What follows belongs to an exercise in optimizing a design on an open flow for small area and a short achievable clock period; a production flow would make more cautious choices. Function was checked by simulation only, so behaviour that the tests miss may differ from the original. The series may have gaps, and a smaller design here may also do less where the tests do not look. Power and IR-drop figures of this design are not reliable: the tool's default activity estimate is inflated in some of its runs.

--- flow/design.v: outline only ---
// module TRN_RMS: 381 lines
module TRN_RMS(
    input wire clk,
    input wire reset,
    input wire [19:0] data_in,
    output wire rms_tlast,
    output wire [39:0] result
);
  // ...
==> flow/flow/run.sh <==
#!/bin/bash
# Layout flow: the standard ORFS flow (standard.sh), with two changes:
#  - after the standard synthesis, the logic between the sample registers and
#    the squarer's carry-save registers (sq_s, sq_c) is replaced by the
#    hand-mapped tree in flow/tree.txt (flow/patch.py); registers are untouched;
#  - repair aims at a tighter setup margin, may resize across cell footprints,
#    and ports get buf_2 buffers.
set -euo pipefail
MARGIN=${MARGIN:-5.0}
R=$PWD/orfs/results/sky130hd/TRN_RMS/base
python3 - "$MARGIN" <<'PY'
import re, sys
s = open("standard.sh").read()
s2 = re.sub(r'SETUP_SLACK_MARGIN=\S+', 'SETUP_SLACK_MARGIN=' + sys.argv[1], s)
s2 = s2.replace('"${@:-finish}"', 'MATCH_CELL_FOOTPRINT=0 "${@:-finish}"')
assert s2.count('MATCH_CELL_FOOTPRINT=0') == 1 and 'SETUP_SLACK_MARGIN=' + sys.argv[1] in s2
open("my_standard.sh", "w").write(s2)
PY
export BUFFER_PORTS_ARGS="-buffer_cell sky130_fd_sc_hd__buf_2"
bash my_standard.sh "$R/1_2_yosys.v" > synth.log 2>&1
cp "$R/1_2_yosys.v" "$R/1_2_yosys_standard.v"
python3 flow/patch.py "$R/1_2_yosys_standard.v" flow/tree.txt "$R/1_2_yosys.v" > patch.log 2>&1
bash my_standard.sh > layout.log 2>&1
==> flow/flow/patch.py <==
#!/usr/bin/env python3
"""Replace the synthesized logic that feeds the registers named in a tree
file with the cells the tree file lists.  Registers are untouched.

usage: patch.py netlist.v tree.txt out.v
"""
import re, sys

src, treef, dst = sys.argv[1:4]
text = open(src).read()

cell_re = re.compile(r'^(\s*)(sky130_fd_sc_hd__\w+)\s+(\\\S+\s|\S+)\s*\((.*?)\);\n', re.S | re.M)
pin_re = re.compile(r'\.(\w+)\(\s*(\\\S+\s|[^()\s]+)\s*\)')
OUTPINS = {"X", "Y", "Q", "Q_N", "SUM", "COUT", "HI", "LO"}

cells = []
for m in cell_re.finditer(text):
    typ, inst, body = m.group(2), m.group(3).strip(), m.group(4)
    pins = {p: n.strip() for p, n in pin_re.findall(body)}
    cells.append({"typ": typ, "inst": inst, "pins": pins, "span": m.span()})

def is_ff(c):
    return "__df" in c["typ"]

drv, loads = {}, {}
for i, c in enumerate(cells):
    for p, n in c["pins"].items():
        if p in OUTPINS:
            assert n not in drv, "two drivers on " + n
            drv[n] = i
        else:
            loads.setdefault(n, []).append(i)

regs = {}
for i, c in enumerate(cells):
    if is_ff(c):
        name = re.sub(r'\$_.*$', '', c["inst"].lstrip("\\"))
        regs[name] = i

tree_cells, outs = [], []
for line in open(treef):
    f = line.split()
    if not f or f[0].startswith("#"):
        continue
    if f[0] == "CELL":
        tree_cells.append((f[1], f[2], dict(kv.split("=", 1) for kv in f[3:])))
    elif f[0] == "OUT":
        outs.append((f[1], f[2]))

def qnet(r):
    return cells[regs[r]]["pins"]["Q"]

rename = {}
roots = []
for r, net in outs:
    if r not in regs:
        sys.exit("patch: register %s not in netlist" % r)
    d = cells[regs[r]]["pins"]["D"]
    if net.startswith("reg:"):
        if d != qnet(net[4:]):
            sys.exit("patch: %s is not fed straight from %s" % (r, net[4:]))
        continue
    rename[net] = d
    roots.append(d)

# fan-in cone of the roots, up to registers and ports
cone = set()
stack = list(roots)
seen = set()
while stack:
    n = stack.pop()
    if n in seen:
        continue
    seen.add(n)
    i = drv.get(n)
    if i is None or is_ff(cells[i]):
        continue
    cone.add(i)
    for p, m in cells[i]["pins"].items():
        if p not in OUTPINS:
            stack.append(m)
# keep cone cells whose outputs are used outside the cone
rootset = set(roots)
changed = True
while changed:
    changed = False
    for i in list(cone):
        for p, n in cells[i]["pins"].items():
            if p in OUTPINS:
                users = loads.get(n, [])
                ext = [u for u in users if u not in cone and not (is_ff(cells[u]) and cells[u]["pins"].get("D") == n and n in rootset)]
                port = re.match(r'^(result|rms_tlast)\b', n) is not None
                if ext or port:
                    cone.discard(i)
                    changed = True
                    break
# anything still in the cone that feeds a kept cell must stay too
changed = True
while changed:
    changed = False
    for i in list(cone):
        for p, n in cells[i]["pins"].items():
            if p in OUTPINS and any(u not in cone and not is_ff(cells[u]) for u in loads.get(n, [])):
                cone.discard(i)
                changed = True

# nets the new cells use
def net_of(n):
    if n.startswith("reg:"):
        return qnet(n[4:])
    return rename.get(n, "tn_" + n)

for i in cone:
    for p, n in cells[i]["pins"].items():
        if p in OUTPINS and n in rootset:
            pass
new_wires = set()
out = []
for typ, inst, pins in tree_cells:
    conn = []
    for p, n in pins.items():
        m = net_of(n)
        if m.startswith("tn_"):
            new_wires.add(m)
        conn.append("    .%s(%s)" % (p, m + " " if m.startswith("\\") else m))
    out.append("  %s %s (\n%s\n  );\n" % (typ, inst, ",\n".join(conn)))

# every root must now be driven by exactly one new cell
driven = {}
for typ, inst, pins in tree_cells:
    for p, n in pins.items():
        if p in OUTPINS:
            driven[net_of(n)] = driven.get(net_of(n), 0) + 1
for r in roots:
    if driven.get(r) != 1:
        sys.exit("patch: root %s driven %s times" % (r, driven.get(r)))
    i = drv.get(r)
    if i is not None and i not in cone:
        sys.exit("patch: root %s still driven by kept cell %s" % (r, cells[i]["inst"]))

pieces, last = [], 0
for i in sorted(cone, key=lambda i: cells[i]["span"][0]):
    a, b = cells[i]["span"]
    pieces.append(text[last:a])
    last = b
pieces.append(text[last:])
body = "".join(pieces)
decl = "".join("  wire %s;\n" % w for w in sorted(new_wires))
k = body.rindex("endmodule")
body = body[:k] + decl + "".join(out) + body[k:]
open(dst, "w").write(body)
sys.stderr.write("patch: removed %d cells, added %d cells\n" % (len(cone), len(tree_cells)))
==> flow/standard.sh <==
#!/bin/bash
# synth_recipe.tcl (not shown) runs the flow's synth.tcl, then flattens the netlist and writes it again
# the make line also repeats each setting of config.mk as NAME=value (left out here)
make -C /OpenROAD-flow-scripts/flow DESIGN_CONFIG=/design/flow/config.mk WORK_HOME=/design/flow/orfs CLKGATE_MAP_FILE= SYNTH_SCRIPT=/design/flow/synth_recipe.tcl "${@:-finish}"
==> flow/config.mk <==
export PLATFORM = sky130hd
export DESIGN_NAME = TRN_RMS
export DESIGN_NICKNAME = TRN_RMS
export VERILOG_FILES = /design/flow/design.v
export SDC_FILE = /design/flow/constraint.sdc
export NUM_CORES = 4
export LEC_CHECK = 0
export CAP_MARGIN = 20
export CORE_MARGIN = 2
export CORE_UTILIZATION = 40
export SETUP_SLACK_MARGIN = 5
export SLEW_MARGIN = 20
export TNS_END_PERCENT = 100
==> flow/constraint.sdc <==
create_clock -name core_clock -period 8.0 [get_ports {clk}]
set_input_delay 1.6000 -clock core_clock [delete_from_list [all_inputs] [get_ports {clk}]]
set_output_delay 1.6000 -clock core_clock [all_outputs]
set_load 0.01 [all_outputs]
Not shown: flow/flow/tree.txt
Run 1, clock tree branches:
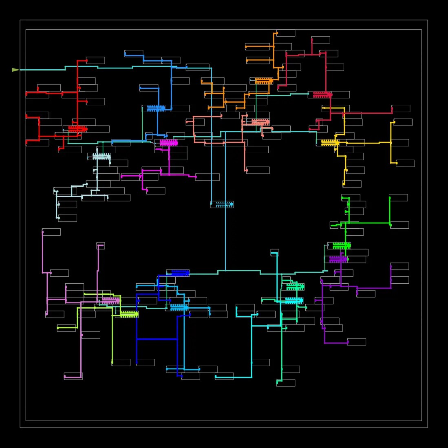
H-tree depth: 4
Clock Sinks: 144
CTS Buf Count: 17
CTS Root Cell: clkbuf_16

Run 1, clock distribution:
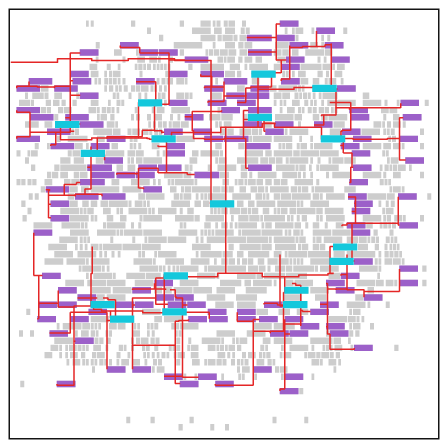
[flip-flops] purple | count: 144
[clock wires] red | length: 1980 um
[clock-net drivers] cyan | count: 17
flops lie	widely spread
clock latency on the worst-skew pair: 430 ps
clock skew: 7.05 ps

Run 1, metal layers overlaid:
Bar = 50 um.
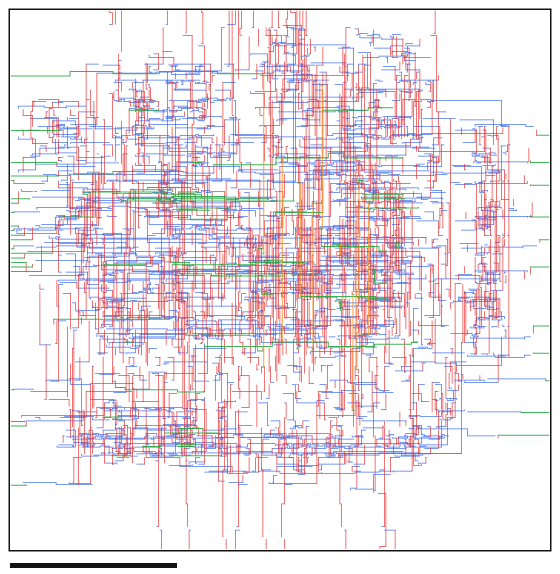
layer	color	wire length
M3	green	1290 um
M2	red	11300 um
M4	orange	467 um
M1	blue	9560 um
GRT Overall Usage: 17.7%
vias post-DR: 7287

==> metrics.md, run 1 <==
| Metric | Value |
|---|---|
| Syn Inst Count | slightly above 1000 |
| Largest net degree at the start of global routing | between 40 and 50 |
| Hold depth | 0 |
| Filler cell count | about 2200 |
| Crit-path slowest cell | fa_2 |
| Routed length per placed instance | roughly 15 um |
| Top layer used by detailed routing | met4 |
| Setup tns final | 0 ps |
| Critical path class | reg -> reg |
| Initial Util | about two fifths |
| Final period util | a little under two fifths |
| DRC violations left | 0 |
| Req. time, crit path | ~8300 ps |
| Core area | between 0.02 and 0.025 mm2 |
| Clk pin slew, worst setup/hold paths | 60 ps |
| Number of global-route vias before repair | 7217 |
| Total of max-cap violations | 0 |
| Crit end category | register |
| Worst Setup Start Kind | register |
| Post-CTS Hold Fix Bufs | 0 |
| Initial DRC Count | just under 500 |
| Post-DP HPWL | between 15 and 20 mm |
| Slowest Stage Delay on Critical Path | between 500 and 600 ps |
| Least-Margin Pin Slew | 1000 ps |
| Total Routed Length | roughly 23 mm |
| Buffers on Ports | 60 |
| Core Rows | 57 |
| Worst Reg-to-Reg Cells | 9 |
| Leading cell type in the layout, fill and taps excluded | nor2_1 |
| First-pass GRT wire length | between 30 and 40 mm |
| Hold Violations, Final | 0 |
| Synthesis-to-finish area growth | 22.1% |
| GPL Wtd Cong | about 0.82 |
| Initial antenna violation count | 0 |
| GR Layer Usage met2 | approximately 29% |
| Post-Syn Area | between 0.009 and 0.01 mm2 |
| Detail-routed via count per cell | 4.86 |
| Multi-input logic area | 0.00663 mm2 |
| Max Root-Sink Buffers | 2 |
| GRT overflow | 0 |
| Die Area | 0.0261 mm2 |
| Slew HR | about a third |
| CP Depth | 9 |
| Nets | roughly 1400 |
| Met2 routed wirelength | 11.3 mm |
| GR Util met1 | about a quarter |
| Placed Instances | between 1000 and 1500 |
| Register area | roughly 0.0030 mm2 |
| Pins Over Slew Limit | 0 |
| Mapped Avg Cell Area | 9.57 um2 |
| Status | timing/DRC/antenna clean |
| I/O pin count | 63 |
| Max reg flops | 45 |
| Diodes inserted | 0 |
| Most frequent cells in the layout | nor2_1, fa_1, dfxtp_1 |
## run 1: metrics by stage
stage / worst slack [ps] / hold slack (ps) / utilization (%) / cell area (um2)
3_5_place_dp: 4390 / 363 / 43.1 / 10500
3_3_place_gp: 4470 / 362 / 43.1 / 10500
2_1_floorplan: 4740 / 324 / - / 10100
6_report: 4980 / 369 / 49.9 / 12100
5_1_grt: 4910 / 382 / 49.9 / 12100
4_1_cts: 4940 / 379 / 47.8 / 11600
## run 1: what timing repair did
item	4_1_cts	5_1_grt
gates resized for setup	80	75
endpoints found under the hold margin	0	0
cloned	0	0
setup buffers	48	38
pin swaps	3	16
setup endpoints to repair	43	33
## run 1: layout make-up
type	instances	share of cell area (%)
multi-input cells	782	54.7
inverters	70	3.38
clock buffers	18	3.54
clock inverters	14	1.49
flip-flops and latches	144	25.0
well taps	324	3.34
repair buffers	148	8.53
==> run 2, diff against run 1 <==
--- a/flow/flow/run.sh
+++ b/flow/flow/run.sh
@@ -6,7 +6,7 @@
 #  - repair aims at a tighter setup margin, may resize across cell footprints,
 #    and ports get buf_2 buffers.
 set -euo pipefail
-MARGIN=${MARGIN:-5.0}
+MARGIN=${MARGIN:-5.2}
 R=$PWD/orfs/results/sky130hd/TRN_RMS/base
 python3 - "$MARGIN" <<'PY'
 import re, sys
Run 2, signal wires on met1:
Bar = 50 um.
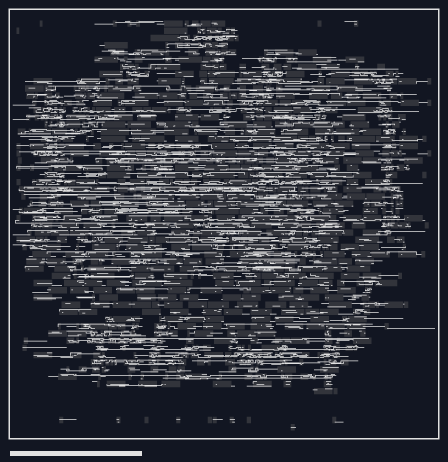
longest straight run	49.2 um
nets with wire on the layer	1267
Total Routed Length: 24.2 mm
vias post-DR: 7568

Run 2, static IR drop:
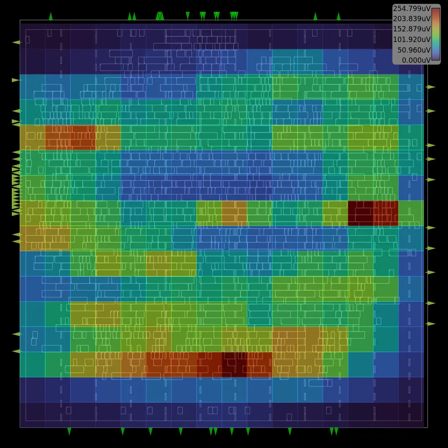

Run 2, metal layers overlaid:
Bar = 50 um.
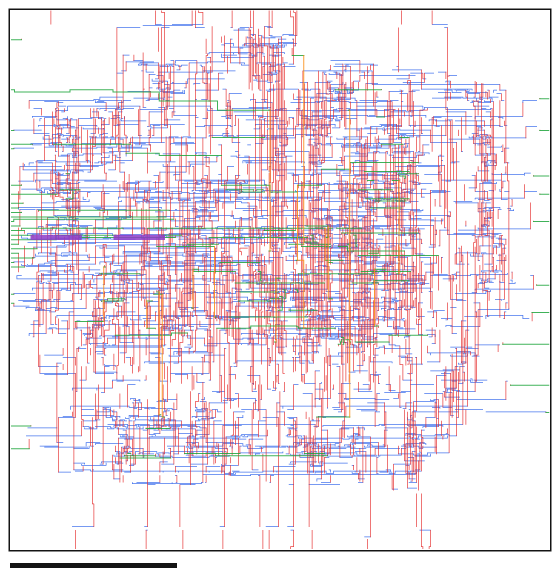
GRT Overall Usage: 18.5%
routed length per placed instance: 15.8 um

==> run 2 against run 1 <==
  * Still clean
  * Critical path depth shrank 3
  * Sequential share of layout area shrank 1.6 points
  * Worst hold slack lost 22 ps
==> metrics.md, run 2 <==
| Metric | Value |
|---|---|
| Core area | 0.0243 mm2 (unchanged) |
| Die Ht | 162 um (unchanged) |
| Delay-heaviest family, CP | simple AND/OR/NAND/NOR gates (was adder cells) |
| Clock Sinks | 144 (unchanged) |
| Placed Instances | 1381 (was 1382) |
| CP Depth | 6 (was 9) |
| Routed Antenna Nets | 0 (unchanged) |
| Data arrival, critical path | 3350 ps (was 3330 ps) |
| Design area | 0.0130 mm2 (was 0.0121 mm2) |
| Crit Path Max Fanout | 4 (was 7) |
| Clock skew | 10.6 ps (was 7.05 ps) |
| Hold Violations, Final | 0 (unchanged) |
| DRC violations left | 0 (unchanged) |
| Hold depth | 0 (unchanged) |
| GPL Wtd Cong | 0.854 (was 0.824) |
| Pre-antenna DRT Iters | 5 (unchanged) |
| Initial DRC Count | 452 (was 484) |
| WP buf/inv | 1 (was 3) |
| Post-Syn Area | 0.00993 mm2 (unchanged) |
| Final worst setup slack | 5000 ps (was 4980 ps) |
| Register area | 0.00304 mm2 (was 0.00303 mm2) |
| Setup tns final | 0 ps (unchanged) |
| Worst Setup Start Kind | input pin (was register) |
| Slowest Stage Delay on Critical Path | 530 ps (was 550 ps) |
| CTS Root Cell | clkbuf_16 (unchanged) |
| Hold Crit Class | reg -> reg (unchanged) |
| Worst Reg-to-Reg Cells | 8 (was 9) |
| Nets | 1397 (was 1359) |
| Number of global-route vias before repair | 7600 (was 7217) |
| Slew HR | 33.7% (was 33.0%) |
| Post-CTS Hold Fix Bufs | 0 (unchanged) |
| Syn Inst Count | 1037 (unchanged) |
| Largest net degree at the start of global routing | 46 (unchanged) |
| Fin util | 53.4% (was 49.9%) |
| Post CTS Setup Buffer Count | 98 (was 48) |
| RSZ-0062 raised after global routing | true (unchanged) |
| FMAX | 333 MHz (was 331 MHz) |
| Die Span X | 162 um (unchanged) |
| Crit-path slowest cell | or4_4 (was fa_2) |
| Final std cells w/o fill | 1539 (was 1500) |
| Initial Util | 40.8% (unchanged) |
| Initial antenna violation count | 3 (was 0) |
| Buffers on Ports | 60 (unchanged) |
| Multi-input logic area | 0.00706 mm2 (was 0.00663 mm2) |
| Hold_ws | 347 ps (was 369 ps) |
| Critical path class | in -> reg (was reg -> reg) |
| Leading cell type in the layout, fill and taps excluded | nor2_1 (unchanged) |
| H-tree depth | 4 (unchanged) |
| I/O pin count | 63 (unchanged) |
| Total of max-cap violations | 0 (unchanged) |
| Most common cell on crit path | or3_4 |
| Mapped Avg Cell Area | 9.57 um2 (unchanged) |
| Clk pin slew, worst setup/hold paths | 70 ps (was 60 ps) |
| Setup violations, final | 0 (unchanged) |
| GRT overflow | 0 (unchanged) |
| Yosys warning total | 1 (unchanged) |
| Req. time, crit path | 8350 ps (was 8310 ps) |
| Filler cell count | 2094 (was 2195) |
| Detail-routed via count per cell | 4.92 (was 4.86) |
| Status | timing/DRC/antenna clean (unchanged) |
| CTS tree | done (unchanged) |
| CTS Buf Count | 17 (unchanged) |
| Flop2flop setup slack | 5020 ps (was 4980 ps) |
| Max reg flops | 45 (unchanged) |
| Final period util | 37.5% (was 37.7%) |
| Die Area | 0.0261 mm2 (unchanged) |
| Critical-path cell list | buf_8 -> or4_4 -> or3_4 -> or3_4 -> o41ai_4 -> xnor2_1 (was clkinv_4 -> buf_4 -> buf_4 -> nor2_1 -> fa_1 -> fa_2 -> fa_2 -> fa_1 -> ha_1) |
| Core Rows | 57 (unchanged) |
| Pins Over Slew Limit | 0 (unchanged) |
| Crit end category | register (unchanged) |
| Max Root-Sink Buffers | 2 (unchanged) |
| Synthesis-to-finish area growth | 30.8% (was 22.1%) |
| Post-DP HPWL | 15.6 mm (was 15.2 mm) |
| Least-Margin Pin Slew | 994 ps (was 1000 ps) |
| Post-DP Area | 0.0106 mm2 (was 0.0105 mm2) |
| Clock latency on the worst-skew pair | 420 ps (was 430 ps) |
| Most frequent cells in the layout | nor2_1, dfxtp_1, fa_1 (was nor2_1, fa_1, dfxtp_1) |
| Tmin final | 3000 ps (was 3020 ps) |
| Layout cell share with drive strength beyond 1 | 33.4% (was 23.5%) |
| First-pass GRT wire length | 37.7 mm (was 36.1 mm) |
| Dpl ws | 4440 ps (was 4390 ps) |
| Gates resized, CTS repair | 142 (was 80) |
-- run 2: cell types whose count changed in the layout (fill, tap and decap cells not counted), moves of 8 or more --
cell,previous run,this run
a21oi_1,31,21
buf_4,82,93
buf_6,5,29
fa_1,137,112
fa_2,18,43
inv_8,1,9
nor2_1,280,248
nor2_2,13,28
nor2_4,9,26
-- run 2: final cells by class --
type                       instances  area share (%)
timing repair buffer             184            10.9
sequential                       144            23.4
antenna                            1          0.0193
inverter                          70            3.26
timing repair inverter             1          0.0385
tap                              324            3.12
clock inverter                    13            1.54
multi-input combinational        783            54.4
clock buffer                      19            3.41
-- run 2: layer usage --
| layer | up-vias | share of wire [%] | GRT usage [%] |
|---|---|---|---|
| met4 | 4 | 1.9 | 5.32 |
| met2 | 216 | 51 | 31.2 |
| li1 | 3541 | - | - |
| met5 | - | 0.11 | 0 |
| met3 | 37 | 5.6 | 4.83 |
| met1 | 3770 | 41 | 23.6 |
## Run 3: large edit since run 2, in outline
changed, not shown: flow/flow/run.sh
changed, not shown: flow/flow/tree.txt
Run 3, clock distribution:
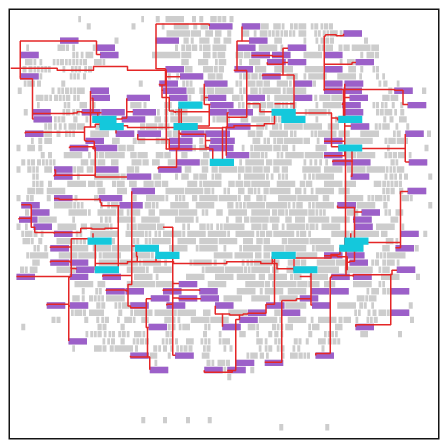
[flip-flops] purple | count: 144
[clock-net drivers] cyan | count: 17
[clock wires] red | length: 2000 um
routed clock nets	18
clock latency on the worst-skew pair: 420 ps
clock skew: 14.6 ps

Run 3, clock tree branches:
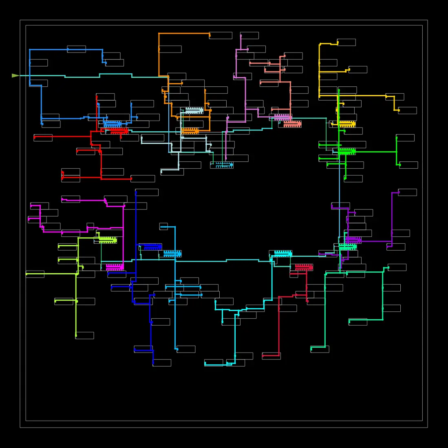
sequential cell count: 144

Run 3, drive-strength map:
Bar = 50 um.
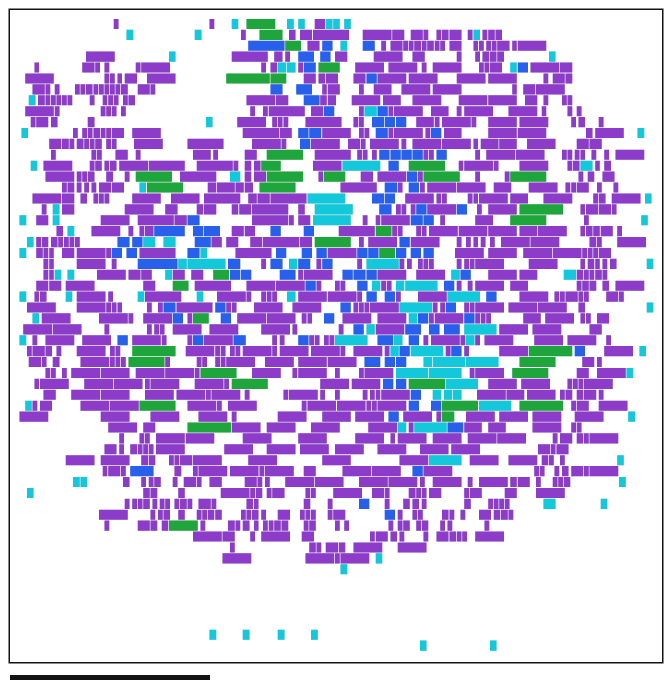
size	color	cells	share	most used
x2	cyan	102	8.5%	buf_2
x6 and larger	green	38	3.2%	clkbuf_16
x1 and smaller	purple	951	79%	nor2_1
x3 and x4	blue	112	9.3%	buf_4
synthesis-to-finish area growth: 21.1%
design area: 0.0122 mm2
Non-CTS buffers: 139
final worst setup slack: 4990 ps

==> run 3 against run 2 <==
  * Still clean on timing, DRC and antenna
  * Count of clock-buffer cells in the layout increased by 1
  * Register-to-register slack about the same
  * Critical endpoint unchanged
  * Critical path type unchanged
==> metrics.md, run 3 <==
| Metric | Value |
|---|---|
| Critical path class | in -> reg (unchanged) |
| H-tree depth | 4 (unchanged) |
| Mapped Avg Cell Area | 9.38 um2 (was 9.57 um2) |
| Number of global-route vias before repair | 7590 (was 7600) |
| Layout cell share with drive strength beyond 1 | 20.9% (was 33.4%) |
| GPL Wtd Cong | 0.815 (was 0.854) |
| Vias post-DR | 7390 (was 7568) |
| Core Rows | 58 (was 57) |
| Detail-routed via count per cell | 4.81 (was 4.92) |
| Setup tns final | 0 ps (unchanged) |
| Die Span X | 163 um (was 162 um) |
| Hold Violations, Final | 0 (unchanged) |
| Setup violations, final | 0 (unchanged) |
| Req. time, crit path | 8340 ps (was 8350 ps) |
| Flop2flop setup slack | 5020 ps (about the same) |
| CTS tree | done (unchanged) |
| Post-DP HPWL | 15.0 mm (was 15.6 mm) |
| Post-DP Area | 0.0106 mm2 (about the same) |
| Total Routed Length | 22.3 mm (was 24.2 mm) |
| Hold depth | 0 (unchanged) |
| Largest net degree at the start of global routing | 46 (unchanged) |
| I/O pin count | 63 (unchanged) |
| Final period util | 37.7% (was 37.5%) |
| Pins Over Slew Limit | 0 (unchanged) |
| Routed Antenna Nets | 0 (unchanged) |
| Initial antenna violation count | 2 (was 3) |
| Most frequent cells in the layout | nor2_1, fa_1, dfxtp_1 (was nor2_1, dfxtp_1, fa_1) |
| Pre-antenna DRT Iters | 5 (unchanged) |
| Filler cell count | 2331 (was 2094) |
| Data arrival, critical path | 3350 ps (about the same) |
| Clk pin slew, worst setup/hold paths | 60 ps (was 70 ps) |
| Least-Margin Pin Slew | 1030 ps (was 994 ps) |
| Leading cell type in the layout, fill and taps excluded | nor2_1 (unchanged) |
| Final std cells w/o fill | 1535 (was 1539) |
| GRT Overall Usage | 17.8% (was 18.5%) |
| Total of max-cap violations | 0 (unchanged) |
| Worst Setup Start Kind | input pin (unchanged) |
| Core area | 0.0250 mm2 (was 0.0243 mm2) |
| GRT overflow | 0 (unchanged) |
| Crit Path Max Fanout | 4 (unchanged) |
| Tmin final | 3010 ps (was 3000 ps) |
| Die Area | 0.0264 mm2 (was 0.0261 mm2) |
| Crit end category | register (unchanged) |
| Slew HR | 31.1% (was 33.7%) |
| Post-Syn Area | 0.0101 mm2 (was 0.00993 mm2) |
| Post-CTS Hold Fix Bufs | 0 (unchanged) |
| Initial Util | 40.3% (was 40.8%) |
| Placed Instances | 1427 (was 1381) |
| CTS Root Cell | clkbuf_16 (unchanged) |
| Status | timing/DRC/antenna clean (unchanged) |
| Clock Sinks | 144 (unchanged) |
| Nets | 1386 (was 1397) |
| Buffers on Ports | 60 (unchanged) |
| Die Ht | 163 um (was 162 um) |
| First-pass GRT wire length | 37.1 mm (was 37.7 mm) |
| RSZ-0062 raised after global routing | true (unchanged) |
| Syn Inst Count | 1073 (was 1037) |
| FMAX | 332 MHz (was 333 MHz) |
| Hold Crit Class | reg -> reg (unchanged) |
| Worst Reg-to-Reg Cells | 7 (was 8) |
| Max Root-Sink Buffers | 2 (unchanged) |
| CTS Buf Count | 17 (unchanged) |
| Max reg flops | 45 (unchanged) |
| Routed length per placed instance | 14.5 um (was 15.8 um) |
| Initial DRC Count | 421 (was 452) |
| Yosys warning total | 1 (unchanged) |
| DRC violations left | 0 (unchanged) |
| Dpl ws | 4440 ps (about the same) |
run 3: cell count changes in the layout (fill, tap and decap cells not counted), moves of 27 or more:
cell     previous run  this run
fa_1              112       139
inv_1              45        82
o21ai_1             5        52
o21ai_0            50         6
fa_2               43        15
run 3: area by class of cell:
cell class	count	area (um2)	share of cell area, %
antenna	2	5.00	0.0411
inverter	103	526	4.31
multi-input combinational	785	6580	54.0
sequential	144	3030	24.9
clock inverter	12	203	1.66
clock buffer	20	468	3.84
tap	330	413	3.39
timing repair buffer	139	962	7.90
run 3: critical path, stage by stage:
cell	delay, ps
buf_8	100
or4_4	530
or3_4	380
or3_4	380
o41ai_4	220
xnor2_1	150
run 3: metrics by stage:
stage	hold WS (ps)	utilization [%]
floorplan	324	-
global placement	356	42.6
detailed placement	347	42.7
CTS	376	47.9
global route	384	48.8
finish	380	48.8
run 3: metal layers:
layer  up-vias  GRT usage (%)  part of all wire, %
met5         -              0                    0
met4         0           4.67                  1.6
met3        32           5.37                  6.0
met2       195           30.2                   50
met1      3663           22.2                   42
li1       3500              -                    -
run 3: timing repair:
item / CTS / global route
setup buffers: 63 / 11
pin swaps: 2 / 16
cloned: 0 / 0
resized for setup: 81 / 45
endpoints found under the setup margin: 28 / 24
## Run 4: large edit since run 3, in outline
flow/design.v: 381 -> 381 lines; modules unchanged: 0
  TRN_RMS: edited, 381 -> 381 lines
changed, not shown: flow/flow/patch.py
changed, not shown: flow/flow/tree.txt
Run 4, metal layers overlaid:
Bar = 50 um.
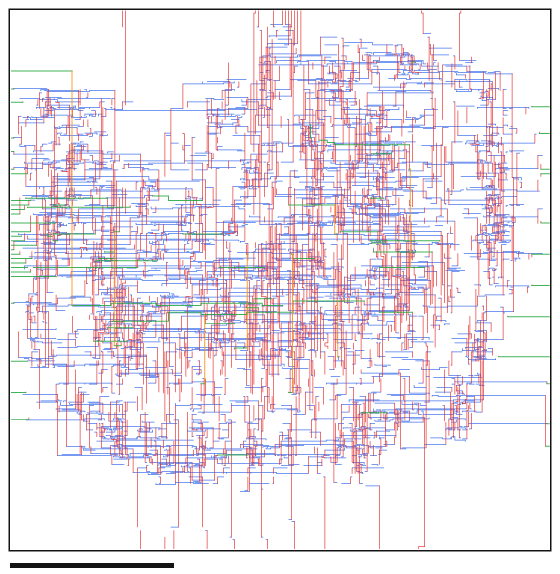
vias post-DR: 7225
routed length per placed instance: 13.0 um

Run 4, clock tree branches:
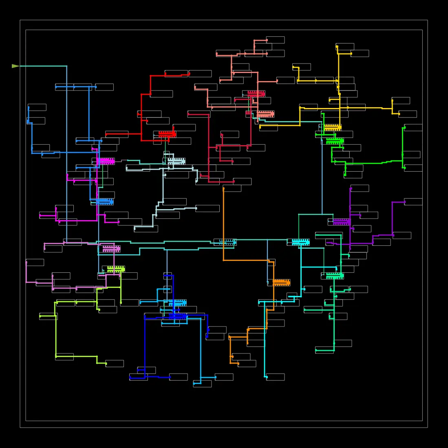

Run 4, signal wires on met1:
Bar = 50 um.
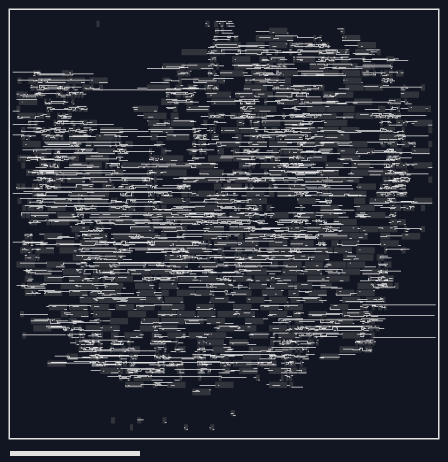
Total Routed Length: 20.4 mm
GR Util met1: 22.4%

==> run 4 against run 3 <==
  * Clock skew decreased by 4.1 ps
  * Flip-flop and latch count did not move
  * Setup slack improved by 65 ps
  * Die area rose by 2.3%
  * Synthesized area up 2.4%
  * Core utilization shrank 2.3 points
  * Critical path depth up 1
  * Synthesized cell count increased by 7.5%
  * Global-route usage fell by 1.4 points
  * Still clean
  * First-iteration DRC count down 16%
==> metrics.md, run 4 <==
| Metric | Value |
|---|---|
| Status | timing/DRC/antenna clean (unchanged) |
| Req. time, crit path | 8310 ps (was 8340 ps) |
| Clock latency on the worst-skew pair | 430 ps (was 420 ps) |
| Tmin final | 2950 ps (was 3010 ps) |
| Post-DP HPWL | 15.7 mm (was 15.0 mm) |
| Initial Util | 40.8% (was 40.3%) |
| Least-Margin Pin Slew | 610 ps (was 1030 ps) |
| Crit Path Max Fanout | 7 (was 4) |
| FMAX | 339 MHz (was 332 MHz) |
| Largest net degree at the start of global routing | 46 (unchanged) |
| Data arrival, critical path | 3260 ps (was 3350 ps) |
| DRC violations left | 0 (unchanged) |
| Number of global-route vias before repair | 7308 (was 7590) |
| GPL Wtd Cong | 0.834 (was 0.815) |
| Pre-antenna DRT Iters | 6 (was 5) |
| Leading cell type in the layout, fill and taps excluded | nor2_1 (unchanged) |
| Fin util | 46.5% (was 48.8%) |
| Clock Sinks | 144 (unchanged) |
| Clk pin slew, worst setup/hold paths | 70 ps (was 60 ps) |
| CTS Root Cell | clkbuf_16 (unchanged) |
| GRT overflow | 0 (unchanged) |
| CTS Buf Count | 17 (unchanged) |
| Most frequent cells in the layout | nor2_1, fa_1, dfxtp_1 (unchanged) |
| Die Span X | 164 um (was 163 um) |
| Worst Setup Start Kind | register (was input pin) |
| Layout cell share with drive strength beyond 1 | 18.2% (was 20.9%) |
| First-pass GRT wire length | 34.8 mm (was 37.1 mm) |
| Final worst setup slack | 5050 ps (was 4990 ps) |
| Yosys warning total | 1 (unchanged) |
| Die Area | 0.0270 mm2 (was 0.0264 mm2) |
| H-tree depth | 4 (unchanged) |
| Setup tns final | 0 ps (unchanged) |
| Hold depth | 0 (unchanged) |
| Setup violations, final | 0 (unchanged) |
| I/O pin count | 63 (unchanged) |
| Core Rows | 58 (unchanged) |
| Synthesis-to-finish area growth | 14.0% (was 21.1%) |
| Buffers on Ports | 60 (unchanged) |
| Syn Inst Count | 1154 (was 1073) |
| Clock skew | 10.5 ps (was 14.6 ps) |
| Flop2flop setup slack | 5050 ps (was 5020 ps) |
| Diodes inserted | 0 (was 2) |
| Nets | 1421 (was 1386) |
| Filler cell count | 2454 (was 2331) |
| Crit end category | register (unchanged) |
| Routed Antenna Nets | 0 (unchanged) |
| Placed Instances | 1508 (was 1427) |
| Max Root-Sink Buffers | 2 (unchanged) |
| Post-Syn Area | 0.0103 mm2 (was 0.0101 mm2) |
| Design area | 0.0117 mm2 (was 0.0122 mm2) |
| Slew HR | 59.3% (was 31.1%) |
| Die Ht | 164 um (was 163 um) |
| Post-DP Area | 0.0107 mm2 (was 0.0106 mm2) |
| Max reg flops | 45 (unchanged) |
| Dpl ws | 4750 ps (was 4440 ps) |
| Final period util | 36.9% (was 37.7%) |
| Final std cells w/o fill | 1569 (was 1535) |
| RSZ-0062 raised after global routing | true (unchanged) |
| Post-CTS Hold Fix Bufs | 0 (unchanged) |
| Initial antenna violation count | 0 (was 2) |
| Hold Crit Class | reg -> reg (unchanged) |
| Hold_ws | 347 ps (was 380 ps) |
| Worst Reg-to-Reg Cells | 7 (unchanged) |
| CTS tree | done (unchanged) |
| GRT Overall Usage | 16.4% (was 17.8%) |
| Total of max-cap violations | 0 (unchanged) |
| Core area | 0.0253 mm2 (was 0.0250 mm2) |
| Pins Over Slew Limit | 0 (unchanged) |
| Hold Violations, Final | 0 (unchanged) |
| Detail-routed via count per cell | 4.60 (was 4.81) |
| Mapped Avg Cell Area | 8.92 um2 (was 9.38 um2) |
| Initial DRC Count | 354 (was 421) |
| Critical path class | reg -> reg (was in -> reg) |
## run 4: timing repair
action | in CTS | in global routing
gates cloned | 0 | 0
pin swaps | 1 | 8
resized for setup | 36 | 26
buffers inserted | 9 | 19
setup endpoints to repair | 22 | 18
## run 4: cell type report
cell class | count | area [um2] | area share, %
Tap cell | 330 | 413 | 3.52
Sequential cell | 144 | 3050 | 26.0
Clock buffer | 19 | 443 | 3.77
Clock inverter | 13 | 153 | 1.30
Multi-Input combinational cell | 809 | 6450 | 54.9
Inverter | 162 | 656 | 5.59
Timing Repair Buffer | 92 | 577 | 4.91
## run 4: metal layers
layer / share of wire [%] / vias up / wire length [um] / track usage (%)
met1: 47 / 3517 / 9550 / 22.4
met4: 1.2 / 0 / 253 / 4.62
li1: - / 3569 / - / -
met5: 0 / - / 0 / 0
met3: 3.5 / 18 / 723 / 2.91
met2: 49 / 121 / 9920 / 26.8
## run 4: worst max-delay path, stage by stage, from the launching register on
cell	delay, ps
dfrtp_2	450
inv_4	80
nor2_1	160
fa_2	470
fa_2	370
fa_2	370
fa_1	510
fa_1	410
==> run 5, diff against run 4 <==
--- a/flow/config.mk
+++ b/flow/config.mk
@@ -8,6 +8,7 @@
 export CAP_MARGIN = 20
 export CORE_MARGIN = 2
 export CORE_UTILIZATION = 40
+export CTS_BUF_LIST = sky130_fd_sc_hd__clkbuf_8
 export SETUP_SLACK_MARGIN = 5
 export SLEW_MARGIN = 20
 export TNS_END_PERCENT = 100
Run 5, clock tree branches:
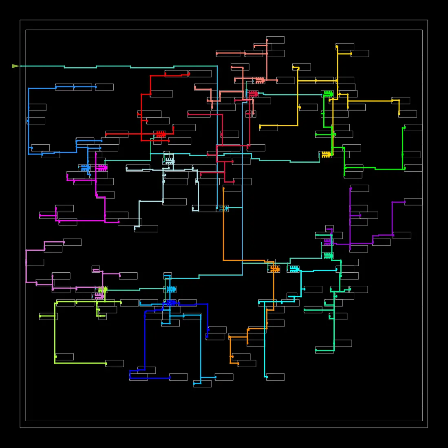
CTS Root Cell: clkbuf_8

Run 5, drive-strength map:
Bar = 50 um.
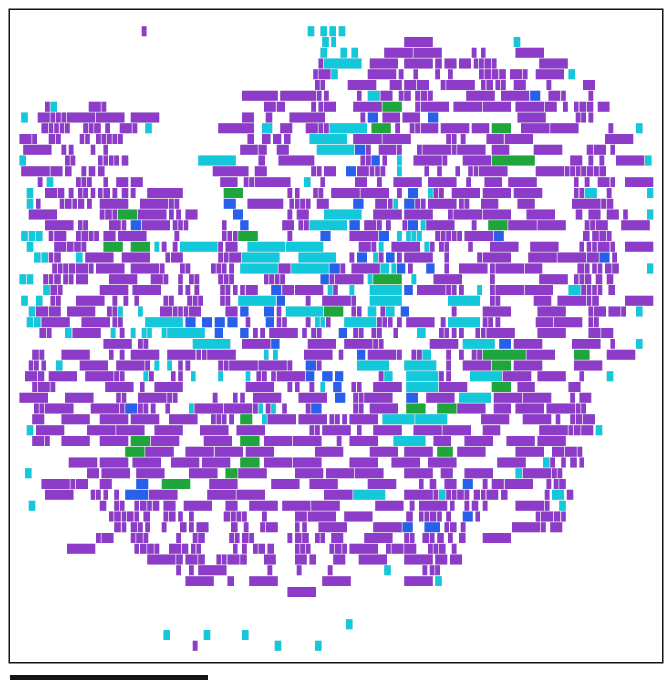
Non-CTS buffers: 93
synthesis-to-finish area growth: 12.2%
final worst setup slack: 5040 ps
design area: 0.0116 mm2

Run 5, signal wires on met1:
Bar = 50 um.
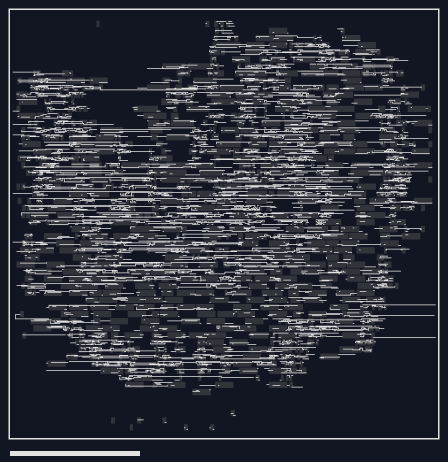
longest straight run	44.2 um
share of all routed wire	47%
wire length on this layer	9650 um
main direction	horizontal
nets with wire on the layer	1300
vias post-DR: 7185
GR Util met1: 22.2%
Total Routed Length: 20.4 mm

==> run 5 against run 4 <==
  * First-iteration DRC count fell by 7.1%
  * Synthesized cell count did not move
==> metrics.md, run 5 <==
| Metric | Value |
|---|---|
| Status | timing/DRC/antenna clean (unchanged) |
| Register area | 0.00305 mm2 (unchanged) |
| Filler cell count | 2470 (was 2454) |
| Non-clock buffer share | 4.99% (was 4.91%) |
| Critical-path cell list | inv_4 -> nor2_2 -> fa_2 -> fa_2 -> fa_1 -> fa_1 -> fa_1 (was inv_4 -> nor2_1 -> fa_2 -> fa_2 -> fa_2 -> fa_1 -> fa_1) |
| Slew HR | 29.2% (was 59.3%) |
| Max Root-Sink Buffers | 2 (unchanged) |
| Buffers on Ports | 60 (unchanged) |
| Yosys warning total | 1 (unchanged) |
| Seq area share | 26.4% (was 26.0%) |
| Worst Setup Start Kind | register (unchanged) |
| Nets | 1422 (was 1421) |
| Syn Inst Count | 1154 (unchanged) |
| RSZ-0062 raised after global routing | true (unchanged) |
| Final period util | 37.0% (was 36.9%) |
| Pre-antenna DRT Iters | 5 (was 6) |
| Least-Margin Pin Slew | 1060 ps (was 610 ps) |
| Multi-input logic area | 0.00646 mm2 (was 0.00645 mm2) |
| Multi-input gates | 809 (unchanged) |
| Clk pin slew, worst setup/hold paths | 90 ps (was 70 ps) |
| Delay-heaviest family, CP | adder cells (unchanged) |
| Well tap count | 330 (unchanged) |
| Critical path class | reg -> reg (unchanged) |
| Req. time, crit path | 8340 ps (was 8310 ps) |
| Inverters, non-clock | 162 (unchanged) |
| Crit Path Max Fanout | 4 (was 7) |
| GPL Wtd Cong | 0.834 (unchanged) |
| DRC violations left | 0 (unchanged) |
| Setup violations, final | 0 (unchanged) |
| WP buf/inv | 1 (unchanged) |
| I/O pin count | 63 (unchanged) |
| Crit end category | register (unchanged) |
| Die Area | 0.0270 mm2 (unchanged) |
| Hold Violations, Final | 0 (unchanged) |
| Post-CTS Hold Fix Bufs | 0 (unchanged) |
| GRT Overall Usage | 16.2% (was 16.4%) |
| Core area | 0.0253 mm2 (unchanged) |
| Diodes inserted | 0 (unchanged) |
| Leading cell type in the layout, fill and taps excluded | nor2_1 (unchanged) |
| Hold depth | 0 (unchanged) |
| Tmin final | 2960 ps (was 2950 ps) |
| Die Span X | 164 um (unchanged) |
| Worst Reg-to-Reg Cells | 7 (unchanged) |
| Hold_ws | 353 ps (was 347 ps) |
| Clock latency on the worst-skew pair | 460 ps (was 430 ps) |
| Flop2flop setup slack | 5040 ps (was 5050 ps) |
| Core Rows | 58 (unchanged) |
| First-pass GRT wire length | 34.5 mm (was 34.8 mm) |
| Clock buffers | 18 (was 19) |
| Initial DRC Count | 329 (was 354) |
| Slowest Stage Delay on Critical Path | 510 ps (about the same) |
| Routed Antenna Nets | 0 (unchanged) |
| Post-Syn Area | 0.0103 mm2 (unchanged) |
| Pins Over Slew Limit | 0 (unchanged) |
| Hold Crit Class | reg -> reg (unchanged) |
| FMAX | 338 MHz (was 339 MHz) |
| Sequential cell count | 144 (unchanged) |
| Detail-routed via count per cell | 4.58 (was 4.60) |
| Largest cell class by area | multi-input gates (unchanged) |
| Routed length per placed instance | 13.0 um (about the same) |
| Initial antenna violation count | 0 (unchanged) |
| CTS tree | done (unchanged) |
| Most common cell on crit path | fa_1 (was fa_2) |
| Clock skew | 14.0 ps (was 10.5 ps) |
| Initial Util | 40.8% (unchanged) |
| CTS Buf Count | 17 (unchanged) |
| Largest net degree at the start of global routing | 46 (unchanged) |
| Max reg flops | 45 (unchanged) |
| Clock Sinks | 144 (unchanged) |
| Post-DP HPWL | 15.7 mm (unchanged) |
| Crit-path slowest cell | fa_1 (unchanged) |
| Data arrival, critical path | 3310 ps (was 3260 ps) |
| Layout cell share with drive strength beyond 1 | 18.6% (was 18.2%) |
| Fraction of area in multi-input gates | 55.9% (was 54.9%) |
| CP Depth | 7 (unchanged) |
| H-tree depth | 4 (unchanged) |
| Number of global-route vias before repair | 7246 (was 7308) |
| GRT overflow | 0 (unchanged) |
| Mapped Avg Cell Area | 8.92 um2 (unchanged) |
| Clk tree area frac | 3.50% (was 5.07%) |
| Most frequent cells in the layout | nor2_1, fa_1, dfxtp_1 (unchanged) |
| Total of max-cap violations | 0 (unchanged) |
| Die Ht | 164 um (unchanged) |
| Setup tns final | 0 ps (unchanged) |
run 5: routing by layer:
layer	track usage, %	share of wire, %	vias up
li1	-	-	3569
met1	22.2	47	3483
met2	26.5	48	118
met3	3.47	3.7	15
met4	3.68	1.2	0
met5	0	0	-
run 5: timing repair:
item / in CTS / in global routing
setup buffers: 20 / 10
pin swaps: 5 / 11
cloned: 0 / 0
setup endpoints to repair: 22 / 23
gates resized for setup: 42 / 23
run 5: through the flow:
stage / area (um2) / worst slack [ps] / utilization [%] / cells
2_1_floorplan: 10300 / 5010 / - / 1155
3_3_place_gp: 10700 / 4480 / 42.5 / 1508
3_5_place_dp: 10700 / 4750 / 42.6 / 1508
4_1_cts: 11400 / 4980 / 45.1 / 1560
5_1_grt: 11600 / 4980 / 45.7 / 1570
6_report: 11600 / 5040 / 45.7 / 1570
==> run 6: too many edits to list; what changed since run 5 <==
flow/design.v: 381 -> 412 lines; modules unchanged: 0
  TRN_RMS: edited, 381 -> 412 lines
changed, not shown: flow/flow/tree.txt
Run 6, metal layers overlaid:
Bar = 50 um.
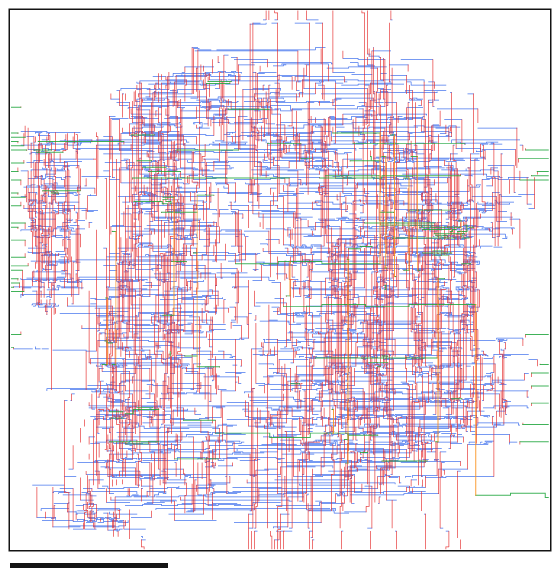
GRT Overall Usage: 21.3%
Total Routed Length: 29.4 mm

Run 6, drive-strength map:
Bar = 50 um.
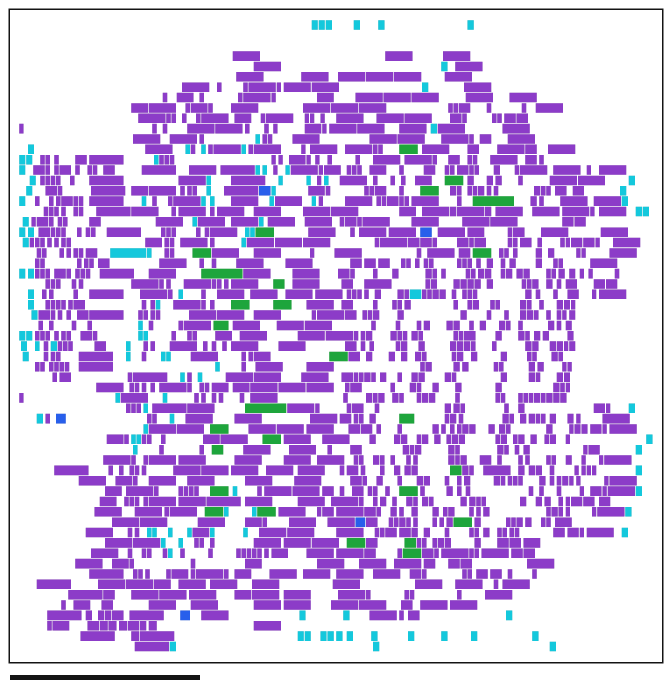
design area: 0.0121 mm2
Non-CTS buffers: 62
synthesis-to-finish area growth: 8.27%
final worst setup slack: 5100 ps

Run 6, clock distribution:
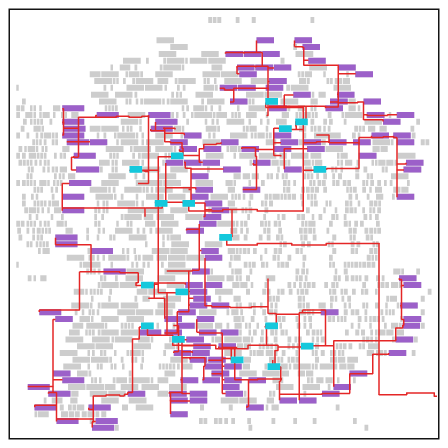
clock skew: 25.0 ps

==> run 6 against run 5 <==
  * Still clean on timing, DRC and antenna
  * Largest cell class unchanged
  * Flip-flop and latch count rose by 1
  * First-iteration DRC count grew 88%
==> metrics.md, run 6 <==
| Metric | Value |
|---|---|
| Number of global-route vias before repair | 8996 (was 7246) |
| Crit Path Max Fanout | 7 (was 4) |
| GPL Wtd Cong | 0.922 (was 0.834) |
| Vias post-DR | 8595 (was 7185) |
| Crit end category | register (unchanged) |
| Nets | 1572 (was 1422) |
| Slew HR | 62.4% (was 29.2%) |
| Initial Util | 40.5% (was 40.8%) |
| Die Area | 0.0293 mm2 (was 0.0270 mm2) |
| Diodes inserted | 0 (unchanged) |
| Core area | 0.0276 mm2 (was 0.0253 mm2) |
| RSZ-0062 raised after global routing | false (was true) |
| Hold_ws | 343 ps (was 353 ps) |
| Hold Crit Class | reg -> reg (unchanged) |
| Placed Instances | 1719 (was 1508) |
| Pre-antenna DRT Iters | 5 (unchanged) |
| Largest net degree at the start of global routing | 46 (unchanged) |
| Clock Sinks | 145 (was 144) |
| Mapped Avg Cell Area | 8.49 um2 (was 8.92 um2) |
| Setup tns final | 0 ps (unchanged) |
| Post-DP HPWL | 24.9 mm (was 15.7 mm) |
| Worst Reg-to-Reg Cells | 7 (unchanged) |
| Pins Over Slew Limit | 0 (unchanged) |
| FMAX | 345 MHz (was 338 MHz) |
| Die Ht | 171 um (was 164 um) |
| Critical-path cell list | inv_2 -> nor2_1 -> ha_1 -> fa_1 -> fa_1 -> fa_1 -> fa_1 (was inv_4 -> nor2_2 -> fa_2 -> fa_2 -> fa_1 -> fa_1 -> fa_1) |
| Clk pin slew, worst setup/hold paths | 100 ps (was 90 ps) |
| Tmin final | 2900 ps (was 2960 ps) |
| Delay-heaviest family, CP | adder cells (unchanged) |
| Syn Inst Count | 1318 (was 1154) |
| Data arrival, critical path | 3240 ps (was 3310 ps) |
| Crit-path slowest cell | fa_1 (unchanged) |
| Initial antenna violation count | 0 (unchanged) |
| First-pass GRT wire length | 47.5 mm (was 34.5 mm) |
| I/O pin count | 63 (unchanged) |
| Register area | 0.00304 mm2 (was 0.00305 mm2) |
| Post-Syn Area | 0.0112 mm2 (was 0.0103 mm2) |
| Final period util | 36.2% (was 37.0%) |
| Most frequent cells in the layout | nor2_1, fa_1, nand2_1 (was nor2_1, fa_1, dfxtp_1) |
| Die Span X | 171 um (was 164 um) |
| WP buf/inv | 1 (unchanged) |
| Slowest Stage Delay on Critical Path | 530 ps (was 510 ps) |
| Most common cell on crit path | fa_1 (unchanged) |
| Post-CTS Hold Fix Bufs | 0 (unchanged) |
| Total of max-cap violations | 0 (unchanged) |
| Least-Margin Pin Slew | 565 ps (was 1060 ps) |
| Critical path class | reg -> reg (unchanged) |
| Req. time, crit path | 8340 ps (about the same) |
| Multi-input logic area | 0.00748 mm2 (was 0.00646 mm2) |
| H-tree depth | 4 (unchanged) |
| Worst Setup Start Kind | register (unchanged) |
| DRC violations left | 0 (unchanged) |
| Routed length per placed instance | 16.8 um (was 13.0 um) |
| Status | timing/DRC/antenna clean (unchanged) |
| Fin util | 43.8% (was 45.7%) |
| CTS Root Cell | clkbuf_8 (unchanged) |
| Detail-routed via count per cell | 4.91 (was 4.58) |
| Leading cell type in the layout, fill and taps excluded | nor2_1 (unchanged) |
| Buffers on Ports | 60 (unchanged) |
| Max Root-Sink Buffers | 2 (unchanged) |
| CP Depth | 7 (unchanged) |
| Yosys warning total | 1 (unchanged) |
| Hold Violations, Final | 0 (unchanged) |
| Layout cell share with drive strength beyond 1 | 11.1% (was 18.6%) |
| Routed Antenna Nets | 0 (unchanged) |
| Post-DP Area | 0.0117 mm2 (was 0.0107 mm2) |
| Initial DRC Count | 617 (was 329) |
| Core Rows | 61 (was 58) |
| Clock latency on the worst-skew pair | 470 ps (was 460 ps) |
| Hold depth | 0 (unchanged) |
| Setup violations, final | 0 (unchanged) |
| Dpl ws | 5070 ps (was 4750 ps) |
| Final std cells w/o fill | 1751 (was 1570) |
| GRT overflow | 0 (unchanged) |
| Filler cell count | 2841 (was 2470) |
| CTS tree | done (unchanged) |
| Max reg flops | 45 (unchanged) |
| CTS Buf Count | 17 (unchanged) |
| Flop2flop setup slack | 5100 ps (was 5040 ps) |
## run 6: metal layers
layer | global-route usage (%) | share of wire (%)
met1 | 29.8 | 48
met3 | 2.99 | 3.5
met4 | 5.45 | 1.8
met2 | 35.0 | 47
met5 | 0 | 0
## run 6: timing repair
action                                  in CTS  in global routing
resized for setup                            0                  2
buffers inserted                             0                  0
hold endpoints to repair                     0                  0
endpoints found under the setup margin       0                  8
## run 6: worst register-to-register path: stages, from the launching register on
cell and delay, ps:
dfrtp_2 490, inv_2 140, nor2_1 60, ha_1 290, fa_1 460, fa_1 390, fa_1 530, fa_1 420
## run 6: area by class of cell
type | count | share of cell area [%]
timing repair buffer | 62 | 2.60
clock buffer | 18 | 2.05
inverter | 100 | 3.10
multi-input combinational | 1034 | 61.7
tap | 378 | 3.90
sequential | 145 | 25.1
clock inverter | 14 | 1.49
==> run 7: too many edits to list; what changed since run 6 <==
changed, not shown: flow/flow/tree.txt
Run 7, static IR drop:
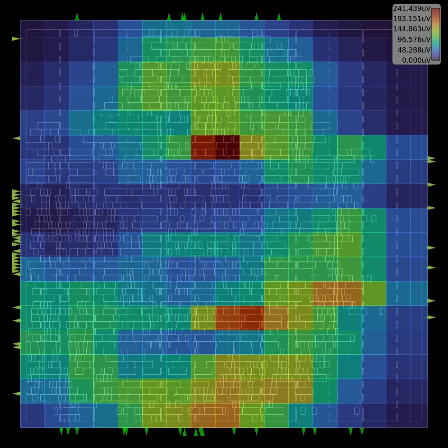

Run 7, clock distribution:
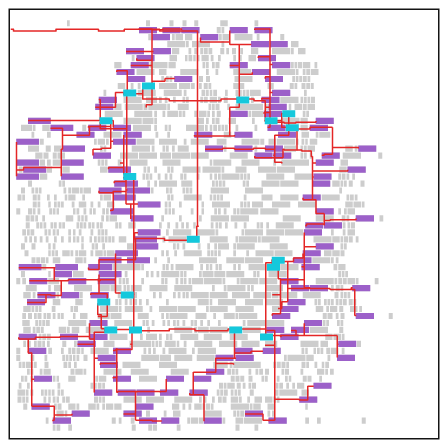
[flip-flops] purple | count: 145
[clock wires] red | length: 1950 um
[clock-net drivers] cyan | count: 17
routed clock nets	18
clock latency on the worst-skew pair: 450 ps
clock skew: 13.0 ps

Run 7, signal wires on met1:
Bar = 50 um.
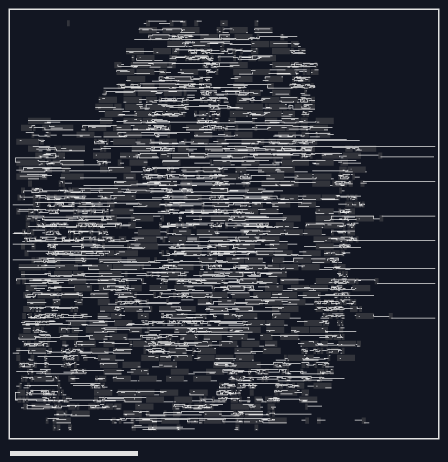
share of all routed wire	49%
longest straight run	67.2 um
wire length on this layer	10500 um
main direction	horizontal
Total Routed Length: 21.6 mm
GR Util met1: 23.2%
vias post-DR: 7403

==> run 7 against run 6 <==
  * First-iteration DRC count down 53%
  * Worst hold slack improved by 12 ps
  * Critical path depth did not move
  * Non-clock buffer count up 1
  * Clock skew fell by 12 ps
  * Flip-flop and latch count is the same
  * Critical endpoint is now sq_c[18]
==> metrics.md, run 7 <==
| Metric | Value |
|---|---|
| Req. time, crit path | 8320 ps (was 8340 ps) |
| FMAX | 343 MHz (was 345 MHz) |
| Hold Violations, Final | 0 (unchanged) |
| Slowest Stage Delay on Critical Path | 520 ps (was 530 ps) |
| CTS Buf Count | 17 (unchanged) |
| GRT overflow | 0 (unchanged) |
| Most common cell on crit path | fa_1 (unchanged) |
| Hold Crit Class | reg -> reg (unchanged) |
| Initial Util | 40.8% (was 40.5%) |
| Syn Inst Count | 1198 (was 1318) |
| Synthesis-to-finish area growth | 8.89% (was 8.27%) |
| GRT Overall Usage | 16.5% (was 21.3%) |
| Worst Reg-to-Reg Cells | 7 (unchanged) |
| Diodes inserted | 0 (unchanged) |
| Die Ht | 167 um (was 171 um) |
| Pre-antenna DRT Iters | 4 (was 5) |
| Flop2flop setup slack | 5090 ps (was 5100 ps) |
| GR Layer Usage met2 | 26.1% (was 35.0%) |
| Most frequent cells in the layout | nor2_1, fa_1, dfxtp_1 (was nor2_1, fa_1, nand2_1) |
| Fin util | 44.4% (was 43.8%) |
| Layout cell share with drive strength beyond 1 | 12.9% (was 11.1%) |
| Buffers on Ports | 60 (unchanged) |
| CP Depth | 7 (unchanged) |
| Worst Setup Start Kind | register (unchanged) |
| Routed length per placed instance | 13.6 um (was 16.8 um) |
| Critical-path cell list | inv_2 -> nor2_1 -> ha_1 -> fa_1 -> fa_1 -> fa_1 -> fa_1 (unchanged) |
| Crit-path slowest cell | fa_1 (unchanged) |
| Critical path class | reg -> reg (unchanged) |
| Core area | 0.0261 mm2 (was 0.0276 mm2) |
| Met3 GRT Util | 3.45% (was 2.99%) |
| Post-DP HPWL | 17.3 mm (was 24.9 mm) |
| CTS Root Cell | clkbuf_8 (unchanged) |
| GPL Wtd Cong | 0.856 (was 0.922) |
| Yosys warning total | 1 (unchanged) |
| Status | timing/DRC/antenna clean (unchanged) |
| Least-Margin Pin Slew | 614 ps (was 565 ps) |
| Die Span X | 167 um (was 171 um) |
| Crit end category | register (unchanged) |
| Tmin final | 2910 ps (was 2900 ps) |
| Crit Path Max Fanout | 7 (unchanged) |
| Largest net degree at the start of global routing | 46 (unchanged) |
| Initial antenna violation count | 0 (unchanged) |
| Post-Syn Area | 0.0106 mm2 (was 0.0112 mm2) |
| Die Area | 0.0279 mm2 (was 0.0293 mm2) |
| Pins Over Slew Limit | 0 (unchanged) |
| Nets | 1453 (was 1572) |
| Hold_ws | 355 ps (was 343 ps) |
| DRC violations left | 0 (unchanged) |
| Clock Sinks | 145 (unchanged) |
| Core Rows | 59 (was 61) |
| Filler cell count | 2567 (was 2841) |
| GRT Max-Usage Layer | met2 (unchanged) |
| H-tree depth | 4 (unchanged) |
| Max Root-Sink Buffers | 2 (unchanged) |
| Delay-heaviest family, CP | adder cells (unchanged) |
| Final period util | 36.4% (was 36.2%) |
| Post-CTS Hold Fix Bufs | 0 (unchanged) |
| Routed Antenna Nets | 0 (unchanged) |
| Initial DRC Count | 291 (was 617) |
| Clk pin slew, worst setup/hold paths | 80 ps (was 100 ps) |
| Final worst setup slack | 5090 ps (was 5100 ps) |
| RSZ-0062 raised after global routing | false (unchanged) |
| Placed Instances | 1556 (was 1719) |
| Setup violations, final | 0 (unchanged) |
| Detail-routed via count per cell | 4.66 (was 4.91) |
| Final std cells w/o fill | 1589 (was 1751) |
| Total of max-cap violations | 0 (unchanged) |
| I/O pin count | 63 (unchanged) |
| Setup tns final | 0 ps (unchanged) |
| Mapped Avg Cell Area | 8.87 um2 (was 8.49 um2) |
| Design area | 0.0116 mm2 (was 0.0121 mm2) |
| Hold depth | 0 (unchanged) |
| Leading cell type in the layout, fill and taps excluded | nor2_1 (unchanged) |
| WP buf/inv | 1 (unchanged) |
| Number of global-route vias before repair | 7615 (was 8996) |
| CTS tree | done (unchanged) |
| Data arrival, critical path | 3230 ps (was 3240 ps) |
| Dpl ws | 4810 ps (was 5070 ps) |
| First-pass GRT wire length | 37.2 mm (was 47.5 mm) |
| Max reg flops | 45 (unchanged) |
| Slew HR | 59.1% (was 62.4%) |
| Post-DP Area | 0.0111 mm2 (was 0.0117 mm2) |
[run 7: per-layer routing]
metal	part of all wire [%]	vias up
met2	45	160
met1	49	3561
met3	4.8	21
met4	1.4	0
li1	-	3661
met5	0	-
[run 7: worst register-to-register path: cells and delay by family, from the launching register on]
family                   cells  cell delay (ps)
adder cells (fa/ha/maj)      5             2120
flip-flops                   1              450
buffers and inverters        1              150
AND/OR/NAND/NOR              1               60
[run 7: what timing repair did]
action / in CTS / in global routing
gates resized for setup: 3 / 7
cloned: 0 / 0
hold endpoints to repair: 0 / 0
pin swaps: 0 / 1
setup buffers: 0 / 1
endpoints found under the setup margin: 13 / 16
[run 7: cell type report]
cell class / count / area, um2 / share of cell area (%)
multi-input cells: 858 / 6740 / 58.3
clock inverters: 12 / 166 / 1.44
inverters: 156 / 586 / 5.06
well taps: 335 / 419 / 3.62
repair buffers: 63 / 339 / 2.93
clock buffers: 20 / 275 / 2.38
flip-flops and latches: 145 / 3050 / 26.3
==> run 8, diff against run 7 <==
--- a/flow/config.mk
+++ b/flow/config.mk
@@ -7,7 +7,7 @@
 export LEC_CHECK = 0
 export CAP_MARGIN = 20
 export CORE_MARGIN = 2
-export CORE_UTILIZATION = 40
+export CORE_UTILIZATION = 60
 export CTS_BUF_LIST = sky130_fd_sc_hd__clkbuf_8
 export SETUP_SLACK_MARGIN = 5
 export SLEW_MARGIN = 20
Run 8, clock tree branches:
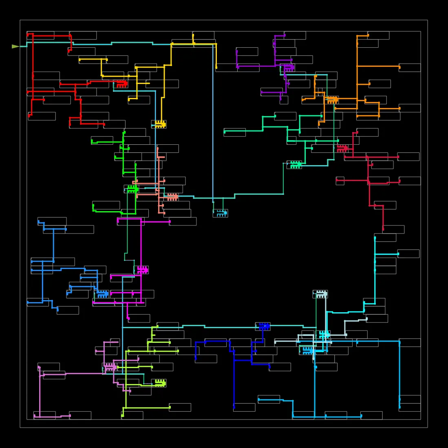
sequential cell count: 145
Clock Sinks: 145

Run 8, signal wires on met1:
Bar = 50 um.
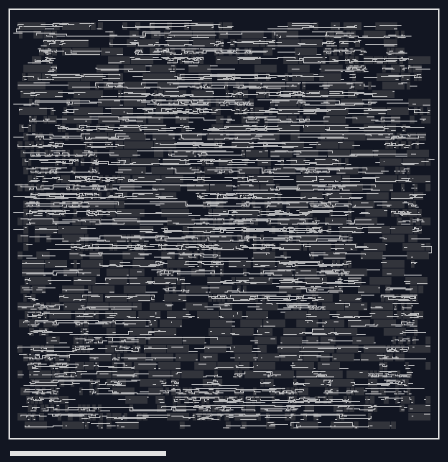
main direction	horizontal
wire length on this layer	10100 um
share of all routed wire	48%
vias post-DR: 7453
GR Util met1: 36.2%
Total Routed Length: 21.2 mm

Run 8, metal layers overlaid:
Bar = 50 um.
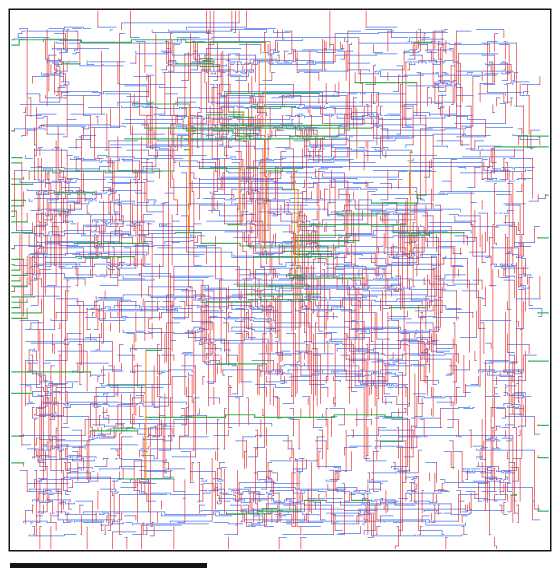
layer	color	wire length
M3	green	1070 um
M1	blue	10100 um
M4	orange	212 um
M2	red	9840 um
routed length per placed instance: 14.3 um
GRT Overall Usage: 24.6%

==> run 8 against run 7 <==
  * Non-clock buffer count grew 4
  * Clock skew up 4.8 ps
  * Critical path type unchanged
  * Core utilization up 22 points
  * Synthesized cell count unchanged
  * Die area decreased by 33%
  * Still clean
  * Flip-flop and latch count unchanged
==> metrics.md, run 8 <==
| Metric | Value |
|---|---|
| Hold Violations, Final | 0 (unchanged) |
| CTS Buf Count | 17 (unchanged) |
| Crit Path Max Fanout | 7 (unchanged) |
| Pins Over Slew Limit | 0 (unchanged) |
| Clk pin slew, worst setup/hold paths | 90 ps (was 80 ps) |
| RSZ-0062 raised after global routing | false (unchanged) |
| Final period util | 36.4% (about the same) |
| Routed Antenna Nets | 0 (unchanged) |
| H-tree depth | 4 (unchanged) |
| Fin util | 66.2% (was 44.4%) |
| Filler cell count | 1511 (was 2567) |
| Die Ht | 137 um (was 167 um) |
| Initial antenna violation count | 0 (unchanged) |
| Slew HR | 30.1% (was 59.1%) |
| Synthesis-to-finish area growth | 7.75% (was 8.89%) |
| Slowest Stage Delay on Critical Path | 530 ps (was 520 ps) |
| Syn Inst Count | 1198 (unchanged) |
| Most common cell on crit path | fa_1 (unchanged) |
| Worst Reg-to-Reg Cells | 7 (unchanged) |
| CTS Root Cell | clkbuf_8 (unchanged) |
| Worst Setup Start Kind | register (unchanged) |
| GPL Wtd Cong | 0.883 (was 0.856) |
| Number of global-route vias before repair | 7327 (was 7615) |
| Largest net degree at the start of global routing | 46 (unchanged) |
| Most frequent cells in the layout | nor2_1, fa_1, dfxtp_1 (unchanged) |
| Max Root-Sink Buffers | 2 (unchanged) |
| Nets | 1457 (was 1453) |
| Flop2flop setup slack | 5090 ps (about the same) |
| DRC violations left | 0 (unchanged) |
| Least-Margin Pin Slew | 1050 ps (was 614 ps) |
| Data arrival, critical path | 3260 ps (was 3230 ps) |
| CTS tree | done (unchanged) |
| Max reg flops | 45 (unchanged) |
| CP Depth | 7 (unchanged) |
| Die Span X | 137 um (was 167 um) |
| Detail-routed via count per cell | 5.03 (was 4.66) |
| Critical-path cell list | inv_2 -> nor2_1 -> ha_1 -> fa_1 -> fa_1 -> fa_1 -> fa_1 (unchanged) |
| Leading cell type in the layout, fill and taps excluded | nor2_1 (unchanged) |
| Pre-antenna DRT Iters | 5 (was 4) |
| First-pass GRT wire length | 35.4 mm (was 37.2 mm) |
| Post-CTS Hold Fix Bufs | 0 (unchanged) |
| Delay-heaviest family, CP | adder cells (unchanged) |
| Total of max-cap violations | 0 (unchanged) |
| I/O pin count | 63 (unchanged) |
| Diodes inserted | 0 (unchanged) |
| Hold Crit Class | reg -> reg (unchanged) |
| Post-Syn Area | 0.0106 mm2 (unchanged) |
| Multi-input logic area | 0.00674 mm2 (about the same) |
| Tmin final | 2910 ps (about the same) |
| Crit end category | register (unchanged) |
| Initial Util | 61.4% (was 40.8%) |
| Buffers on Ports | 60 (unchanged) |
| Die Area | 0.0188 mm2 (was 0.0279 mm2) |
| Clock skew | 17.8 ps (was 13.0 ps) |
| Initial DRC Count | 451 (was 291) |
| WP buf/inv | 1 (unchanged) |
| Clock latency on the worst-skew pair | 470 ps (was 450 ps) |
| Core area | 0.0173 mm2 (was 0.0261 mm2) |
| Mapped Avg Cell Area | 8.87 um2 (unchanged) |
| FMAX | 343 MHz (about the same) |
| Setup violations, final | 0 (unchanged) |
| Layout cell share with drive strength beyond 1 | 13.5% (was 12.9%) |
| Core Rows | 48 (was 59) |
| Hold depth | 0 (unchanged) |
| Status | timing/DRC/antenna clean (unchanged) |
| Crit-path slowest cell | fa_1 (unchanged) |
| Critical path class | reg -> reg (unchanged) |
| Register area | 0.00305 mm2 (about the same) |
| Req. time, crit path | 8350 ps (was 8320 ps) |
| Setup tns final | 0 ps (unchanged) |
| Post-DP HPWL | 16.7 mm (was 17.3 mm) |
| Yosys warning total | 1 (unchanged) |
| GRT overflow | 0 (unchanged) |
run 8: metal layers:
metal	track usage [%]	wire, um	vias up
met5	0	0	-
met4	6.53	212	0
li1	-	-	3671
met3	5.11	1070	19
met1	36.2	10100	3583
met2	37.4	9840	180
run 8: layout make-up:
cell class / instances / share of cell area (%)
repair buffers: 67 / 3.22
well taps: 225 / 2.46
clock inverters: 15 / 1.61
flip-flops and latches: 145 / 26.6
inverters: 156 / 5.14
clock buffers: 17 / 2.04
multi-input cells: 858 / 58.9
run 8: per-stage QoR:
stage,std cells,hold WS (ps),worst slack (ps),cell area (um2)
2_1_floorplan,1199,324,5060,10600
3_3_place_gp,1446,390,4380,10900
3_5_place_dp,1446,386,4330,10900
4_1_cts,1478,413,5050,11400
5_1_grt,1483,410,5000,11500
6_report,1483,392,5090,11500
run 8: timing repair:
action	CTS	global route
setup endpoints to repair	14	16
pin swaps	0	2
resized for setup	5	11
setup buffers	0	5
==> run 9, diff against run 8 <==
--- a/flow/config.mk
+++ b/flow/config.mk
@@ -7,8 +7,9 @@
 export LEC_CHECK = 0
 export CAP_MARGIN = 20
 export CORE_MARGIN = 2
-export CORE_UTILIZATION = 60
+export CORE_UTILIZATION = 70
 export CTS_BUF_LIST = sky130_fd_sc_hd__clkbuf_8
+export PLACE_DENSITY = 0.8
 export SETUP_SLACK_MARGIN = 5
 export SLEW_MARGIN = 20
 export TNS_END_PERCENT = 100
Run 9, drive-strength map:
Bar = 50 um.
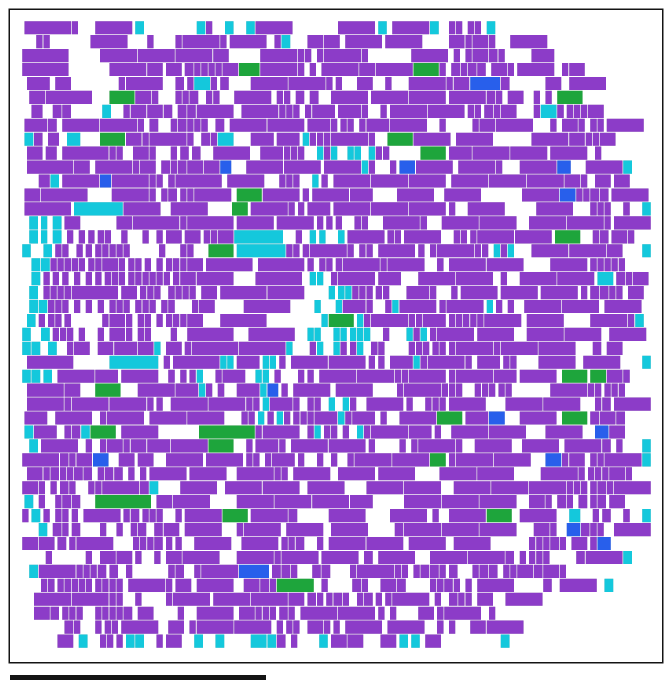
size	color	cells	share	most used
x2	cyan	129	10%	buf_2
x6 and larger	green	25	2.0%	clkbuf_8
x3 and x4	blue	14	1.1%	clkinv_4
x1 and smaller	purple	1088	87%	nor2_1
Non-CTS buffers: 65
design area: 0.0114 mm2
synthesis-to-finish area growth: 7.03%
final worst setup slack: 5100 ps

Run 9, static IR drop:
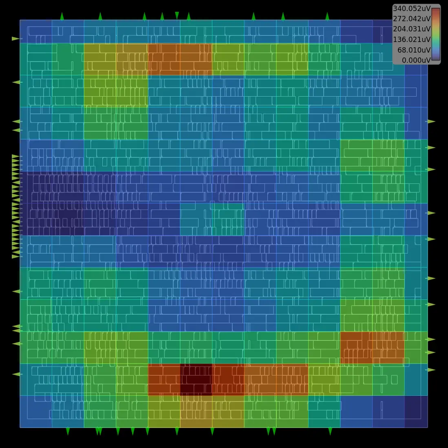

Run 9, clock tree branches:
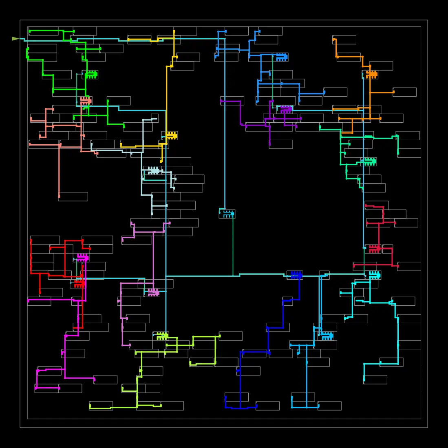

==> run 9 against run 8 <==
  * Flip-flop and latch count unchanged
  * Non-clock buffer count decreased by 2
  * Core utilization is 9.5 points higher
  * Via count is 2.7% higher
  * Highest routed layer unchanged
==> metrics.md, run 9 <==
| Metric | Value |
|---|---|
| Status | timing/DRC/antenna clean (unchanged) |
| GPL Wtd Cong | 0.937 (was 0.883) |
| Largest net degree at the start of global routing | 46 (unchanged) |
| Die Area | 0.0162 mm2 (was 0.0188 mm2) |
| Clock latency on the worst-skew pair | 470 ps (about the same) |
| Final period util | 36.3% (was 36.4%) |
| Clock skew | 15.4 ps (was 17.8 ps) |
| Total Routed Length | 20.7 mm (was 21.2 mm) |
| Flop2flop setup slack | 5100 ps (was 5090 ps) |
| Worst Setup Start Kind | register (unchanged) |
| GRT overflow | 0 (unchanged) |
| Buffers on Ports | 60 (unchanged) |
| Layout cell share with drive strength beyond 1 | 13.4% (was 13.5%) |
| Hold Violations, Final | 0 (unchanged) |
| Max Root-Sink Buffers | 2 (unchanged) |
| Setup violations, final | 0 (unchanged) |
| Crit end category | register (unchanged) |
| Number of global-route vias before repair | 7704 (was 7327) |
| Syn Inst Count | 1198 (unchanged) |
| Tmin final | 2900 ps (was 2910 ps) |
| Max reg flops | 45 (unchanged) |
| Detail-routed via count per cell | 5.30 (was 5.03) |
| Most frequent cells in the layout | nor2_1, fa_1, dfxtp_1 (unchanged) |
| Fin util | 75.7% (was 66.2%) |
| Placed Instances | 1409 (was 1446) |
| Req. time, crit path | 8340 ps (was 8350 ps) |
| I/O pin count | 63 (unchanged) |
| Mapped Avg Cell Area | 8.87 um2 (unchanged) |
| Slew HR | 34.0% (was 30.1%) |
| CTS Root Cell | clkbuf_8 (unchanged) |
| Setup tns final | 0 ps (unchanged) |
| Final std cells w/o fill | 1444 (was 1483) |
| Post-Syn Area | 0.0106 mm2 (unchanged) |
| DRC violations left | 0 (unchanged) |
| Data arrival, critical path | 3240 ps (was 3260 ps) |
| Clock Sinks | 145 (unchanged) |
| Initial DRC Count | 399 (was 451) |
| Routed Antenna Nets | 0 (unchanged) |
| Critical path class | reg -> reg (unchanged) |
| CTS tree | done (unchanged) |
| Post-DP Area | 0.0109 mm2 (about the same) |
| Dpl ws | 4350 ps (was 4330 ps) |
| Worst Reg-to-Reg Cells | 7 (unchanged) |
| Diodes inserted | 0 (unchanged) |
| Initial antenna violation count | 0 (unchanged) |
| Leading cell type in the layout, fill and taps excluded | nor2_1 (unchanged) |
| Routed length per placed instance | 14.4 um (was 14.3 um) |
| Die Span X | 127 um (was 137 um) |
| Hold_ws | 362 ps (was 392 ps) |
| Nets | 1455 (was 1457) |
| Hold Crit Class | reg -> reg (unchanged) |
| H-tree depth | 4 (unchanged) |
| FMAX | 345 MHz (was 343 MHz) |
| Initial Util | 70.7% (was 61.4%) |
| Core Rows | 45 (was 48) |
| Crit Path Max Fanout | 7 (unchanged) |
| Post-DP HPWL | 16.2 mm (was 16.7 mm) |
| Clk pin slew, worst setup/hold paths | 80 ps (was 90 ps) |
| Pins Over Slew Limit | 0 (unchanged) |
| Hold depth | 0 (unchanged) |
| GRT Overall Usage | 27.7% (was 24.6%) |
| First-pass GRT wire length | 35.2 mm (was 35.4 mm) |
| Pre-antenna DRT Iters | 5 (unchanged) |
| Die Ht | 127 um (was 137 um) |
| RSZ-0062 raised after global routing | false (unchanged) |
| Least-Margin Pin Slew | 989 ps (was 1050 ps) |
| Core area | 0.0150 mm2 (was 0.0173 mm2) |
| Vias post-DR | 7654 (was 7453) |
| Yosys warning total | 1 (unchanged) |
| Total of max-cap violations | 0 (unchanged) |
| Post-CTS Hold Fix Bufs | 0 (unchanged) |
| CTS Buf Count | 17 (unchanged) |
[run 9: critical path, stage by stage (launching register included)]
cell and delay, ps:
dfrtp_1 490, inv_4 140, nor2_1 50, ha_1 330, fa_1 460, fa_1 390
fa_1 500, fa_1 410
[run 9: area by class of cell]
type,instances,area [um2]
tap,188,235
timing repair buffer,65,354
clock buffer,18,248
clock inverter,14,154
inverter,156,588
multi-input combinational,858,6750
fill,1062,3660
sequential,145,3050
[run 9: repair_timing]
action	in CTS	in global routing
pin swaps	0	2
cloned	0	0
setup buffers	0	3
endpoints found under the setup margin	13	14
gates resized for setup	4	11
[run 9: per-layer routing]
metal	global-route usage [%]	wire length, um	vias to the layer above
met4	8.53	323	0
met2	44.5	9930	247
li1	-	-	3670
met3	5.82	1350	32
met5	0	0	-
met1	38.6	9140	3705
## Run 10: large edit since run 9, in outline
flow/design.v: 412 -> 415 lines; modules unchanged: 0
  TRN_RMS: edited, 412 -> 415 lines
changed, not shown: flow/flow/tree.txt
Run 10, static IR drop:
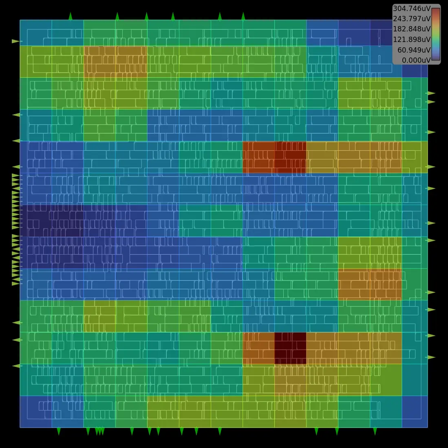

Run 10, signal wires on met1:
Bar = 50 um.
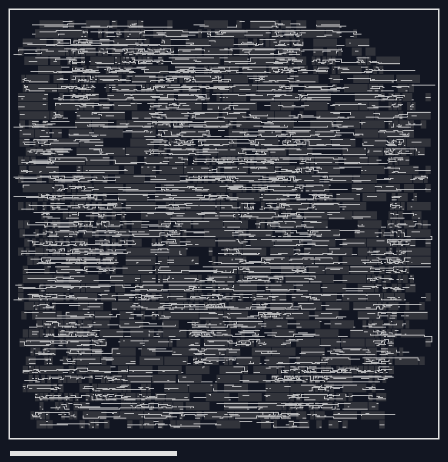
vias post-DR: 7717
Total Routed Length: 21.6 mm
GR Util met1: 39.7%

Run 10, drive-strength map:
Bar = 50 um.
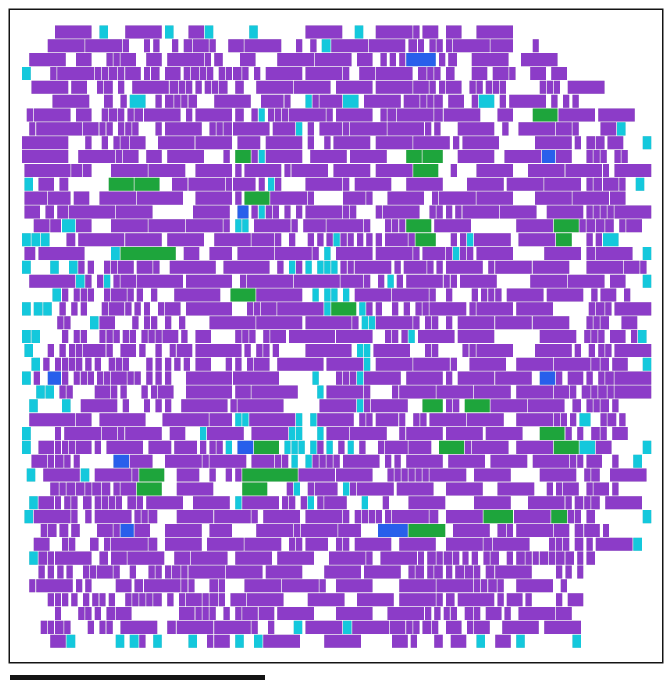
size	color	cells	share	most used
x6 and larger	green	28	2.2%	clkbuf_8
x2	cyan	124	9.9%	buf_2
x3 and x4	blue	9	0.72%	clkinv_4
x1 and smaller	purple	1091	87%	nor2_1
synthesis-to-finish area growth: 6.85%
final worst setup slack: 5120 ps
design area: 0.0115 mm2
Non-CTS buffers: 63

==> run 10 against run 9 <==
  * Critical path depth increased by 5
  * Die area increased by 1.3%
  * Core utilization increased by 0.35 points
  * Clock skew increased by 1.0 ps
  * Global-route usage increased by 0.51 points
==> metrics.md, run 10 <==
| Metric | Value |
|---|---|
| Delay-heaviest family, CP | compound AO/OA/AOI/OAI gates (was adder cells) |
| Nets | 1447 (was 1455) |
| Layout cell share with drive strength beyond 1 | 12.9% (was 13.4%) |
| Hold depth | 0 (unchanged) |
| Diodes inserted | 0 (unchanged) |
| Die Area | 0.0164 mm2 (was 0.0162 mm2) |
| Final std cells w/o fill | 1440 (was 1444) |
| First-pass GRT wire length | 36.3 mm (was 35.2 mm) |
| Hold Violations, Final | 0 (unchanged) |
| Yosys warning total | 1 (unchanged) |
| CTS tree | done (unchanged) |
| Worst Reg-to-Reg Cells | 12 (was 7) |
| Die Ht | 128 um (was 127 um) |
| CP Depth | 12 (was 7) |
| Status | timing/DRC/antenna clean (unchanged) |
| Setup tns final | 0 ps (unchanged) |
| Slew HR | 33.6% (was 34.0%) |
| Post-CTS Hold Fix Bufs | 0 (unchanged) |
| Largest net degree at the start of global routing | 46 (unchanged) |
| CTS Root Cell | clkbuf_8 (unchanged) |
| Data arrival, critical path | 3180 ps (was 3240 ps) |
| Tmin final | 2880 ps (was 2900 ps) |
| Hold Crit Class | reg -> reg (unchanged) |
| Most frequent cells in the layout | nor2_1, fa_1, nand2_1 (was nor2_1, fa_1, dfxtp_1) |
| Pins Over Slew Limit | 0 (unchanged) |
| Placed Instances | 1407 (was 1409) |
| Clk pin slew, worst setup/hold paths | 90 ps (was 80 ps) |
| Mapped Avg Cell Area | 9.01 um2 (was 8.87 um2) |
| Total of max-cap violations | 0 (unchanged) |
| CTS Buf Count | 17 (unchanged) |
| FMAX | 348 MHz (was 345 MHz) |
| Clock Sinks | 153 (was 145) |
| Crit-path slowest cell | fa_1 (unchanged) |
| Setup violations, final | 0 (unchanged) |
| Syn Inst Count | 1196 (was 1198) |
| WP buf/inv | 2 (was 1) |
| Post-Syn Area | 0.0108 mm2 (was 0.0106 mm2) |
| Critical-path cell list | fa_1 -> nor2_1 -> o21ai_1 -> a21oi_1 -> o21ai_4 -> a21oi_2 -> buf_6 -> o21ai_4 -> buf_12 -> a21oi_1 -> xor2_1 -> nor2_1 (was inv_4 -> nor2_1 -> ha_1 -> fa_1 -> fa_1 -> fa_1 -> fa_1) |
| Pre-antenna DRT Iters | 5 (unchanged) |
| I/O pin count | 63 (unchanged) |
| Fin util | 76.0% (was 75.7%) |
| Core area | 0.0151 mm2 (was 0.0150 mm2) |
| Routed Antenna Nets | 0 (unchanged) |
| GRT Overall Usage | 28.2% (was 27.7%) |
| Post-DP Area | 0.0110 mm2 (was 0.0109 mm2) |
| Dpl ws | 4260 ps (was 4350 ps) |
| Initial Util | 71.1% (was 70.7%) |
| GPL Wtd Cong | 0.922 (was 0.937) |
| Least-Margin Pin Slew | 997 ps (was 989 ps) |
| Leading cell type in the layout, fill and taps excluded | nor2_1 (unchanged) |
| Crit end category | register (unchanged) |
| Routed length per placed instance | 15.0 um (was 14.4 um) |
| Die Span X | 128 um (was 127 um) |
| Number of global-route vias before repair | 7705 (was 7704) |
| Filler cell count | 1060 (was 1062) |
| Hold_ws | 347 ps (was 362 ps) |
| H-tree depth | 4 (unchanged) |
| Critical path class | reg -> reg (unchanged) |
| Buffers on Ports | 60 (unchanged) |
| Flop2flop setup slack | 5120 ps (was 5100 ps) |
| Initial DRC Count | 509 (was 399) |
| Detail-routed via count per cell | 5.36 (was 5.30) |
| Req. time, crit path | 8300 ps (was 8340 ps) |
| Final period util | 36.0% (was 36.3%) |
| Worst Setup Start Kind | register (unchanged) |
| Post-DP HPWL | 16.5 mm (was 16.2 mm) |
| Clock latency on the worst-skew pair | 460 ps (was 470 ps) |
| GRT overflow | 0 (unchanged) |
| RSZ-0062 raised after global routing | false (unchanged) |
| Core Rows | 45 (unchanged) |
| Max Root-Sink Buffers | 2 (unchanged) |
| Crit Path Max Fanout | 17 (was 7) |
| Max reg flops | 45 (unchanged) |
| Clock skew | 16.4 ps (was 15.4 ps) |
| Slowest Stage Delay on Critical Path | 540 ps (was 500 ps) |
| DRC violations left | 0 (unchanged) |
| Initial antenna violation count | 0 (unchanged) |
## run 10: final cells by class
type | instances | area (um2) | share of cell area, %
sequential | 153 | 3240 | 28.2
tap | 188 | 235 | 2.04
inverter | 142 | 533 | 4.63
multi-input combinational | 862 | 6750 | 58.6
clock buffer | 17 | 234 | 2.03
clock inverter | 15 | 181 | 1.58
timing repair buffer | 63 | 339 | 2.95
## run 10: metal layers
layer	track usage, %	up-vias	part of all wire, %
met5	0	-	0
met4	7.89	0	1.7
met3	4.84	43	6.5
met2	46.0	290	48
met1	39.7	3714	43
li1	-	3670	-
## run 10: timing repair
action	CTS	global route
pin swaps	0	1
setup endpoints to repair	13	13
hold endpoints to repair	0	0
resized for setup	4	6
buffers inserted	0	1
==> run 11, diff against run 10 <==
--- a/flow/flow/run.sh
+++ b/flow/flow/run.sh
@@ -6,7 +6,7 @@
 #  - repair aims at a tighter setup margin, may resize across cell footprints,
 #    and ports get buf_2 buffers.
 set -euo pipefail
-MARGIN=${MARGIN:-5.0}
+MARGIN=${MARGIN:-5.4}
 R=$PWD/orfs/results/sky130hd/TRN_RMS/base
 python3 - "$MARGIN" <<'PY'
 import re, sys
Run 11, signal wires on met1:
Bar = 50 um.
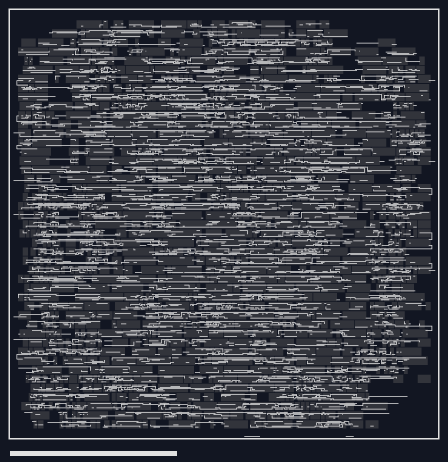
nets with wire on the layer	1387
longest straight run	36.3 um
Total Routed Length: 25.6 mm
vias post-DR: 8199
GR Util met1: 40.3%

Run 11, clock distribution:
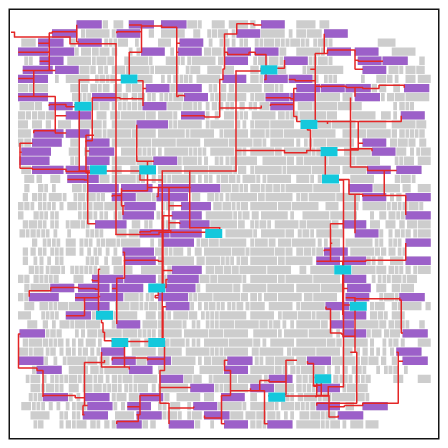
[clock wires] red | length: 1910 um
[clock-net drivers] cyan | count: 17
[flip-flops] purple | count: 153
flops lie	widely spread
routed clock nets	18
clock latency on the worst-skew pair: 480 ps
clock skew: 11.2 ps

Run 11, metal layers overlaid:
Bar = 50 um.
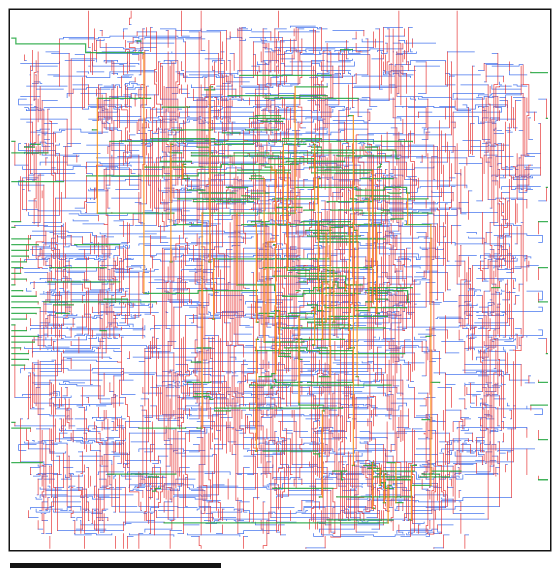
layer	color	wire length
M4	orange	1000 um
M2	red	12600 um
M1	blue	10000 um
M3	green	1880 um
GRT Overall Usage: 30.4%
routed length per placed instance: 17.2 um

==> run 11 against run 10 <==
  * Synthesized cell count is the same
  * Global-route usage up 2.1 points
  * Count of clock-buffer cells in the layout grew 1
  * Register-to-register slack better by 170 ps
  * Critical path type unchanged
  * First-iteration DRC count grew 17%
  * Sequential share of layout area decreased by 2.0 points
  * Clock skew shrank 5.2 ps
  * Synthesized area stayed put
  * Worst hold slack improved by 0.65 ps
==> metrics.md, run 11 <==
| Metric | Value |
|---|---|
| Synthesis-to-finish area growth | 17.7% (was 6.85%) |
| Met3 GRT Util | 6.89% (was 4.84%) |
| Initial DRC Count | 598 (was 509) |
| Worst Reg-to-Reg Cells | 6 (was 12) |
| First-pass GRT wire length | 38.3 mm (was 36.3 mm) |
| Req. time, crit path | 8360 ps (was 8300 ps) |
| Total of max-cap violations | 0 (unchanged) |
| Post-DP HPWL | 16.4 mm (was 16.5 mm) |
| Setup tns final | 0 ps (unchanged) |
| Leading cell type in the layout, fill and taps excluded | nor2_1 (unchanged) |
| CP Depth | 6 (was 12) |
| Pre-antenna DRT Iters | 5 (unchanged) |
| Slowest Stage Delay on Critical Path | 540 ps (about the same) |
| Top layer used by detailed routing | met4 (unchanged) |
| Crit end category | register (unchanged) |
| Metal3 WL | 1.88 mm (was 1.41 mm) |
| CTS tree | done (unchanged) |
| Clk pin slew, worst setup/hold paths | 90 ps (about the same) |
| Max Root-Sink Buffers | 2 (unchanged) |
| WL met1 | 10.0 mm (was 9.39 mm) |
| Delay-heaviest family, CP | adder cells (was compound AO/OA/AOI/OAI gates) |
| Setup violations, final | 0 (unchanged) |
| Data arrival, critical path | 3060 ps (was 3180 ps) |
| Tmin final | 2700 ps (was 2880 ps) |
| Final period util | 33.8% (was 36.0%) |
| Post-Syn Area | 0.0108 mm2 (unchanged) |
| Yosys warning total | 1 (unchanged) |
| Clock Sinks | 153 (unchanged) |
| Most frequent cells in the layout | nor2_1, nand2_1, fa_1 (was nor2_1, fa_1, nand2_1) |
| Detail-routed via count per cell | 5.51 (was 5.36) |
| Status | timing/DRC/antenna clean (unchanged) |
| Core Rows | 45 (unchanged) |
| Placed Instances | 1407 (unchanged) |
| Post CTS Setup Buffer Count | 29 (was 0) |
| GRT overflow | 0 (unchanged) |
| Die Area | 0.0164 mm2 (unchanged) |
| Core area | 0.0151 mm2 (unchanged) |
| Buffers on Ports | 60 (unchanged) |
| Slew HR | 34.0% (was 33.6%) |
| Initial antenna violation count | 0 (unchanged) |
| Critical-path cell list | inv_2 -> nor2_1 -> fa_2 -> fa_2 -> fa_1 -> fa_1 (was fa_1 -> nor2_1 -> o21ai_1 -> a21oi_1 -> o21ai_4 -> a21oi_2 -> buf_6 -> o21ai_4 -> buf_12 -> a21oi_1 -> xor2_1 -> nor2_1) |
| Critical path class | reg -> reg (unchanged) |
| Routed Antenna Nets | 0 (unchanged) |
| FMAX | 370 MHz (was 348 MHz) |
| Die Span X | 128 um (unchanged) |
| CTS Buf Count | 17 (unchanged) |
| Die Ht | 128 um (unchanged) |
| H-tree depth | 4 (unchanged) |
| Hold Violations, Final | 0 (unchanged) |
| Worst Setup Start Kind | register (unchanged) |
| DRC violations left | 0 (unchanged) |
| Pins Over Slew Limit | 0 (unchanged) |
| Layout cell share with drive strength beyond 1 | 30.4% (was 12.9%) |
| Nets | 1495 (was 1447) |
| Flop2flop setup slack | 5300 ps (was 5120 ps) |
| Diodes inserted | 0 (unchanged) |
| Max reg flops | 45 (unchanged) |
| Post-CTS Hold Fix Bufs | 0 (unchanged) |
| GPL Wtd Cong | 0.911 (was 0.922) |
| GR Layer Usage met2 | 49.2% (was 46.0%) |
| Least-Margin Pin Slew | 990 ps (was 997 ps) |
| Largest net degree at the start of global routing | 46 (unchanged) |
| Met2 routed wirelength | 12.6 mm (was 10.4 mm) |
| WP buf/inv | 1 (was 2) |
| Mapped Avg Cell Area | 9.01 um2 (unchanged) |
| CTS Root Cell | clkbuf_8 (unchanged) |
| Crit Path Max Fanout | 4 (was 17) |
| Final std cells w/o fill | 1488 (was 1440) |
| Number of global-route vias before repair | 8064 (was 7705) |
| Crit-path slowest cell | fa_1 (unchanged) |
| Hold Crit Class | reg -> reg (unchanged) |
| GRT Max-Usage Layer | met2 (unchanged) |
| Syn Inst Count | 1196 (unchanged) |
| Initial Util | 71.1% (unchanged) |
| RSZ-0062 raised after global routing | true (was false) |
-- run 11: worst register-to-register path: stages, from the launching register on --
cell     delay, ps
dfrtp_2        430
inv_2           80
nor2_1         230
fa_2           490
fa_2           400
fa_1           540
fa_1           420
-- run 11: per-stage QoR --
step	utilization (%)	hold WS [ps]	setup WS [ps]	cell area, um2
after global routing	83.8	379	5220	12700
after detailed placement	73.1	331	4830	11100
after floorplan	-	324	5410	10800
final	83.8	348	5300	12700
after global placement	73.1	327	4960	11100
after CTS	79.3	350	5350	12000
-- run 11: area by class of cell --
| type | count | area [um2] |
|---|---|---|
| Clock inverter | 14 | 186 |
| Timing Repair Buffer | 111 | 857 |
| Multi-Input combinational cell | 862 | 7230 |
| Sequential cell | 153 | 3320 |
| Inverter | 142 | 608 |
| Clock buffer | 18 | 248 |
| Tap cell | 188 | 235 |
| Fill cell | 808 | 2460 |
==> run 12: too many edits to list; what changed since run 11 <==
flow/design.v: 415 -> 417 lines; modules unchanged: 0
  TRN_RMS: edited, 415 -> 417 lines
changed, not shown: flow/flow/run.sh
changed, not shown: flow/flow/tree.txt
Run 12, metal layers overlaid:
Bar = 50 um.
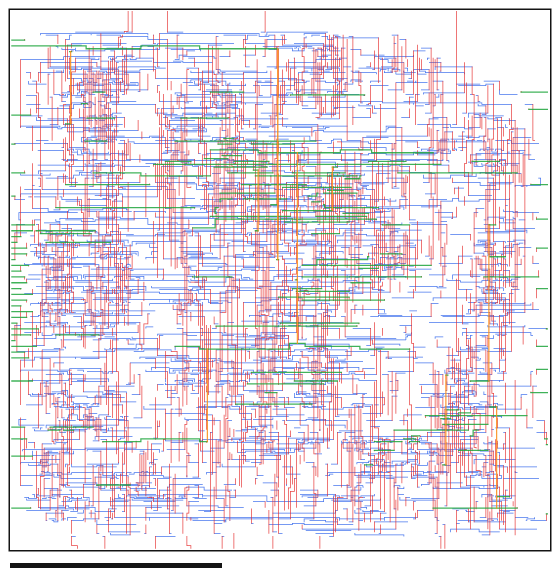
layer	color	wire length
M2	red	9290 um
M1	blue	9410 um
M3	green	1430 um
M4	orange	239 um
vias post-DR: 7536
Total Routed Length: 20.4 mm
routed length per placed instance: 14.3 um

Run 12, clock tree branches:
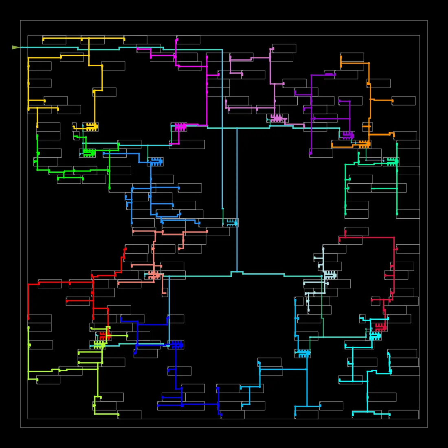
sequential cell count: 154
Clock Sinks: 154

Run 12, signal wires on met1:
Bar = 50 um.
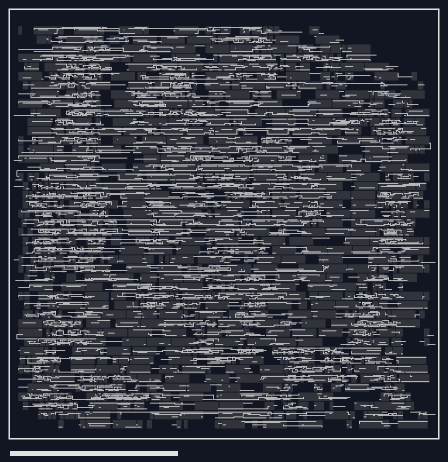
longest straight run	52.9 um
wire length on this layer	9410 um
share of all routed wire	46%
main direction	horizontal
GR Util met1: 39.9%

==> run 12 against run 11 <==
  * Cell count decreased by 4.6%
  * Still clean
  * Sequential share of layout area increased by 1.4 points
  * Critical path depth unchanged
  * Worst hold slack got worse by 3.8 ps
  * Design area decreased by 11%
  * Flip-flop and latch count increased by 1
  * Highest routed layer unchanged
  * Via count decreased by 8.1%
  * Die area decreased by 1.5%
  * Synthesized area decreased by 1.6%
==> metrics.md, run 12 <==
| Metric | Value |
|---|---|
| Crit end category | register (unchanged) |
| Number of global-route vias before repair | 7513 (was 8064) |
| Layout cell share with drive strength beyond 1 | 13.3% (was 30.4%) |
| Final std cells w/o fill | 1420 (was 1488) |
| Die Ht | 127 um (was 128 um) |
| Final period util | 35.5% (was 33.8%) |
| GRT overflow | 0 (unchanged) |
| Req. time, crit path | 8320 ps (was 8360 ps) |
| Pre-antenna DRT Iters | 5 (unchanged) |
| Initial antenna violation count | 0 (unchanged) |
| H-tree depth | 4 (unchanged) |
| Syn Inst Count | 1179 (was 1196) |
| Mapped Avg Cell Area | 9.00 um2 (was 9.01 um2) |
| Routed Antenna Nets | 0 (unchanged) |
| GRT Max-Usage Layer | met2 (unchanged) |
| Slew HR | 33.8% (was 34.0%) |
| Met3 GRT Util | 6.49% (was 6.89%) |
| Core area | 0.0146 mm2 (was 0.0151 mm2) |
| CTS tree | done (unchanged) |
| Hold Crit Class | reg -> reg (unchanged) |
| CTS Buf Count | 17 (unchanged) |
| Detail-routed via count per cell | 5.31 (was 5.51) |
| Synthesis-to-finish area growth | 6.96% (was 17.7%) |
| Data arrival, critical path | 3160 ps (was 3060 ps) |
| Post-Syn Area | 0.0106 mm2 (was 0.0108 mm2) |
| Crit Path Max Fanout | 7 (was 4) |
| Hold depth | 0 (unchanged) |
| Clock skew | 14.8 ps (was 11.2 ps) |
| GRT Overall Usage | 27.2% (was 30.4%) |
| Gates resized, CTS repair | 6 (was 120) |
| Nets | 1432 (was 1495) |
| Largest net degree at the start of global routing | 46 (unchanged) |
| Total of max-cap violations | 0 (unchanged) |
| DRC violations left | 0 (unchanged) |
| Initial Util | 72.4% (was 71.1%) |
| Setup violations, final | 0 (unchanged) |
| Most common cell on crit path | fa_1 |
| Buffers on Ports | 60 (unchanged) |
| Clk pin slew, worst setup/hold paths | 80 ps (was 90 ps) |
| Flop2flop setup slack | 5160 ps (was 5300 ps) |
| GR Layer Usage met2 | 41.6% (was 49.2%) |
| Diodes inserted | 0 (unchanged) |
| I/O pin count | 63 (unchanged) |
| Crit-path slowest cell | dfxtp_1 (was fa_1) |
| Max Root-Sink Buffers | 2 (unchanged) |
| First-pass GRT wire length | 34.8 mm (was 38.3 mm) |
| Max reg flops | 45 (unchanged) |
| Tmin final | 2840 ps (was 2700 ps) |
| GPL Wtd Cong | 0.937 (was 0.911) |
| Status | timing/DRC/antenna clean (unchanged) |
| RSZ-0062 raised after global routing | false (was true) |
| Critical path class | reg -> reg (unchanged) |
| Die Area | 0.0162 mm2 (was 0.0164 mm2) |
-- run 12: cell count changes in the layout (fill, tap and decap cells not counted), sizes merged, moves of 13 or more --
cell   delta
a21oi    -13
buf      -45
dfrtp    -27
dfxtp    +28
inv      -22
o21ai    +13
-- run 12: through the flow --
step	worst slack (ps)	cell area [um2]	utilization [%]	hold WS (ps)
finish	5160	11300	77.5	344
global route	5010	11300	77.5	355
CTS	5060	11300	76.9	349
detailed placement	4350	10900	74.1	333
global placement	4470	10900	74.1	314
floorplan	5060	10600	-	310
-- run 12: critical path: cells and delay by family, from the launching register on --
family	cells	cell delay, ps
buffers and inverters	1	140
and+or+nand+nor	1	190
DFF	1	540
adders and majority gates	4	1840
-- run 12: routing by layer --
layer,share of wire (%),wire (um),up-vias
li1,-,-,3647
met1,46,9410,3607
met2,46,9290,263
met3,7.0,1430,19
met4,1.2,239,0
met5,0,0,-
-- run 12: final cells by class --
type	instances	area, um2
Clock buffer	19	262
Clock inverter	13	128
Fill cell	988	3300
Inverter	119	447
Multi-Input combinational cell	867	6810
Sequential cell	154	3130
Tap cell	184	230
Timing Repair Buffer	64	347
==> run 13, diff against run 12 <==
--- a/flow/flow/run.sh
+++ b/flow/flow/run.sh
@@ -6,7 +6,7 @@
 #  - repair aims at a tighter setup margin, may resize across cell footprints,
 #    and ports get buf_2 buffers.
 set -euo pipefail
-MARGIN=${MARGIN:-5.0}
+MARGIN=${MARGIN:-4.7}
 R=$PWD/orfs/results/sky130hd/TRN_RMS/base
 python3 - "$MARGIN" <<'PY'
 import re, sys
Run 13, clock tree branches:
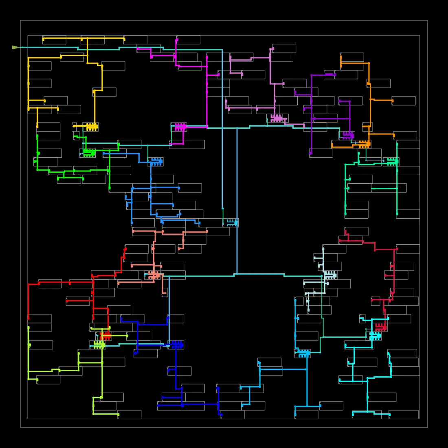

Run 13, metal layers overlaid:
Bar = 50 um.
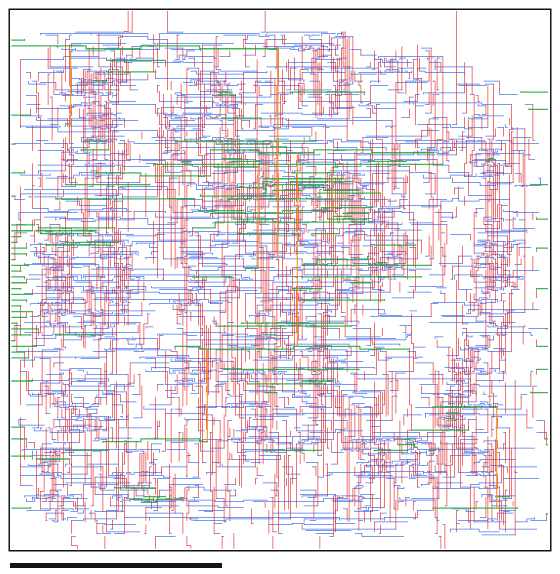
routed length per placed instance: 14.3 um
vias post-DR: 7501
Total Routed Length: 20.2 mm
GRT Overall Usage: 27.1%

Run 13, static IR drop:
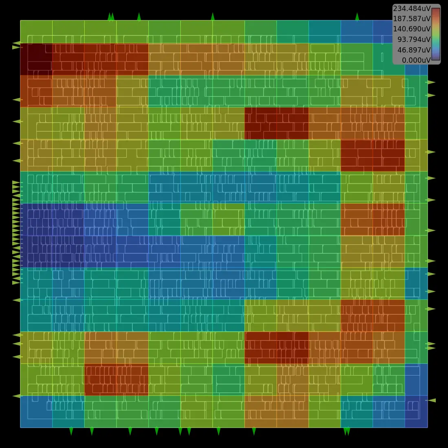

==> run 13 against run 12 <==
  * Critical path type unchanged
  * Clock skew about the same
  * Still clean on timing, DRC and antenna
  * Count of clock-buffer cells in the layout unchanged
  * First-iteration DRC count increased by 1.8%
  * Cell count decreased by 0.21%
  * Die area unchanged
  * Critical path depth increased by 6
  * Synthesized area unchanged
  * Wire length decreased by 0.81%
  * Register-to-register slack got worse by 150 ps
  * Synthesized cell count unchanged
==> metrics.md, run 13 <==
| Metric | Value |
|---|---|
| Total of max-cap violations | 0 (unchanged) |
| Metal3 WL | 1.41 mm (was 1.43 mm) |
| Routed Antenna Nets | 0 (unchanged) |
| Core Rows | 44 (unchanged) |
| Layout cell share with drive strength beyond 1 | 12.4% (was 13.3%) |
| CTS Root Cell | clkbuf_8 (unchanged) |
| DRC violations left | 0 (unchanged) |
| GR Util met1 | 39.9% (about the same) |
| Met2 routed wirelength | 9.27 mm (was 9.29 mm) |
| H-tree depth | 4 (unchanged) |
| Hold Crit Class | reg -> reg (unchanged) |
| Post CTS Setup Buffer Count | 0 (unchanged) |
| Post-Syn Area | 0.0106 mm2 (unchanged) |
| Register area | 0.00313 mm2 (unchanged) |
| Final period util | 37.4% (was 35.5%) |
| I/O pin count | 63 (unchanged) |
| Clock skew | 14.5 ps (was 14.8 ps) |
| Critical-path cell list | fa_1 -> nor2_1 -> nor2_1 -> nand2_1 -> o21ai_4 -> a21oi_1 -> buf_4 -> o21ai_4 -> inv_1 -> o21ai_1 -> xnor2_1 -> nor2_1 (was inv_2 -> nor2_1 -> fa_1 -> fa_1 -> fa_1 -> fa_1) |
| CP Depth | 12 (was 6) |
| Setup violations, final | 0 (unchanged) |
| CTS tree | done (unchanged) |
| Max reg flops | 45 (unchanged) |
| Initial DRC Count | 506 (was 497) |
| Pins Over Slew Limit | 0 (unchanged) |
| GR Layer Usage met2 | 41.4% (was 41.6%) |
| Die Span X | 127 um (unchanged) |
| Nets | 1429 (was 1432) |
| Clock latency on the worst-skew pair | 450 ps (was 460 ps) |
| GPL Wtd Cong | 0.937 (unchanged) |
| Pre-antenna DRT Iters | 7 (was 5) |
| Worst Reg-to-Reg Cells | 12 (was 6) |
| Crit-path slowest cell | fa_1 (was dfxtp_1) |
| WP buf/inv | 2 (was 1) |
| Syn Inst Count | 1179 (unchanged) |
| Data arrival, critical path | 3290 ps (was 3160 ps) |
| Largest net degree at the start of global routing | 46 (unchanged) |
| Max Root-Sink Buffers | 2 (unchanged) |
| Crit end category | register (unchanged) |
| Filler cell count | 997 (was 988) |
| Most common cell on crit path | nor2_1 (was fa_1) |
| Mapped Avg Cell Area | 9.00 um2 (unchanged) |
| Gates resized, CTS repair | 2 (was 6) |
| Initial Util | 72.4% (unchanged) |
| Hold depth | 0 (unchanged) |
| Post-CTS Hold Fix Bufs | 0 (unchanged) |
| Core area | 0.0146 mm2 (unchanged) |
| Status | timing/DRC/antenna clean (unchanged) |
| Placed Instances | 1385 (unchanged) |
| Initial antenna violation count | 0 (unchanged) |
| Synthesis-to-finish area growth | 6.23% (was 6.96%) |
| Number of global-route vias before repair | 7507 (was 7513) |
| Detail-routed via count per cell | 5.29 (was 5.31) |
| RSZ-0062 raised after global routing | false (unchanged) |
| Critical path class | reg -> reg (unchanged) |
| Most frequent cells in the layout | nor2_1, fa_1, dfxtp_1 (unchanged) |
| Met3 GRT Util | 6.49% (unchanged) |
| Slew HR | 35.2% (was 33.8%) |
| Top layer used by detailed routing | met4 (unchanged) |
| Req. time, crit path | 8300 ps (was 8320 ps) |
| Setup tns final | 0 ps (unchanged) |
| Least-Margin Pin Slew | 972 ps (was 992 ps) |
| WL met1 | 9.33 mm (was 9.41 mm) |
| Hold Violations, Final | 0 (unchanged) |
| Yosys warning total | 1 (unchanged) |
| Slowest Stage Delay on Critical Path | 600 ps (was 540 ps) |
| Diodes inserted | 0 (unchanged) |
| Clock Sinks | 154 (unchanged) |
| FMAX | 335 MHz (was 352 MHz) |
-- run 13: cell count changes in the layout (fill, tap and decap cells not counted) --
cell	before	now
a21oi_1	30	34
a21oi_2	4	0
buf_12	1	0
buf_4	2	1
buf_6	1	0
inv_1	63	64
inv_2	58	57
nor2_1	331	334
nor2_2	3	1
nor2_4	1	0
o21ai_1	63	64
o21ai_4	3	2
-- run 13: cell type report --
class,count,share of cell area (%)
timing repair buffer,61,2.73
inverter,119,3.96
multi-input combinational,867,60.0
clock inverter,13,1.13
clock buffer,19,2.32
tap,184,2.04
sequential,154,27.8
-- run 13: metrics by stage --
step / cell area [um2] / hold slack (ps)
floorplan: 10600 / 310
global placement: 10900 / 314
detailed placement: 10900 / 333
CTS: 11200 / 349
global route: 11300 / 355
finish: 11300 / 344
==> run 14, diff against run 13 <==
--- a/flow/flow/run.sh
+++ b/flow/flow/run.sh
@@ -4,9 +4,9 @@
 #    the squarer's carry-save registers (sq_s, sq_c) is replaced by the
 #    hand-mapped tree in flow/tree.txt (flow/patch.py); registers are untouched;
 #  - repair aims at a tighter setup margin, may resize across cell footprints,
-#    and ports get buf_2 buffers.
+#    and ports get buf_1 buffers.
 set -euo pipefail
-MARGIN=${MARGIN:-4.7}
+MARGIN=${MARGIN:-5.0}
 R=$PWD/orfs/results/sky130hd/TRN_RMS/base
 python3 - "$MARGIN" <<'PY'
 import re, sys
@@ -16,7 +16,7 @@
 assert s2.count('MATCH_CELL_FOOTPRINT=0') == 1 and 'SETUP_SLACK_MARGIN=' + sys.argv[1] in s2
 open("my_standard.sh", "w").write(s2)
 PY
-export BUFFER_PORTS_ARGS="-buffer_cell sky130_fd_sc_hd__buf_2"
+export BUFFER_PORTS_ARGS="-buffer_cell sky130_fd_sc_hd__buf_1"
 bash my_standard.sh "$R/1_2_yosys.v" > synth.log 2>&1
 cp "$R/1_2_yosys.v" "$R/1_2_yosys_standard.v"
 python3 flow/patch.py "$R/1_2_yosys_standard.v" flow/tree.txt "$R/1_2_yosys.v" > patch.log 2>&1
Run 14, metal layers overlaid:
Bar = 50 um.
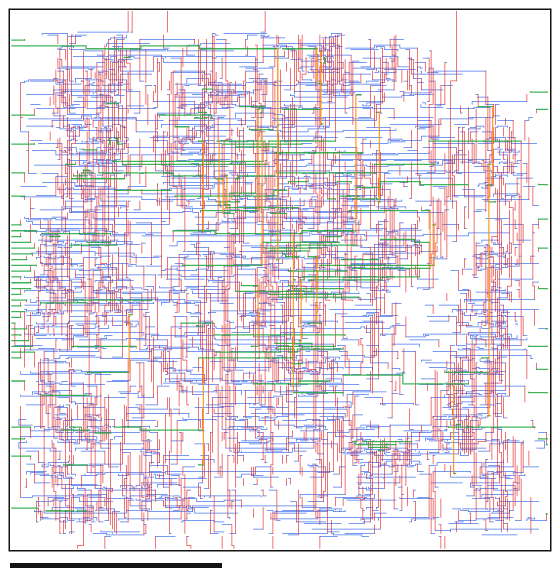
layer	color	wire length
M3	green	1450 um
M4	orange	474 um
M1	blue	9380 um
M2	red	9410 um
GRT Overall Usage: 27.7%
routed length per placed instance: 14.6 um
vias post-DR: 7661

Run 14, static IR drop:
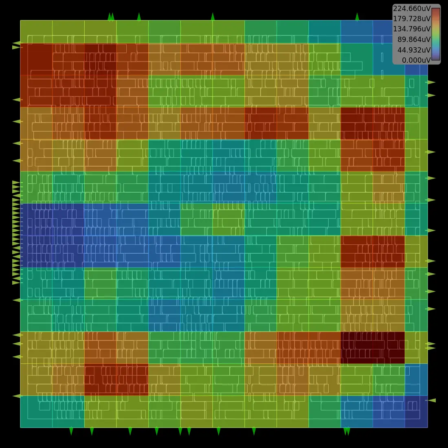

Run 14, clock distribution:
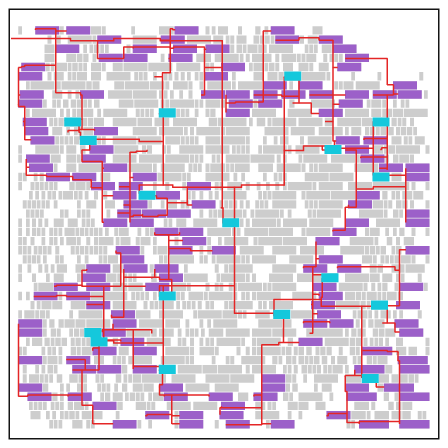
[flip-flops] purple | count: 154
[clock-net drivers] cyan | count: 17
[clock wires] red | length: 1750 um
flops lie	widely spread
clock skew: 10.9 ps

==> run 14 against run 13 <==
  * Wire length is 2.5% higher
  * Die area unchanged
  * Flip-flop and latch count unchanged
  * Still clean
  * Critical path depth stayed put
  * Highest routed layer unchanged
==> metrics.md, run 14 <==
| Metric | Value |
|---|---|
| Status | timing/DRC/antenna clean (unchanged) |
| Slowest Stage Delay on Critical Path | 530 ps (was 600 ps) |
| Pre-antenna DRT Iters | 5 (was 7) |
| GRT overflow | 0 (unchanged) |
| CTS tree | done (unchanged) |
| Clock latency on the worst-skew pair | 460 ps (was 450 ps) |
| Setup violations, final | 0 (unchanged) |
| Synthesis-to-finish area growth | 6.37% (was 6.23%) |
| First-pass GRT wire length | 35.4 mm (was 34.7 mm) |
| Non-clock buffer share | 2.33% (was 2.73%) |
| Setup tns final | 0 ps (unchanged) |
| Critical path class | reg -> reg (unchanged) |
| Final worst setup slack | 5170 ps (was 5010 ps) |
| Worst Setup Start Kind | register (unchanged) |
| Final period util | 35.4% (was 37.4%) |
| Syn Inst Count | 1179 (unchanged) |
| Tmin final | 2830 ps (was 2990 ps) |
| Initial Util | 72.4% (unchanged) |
| Filler cell count | 1035 (was 997) |
| H-tree depth | 4 (unchanged) |
| CTS Root Cell | clkbuf_8 (unchanged) |
| RSZ-0062 raised after global routing | false (unchanged) |
| Core area | 0.0146 mm2 (unchanged) |
| Yosys warning total | 1 (unchanged) |
| Least-Margin Pin Slew | 980 ps (was 972 ps) |
| Delay-heaviest family, CP | compound AO/OA/AOI/OAI gates (unchanged) |
| Largest net degree at the start of global routing | 46 (unchanged) |
| Seq area share | 27.7% (was 27.8%) |
| Crit Path Max Fanout | 12 (unchanged) |
| Register area | 0.00313 mm2 (unchanged) |
| Design area | 0.0113 mm2 (about the same) |
| Routed Antenna Nets | 0 (unchanged) |
| Crit-path slowest cell | fa_1 (unchanged) |
| Die Area | 0.0162 mm2 (unchanged) |
| Multi-input logic area | 0.00681 mm2 (was 0.00677 mm2) |
| Layout cell share with drive strength beyond 1 | 8.64% (was 12.4%) |
| Total Routed Length | 20.7 mm (was 20.2 mm) |
| Inverters, non-clock | 119 (unchanged) |
| Sequential cell count | 154 (unchanged) |
| Hold Crit Class | reg -> reg (unchanged) |
| Mapped Avg Cell Area | 9.00 um2 (unchanged) |
| Leading cell type in the layout, fill and taps excluded | nor2_1 (unchanged) |
| Dpl ws | 4330 ps (was 4350 ps) |
| FMAX | 353 MHz (was 335 MHz) |
| Fraction of area in multi-input gates | 60.4% (was 60.0%) |
| Total of max-cap violations | 0 (unchanged) |
| Hold depth | 0 (unchanged) |
| Die Span X | 127 um (unchanged) |
| Well tap count | 184 (unchanged) |
| Post-CTS Hold Fix Bufs | 0 (unchanged) |
| Initial DRC Count | 361 (was 506) |
| Critical-path cell list | fa_1 -> nor2_1 -> o21ai_2 -> a21oi_2 -> o21ai_2 -> a21oi_1 -> buf_4 -> o21ai_4 -> buf_4 -> a21oi_1 -> xor2_1 -> nor2_1 (was fa_1 -> nor2_1 -> nor2_1 -> nand2_1 -> o21ai_4 -> a21oi_1 -> buf_4 -> o21ai_4 -> inv_1 -> o21ai_1 -> xnor2_1 -> nor2_1) |
| Gates resized, CTS repair | 5 (was 2) |
| Hold Violations, Final | 0 (unchanged) |
| Max reg flops | 45 (unchanged) |
| Multi-input gates | 868 (was 867) |
| DRC violations left | 0 (unchanged) |
| Largest cell class by area | multi-input gates (unchanged) |
| Clk pin slew, worst setup/hold paths | 80 ps (about the same) |
| Diodes inserted | 0 (unchanged) |
| Pins Over Slew Limit | 0 (unchanged) |
| Clock Sinks | 154 (unchanged) |
| Slew HR | 34.7% (was 35.2%) |
| Detail-routed via count per cell | 5.39 (was 5.29) |
| Max Root-Sink Buffers | 2 (unchanged) |
| Post CTS Setup Buffer Count | 0 (unchanged) |
| Initial antenna violation count | 0 (unchanged) |
| Post-Syn Area | 0.0106 mm2 (unchanged) |
| Worst Reg-to-Reg Cells | 12 (unchanged) |
| Buffers on Ports | 60 (unchanged) |
| Core Rows | 44 (unchanged) |
| GPL Wtd Cong | 0.945 (was 0.937) |
| Post-DP HPWL | 16.1 mm (was 15.8 mm) |
| Clock buffers | 18 (was 19) |
| Post-DP Area | 0.0108 mm2 (was 0.0109 mm2) |
| Die Ht | 127 um (unchanged) |
| Most frequent cells in the layout | nor2_1, fa_1, dfxtp_1 (unchanged) |
| Crit end category | register (unchanged) |
| Number of global-route vias before repair | 7741 (was 7507) |
| WP buf/inv | 2 (unchanged) |
| Flop2flop setup slack | 5170 ps (was 5010 ps) |
| Data arrival, critical path | 3150 ps (was 3290 ps) |
| CTS Buf Count | 17 (unchanged) |
| Nets | 1434 (was 1429) |
| Non-CTS buffers | 65 (was 61) |
| I/O pin count | 63 (unchanged) |
| Clk tree area frac | 3.57% (was 3.45%) |
| Req. time, crit path | 8320 ps (was 8300 ps) |
| CP Depth | 12 (unchanged) |
[run 14: cell types whose count changed in the layout (fill, tap and decap cells not counted), sizes merged]
cell / delta
nor2: +1
clkbuf: -1
clkinv: +1
clkinvlp: -1
buf: +4
bufinv: +1
[run 14: stage by stage]
stage / std cells / hold slack [ps] / util [%]
after global routing: 1422 / 366 / 77.1
after global placement: 1385 / 316 / 73.6
after CTS: 1417 / 354 / 76.5
after floorplan: 1180 / 310 / -
after detailed placement: 1385 / 323 / 73.6
final: 1422 / 348 / 77.1
[run 14: metal layers]
metal	part of all wire [%]	global-route usage, %
met5	0	0
met4	2.3	9.05
met3	7.0	6.62
met2	45	43.7
met1	45	38.4
==> run 15: too many edits to list; what changed since run 14 <==
flow/design.v: 417 -> 417 lines; modules unchanged: 0
  TRN_RMS: edited, 417 -> 417 lines
changed, not shown: flow/flow/tree.txt
Run 15, drive-strength map:
Bar = 50 um.
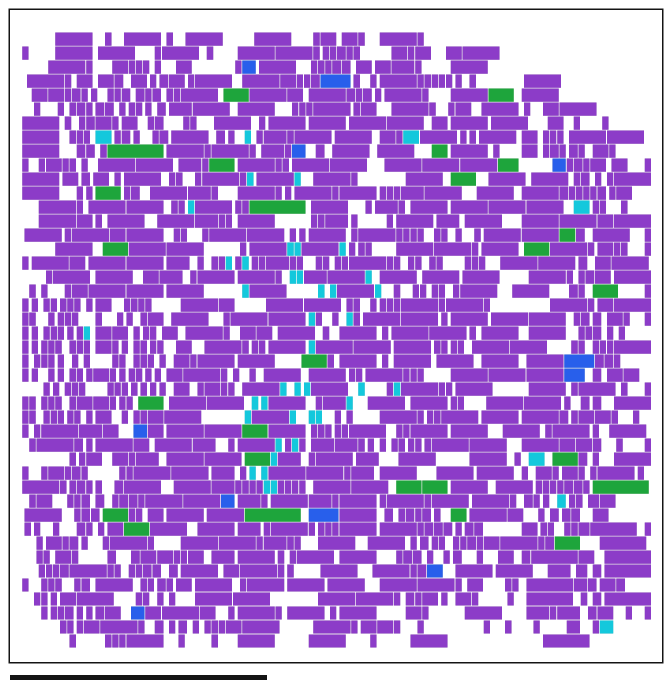
size	color	cells	share	most used
x6 and larger	green	26	2.1%	clkbuf_8
x3 and x4	blue	11	0.90%	buf_4
x2	cyan	45	3.7%	inv_2
x1 and smaller	purple	1136	93%	nor2_1
final worst setup slack: 5140 ps
design area: 0.0112 mm2
synthesis-to-finish area growth: 6.53%
Non-CTS buffers: 64

Run 15, signal wires on met1:
Bar = 50 um.
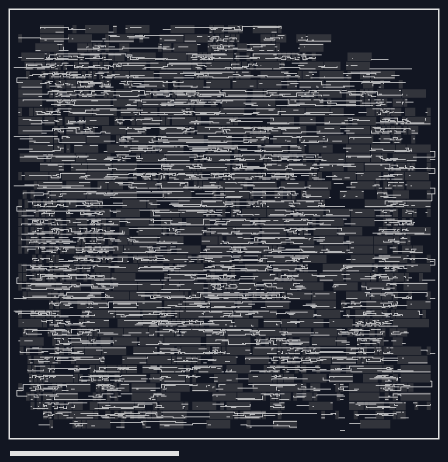
share of all routed wire	46%
nets with wire on the layer	1301
longest straight run	26.2 um
wire length on this layer	9420 um
main direction	horizontal
GR Util met1: 40.4%
Total Routed Length: 20.6 mm

Run 15, clock tree branches:
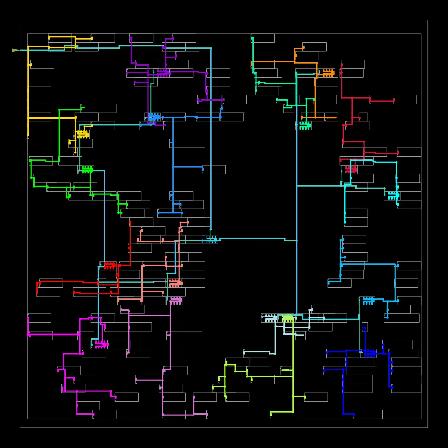

==> run 15 against run 14 <==
  * Still clean on timing, DRC and antenna
  * Cell count shrank 1.4%
  * Via count decreased by 2.1%
  * Synthesized cell count is 1.5% lower
  * Wire length fell by 0.37%
  * Synthesized area fell by 0.64%
  * Core utilization decreased by 0.38 points
  * Sequential share of layout area is 0.14 points higher
  * Clock skew increased by 3.9 ps
  * Largest cell class unchanged
==> metrics.md, run 15 <==
| Metric | Value |
|---|---|
| Pre-antenna DRT Iters | 5 (unchanged) |
| Filler cell count | 1020 (was 1035) |
| Pins Over Slew Limit | 0 (unchanged) |
| Clk pin slew, worst setup/hold paths | 80 ps (about the same) |
| Initial DRC Count | 563 (was 361) |
| GPL Wtd Cong | 0.909 (was 0.945) |
| DRC violations left | 0 (unchanged) |
| WP buf/inv | 1 (was 2) |
| Core Rows | 44 (unchanged) |
| Vias post-DR | 7503 (was 7661) |
| H-tree depth | 4 (unchanged) |
| Final period util | 35.7% (was 35.4%) |
| Crit Path Max Fanout | 10 (was 12) |
| I/O pin count | 63 (unchanged) |
| Hold depth | 0 (unchanged) |
| Critical-path cell list | inv_2 -> nor2_1 -> fa_1 -> fa_1 -> fa_1 -> fa_1 (was fa_1 -> nor2_1 -> o21ai_2 -> a21oi_2 -> o21ai_2 -> a21oi_1 -> buf_4 -> o21ai_4 -> buf_4 -> a21oi_1 -> xor2_1 -> nor2_1) |
| Post-DP Area | 0.0107 mm2 (was 0.0108 mm2) |
| Flop2flop setup slack | 5140 ps (was 5170 ps) |
| Status | timing/DRC/antenna clean (unchanged) |
| Setup tns final | 0 ps (unchanged) |
| Setup violations, final | 0 (unchanged) |
| Nets | 1414 (was 1434) |
| Yosys warning total | 1 (unchanged) |
| Max Root-Sink Buffers | 2 (unchanged) |
| Number of global-route vias before repair | 7565 (was 7741) |
| Syn Inst Count | 1161 (was 1179) |
| CTS Buf Count | 17 (unchanged) |
| GRT overflow | 0 (unchanged) |
| Gates resized, CTS repair | 6 (was 5) |
| Initial antenna violation count | 0 (unchanged) |
| Least-Margin Pin Slew | 970 ps (was 980 ps) |
| Max reg flops | 45 (unchanged) |
| Crit end category | register (unchanged) |
| CP Depth | 6 (was 12) |
| CTS tree | done (unchanged) |
| Post-Syn Area | 0.0105 mm2 (was 0.0106 mm2) |
| Hold Violations, Final | 0 (unchanged) |
| Crit-path slowest cell | fa_1 (unchanged) |
| Initial Util | 72.0% (was 72.4%) |
| GRT Overall Usage | 28.2% (was 27.7%) |
| Diodes inserted | 0 (unchanged) |
| First-pass GRT wire length | 35.8 mm (was 35.4 mm) |
| Core area | 0.0146 mm2 (unchanged) |
| Detail-routed via count per cell | 5.35 (was 5.39) |
| Slowest Stage Delay on Critical Path | 540 ps (was 530 ps) |
## run 15: per-stage QoR
stage	cells	hold WS (ps)	worst slack, ps
global placement	1367	313	4570
CTS	1399	340	5040
floorplan	1162	310	5060
finish	1402	339	5140
detailed placement	1367	317	4380
global route	1402	351	5010
## run 15: area by class of cell
cell class                      instances  area [um2]  share of cell area, %
Multi-Input combinational cell        867        6790                   60.5
Sequential cell                       154        3130                   27.9
Inverter                              101         379                   3.38
Timing Repair Buffer                   64         255                   2.27
Clock buffer                           18         248                   2.21
Tap cell                              184         230                   2.05
Clock inverter                         14         194                   1.73
## run 15: worst register-to-register path: cells and delay by family (launching register included)
| family | cells | cell delay, ps |
|---|---|---|
| DFF | 1 | 520 |
| buffers and inverters | 1 | 180 |
| adders and majority gates | 4 | 1850 |
| and+or+nand+nor | 1 | 180 |
## run 15: layer usage
layer / part of all wire (%) / up-vias / routed length [um] / global-route usage, %
li1: - / 3608 / - / -
met3: 6.5 / 22 / 1340 / 5.48
met2: 46 / 280 / 9550 / 44.2
met5: 0 / - / 0 / 0
met4: 1.6 / 0 / 324 / 9.18
met1: 46 / 3593 / 9420 / 40.4

separate check: timing with driven ports:
Ports are ideal in the flow. The routed layouts listed here were re-timed in OpenROAD.
Step 1 (the two cells are an assumption about what drives the block):
set clk [get_ports {clk}]
set_driving_cell -lib_cell sky130_fd_sc_hd__clkbuf_16 $clk
set_driving_cell -lib_cell sky130_fd_sc_hd__buf_2 [delete_from_list [all_inputs] $clk]
Step 2 moves the port delays by t, midway between the first and last clock arrival at a register: inputs arrive t later, outputs are due t later. That takes back most of the time a late clock gives input paths.
Slacks: ideal / step 1 / step 2; pairs: ideal / step 1.
| run | t, ns | setup slack, ns | worst register clock-pin slew, ns |
|---|---|---|---|
| run 1 | 0.468 | 4.981 / 4.979 / 4.512 | 0.06 / 0.06 |
| run 2 | 0.463 | 4.999 / 4.989 / 4.526 | 0.07 / 0.07 |
| run 3 | 0.459 | 4.986 / 4.984 / 4.525 | 0.06 / 0.06 |
| run 4 | 0.476 | 5.051 / 5.051 / 4.763 | 0.07 / 0.07 |
| run 5 | 0.495 | 5.039 / 5.039 / 4.763 | 0.09 / 0.09 |
| run 6 | 0.502 | 5.103 / 5.103 / 5.103 | 0.10 / 0.10 |
| run 7 | 0.488 | 5.088 / 5.088 / 5.088 | 0.08 / 0.08 |
| run 8 | 0.499 | 5.088 / 5.088 / 5.088 | 0.09 / 0.09 |
| run 9 | 0.500 | 5.100 / 5.100 / 5.100 | 0.09 / 0.09 |
| run 10 | 0.487 | 5.122 / 5.122 / 4.902 | 0.10 / 0.10 |
| run 11 | 0.518 | 5.296 / 5.296 / 5.002 | 0.09 / 0.09 |
| run 12 | 0.484 | 5.159 / 5.159 / 4.947 | 0.09 / 0.09 |
| run 13 | 0.483 | 5.010 / 5.010 / 4.946 | 0.09 / 0.09 |
| run 14 | 0.496 | 5.168 / 5.168 / 4.857 | 0.08 / 0.08 |
| run 15 | 0.497 | 5.143 / 5.143 / 4.871 | 0.09 / 0.09 |
After both steps setup and hold are still met in every run listed. For run 2, which loses most, drivers alone change the setup slack by -0.010 ns; drivers and shift together by -0.473 ns.
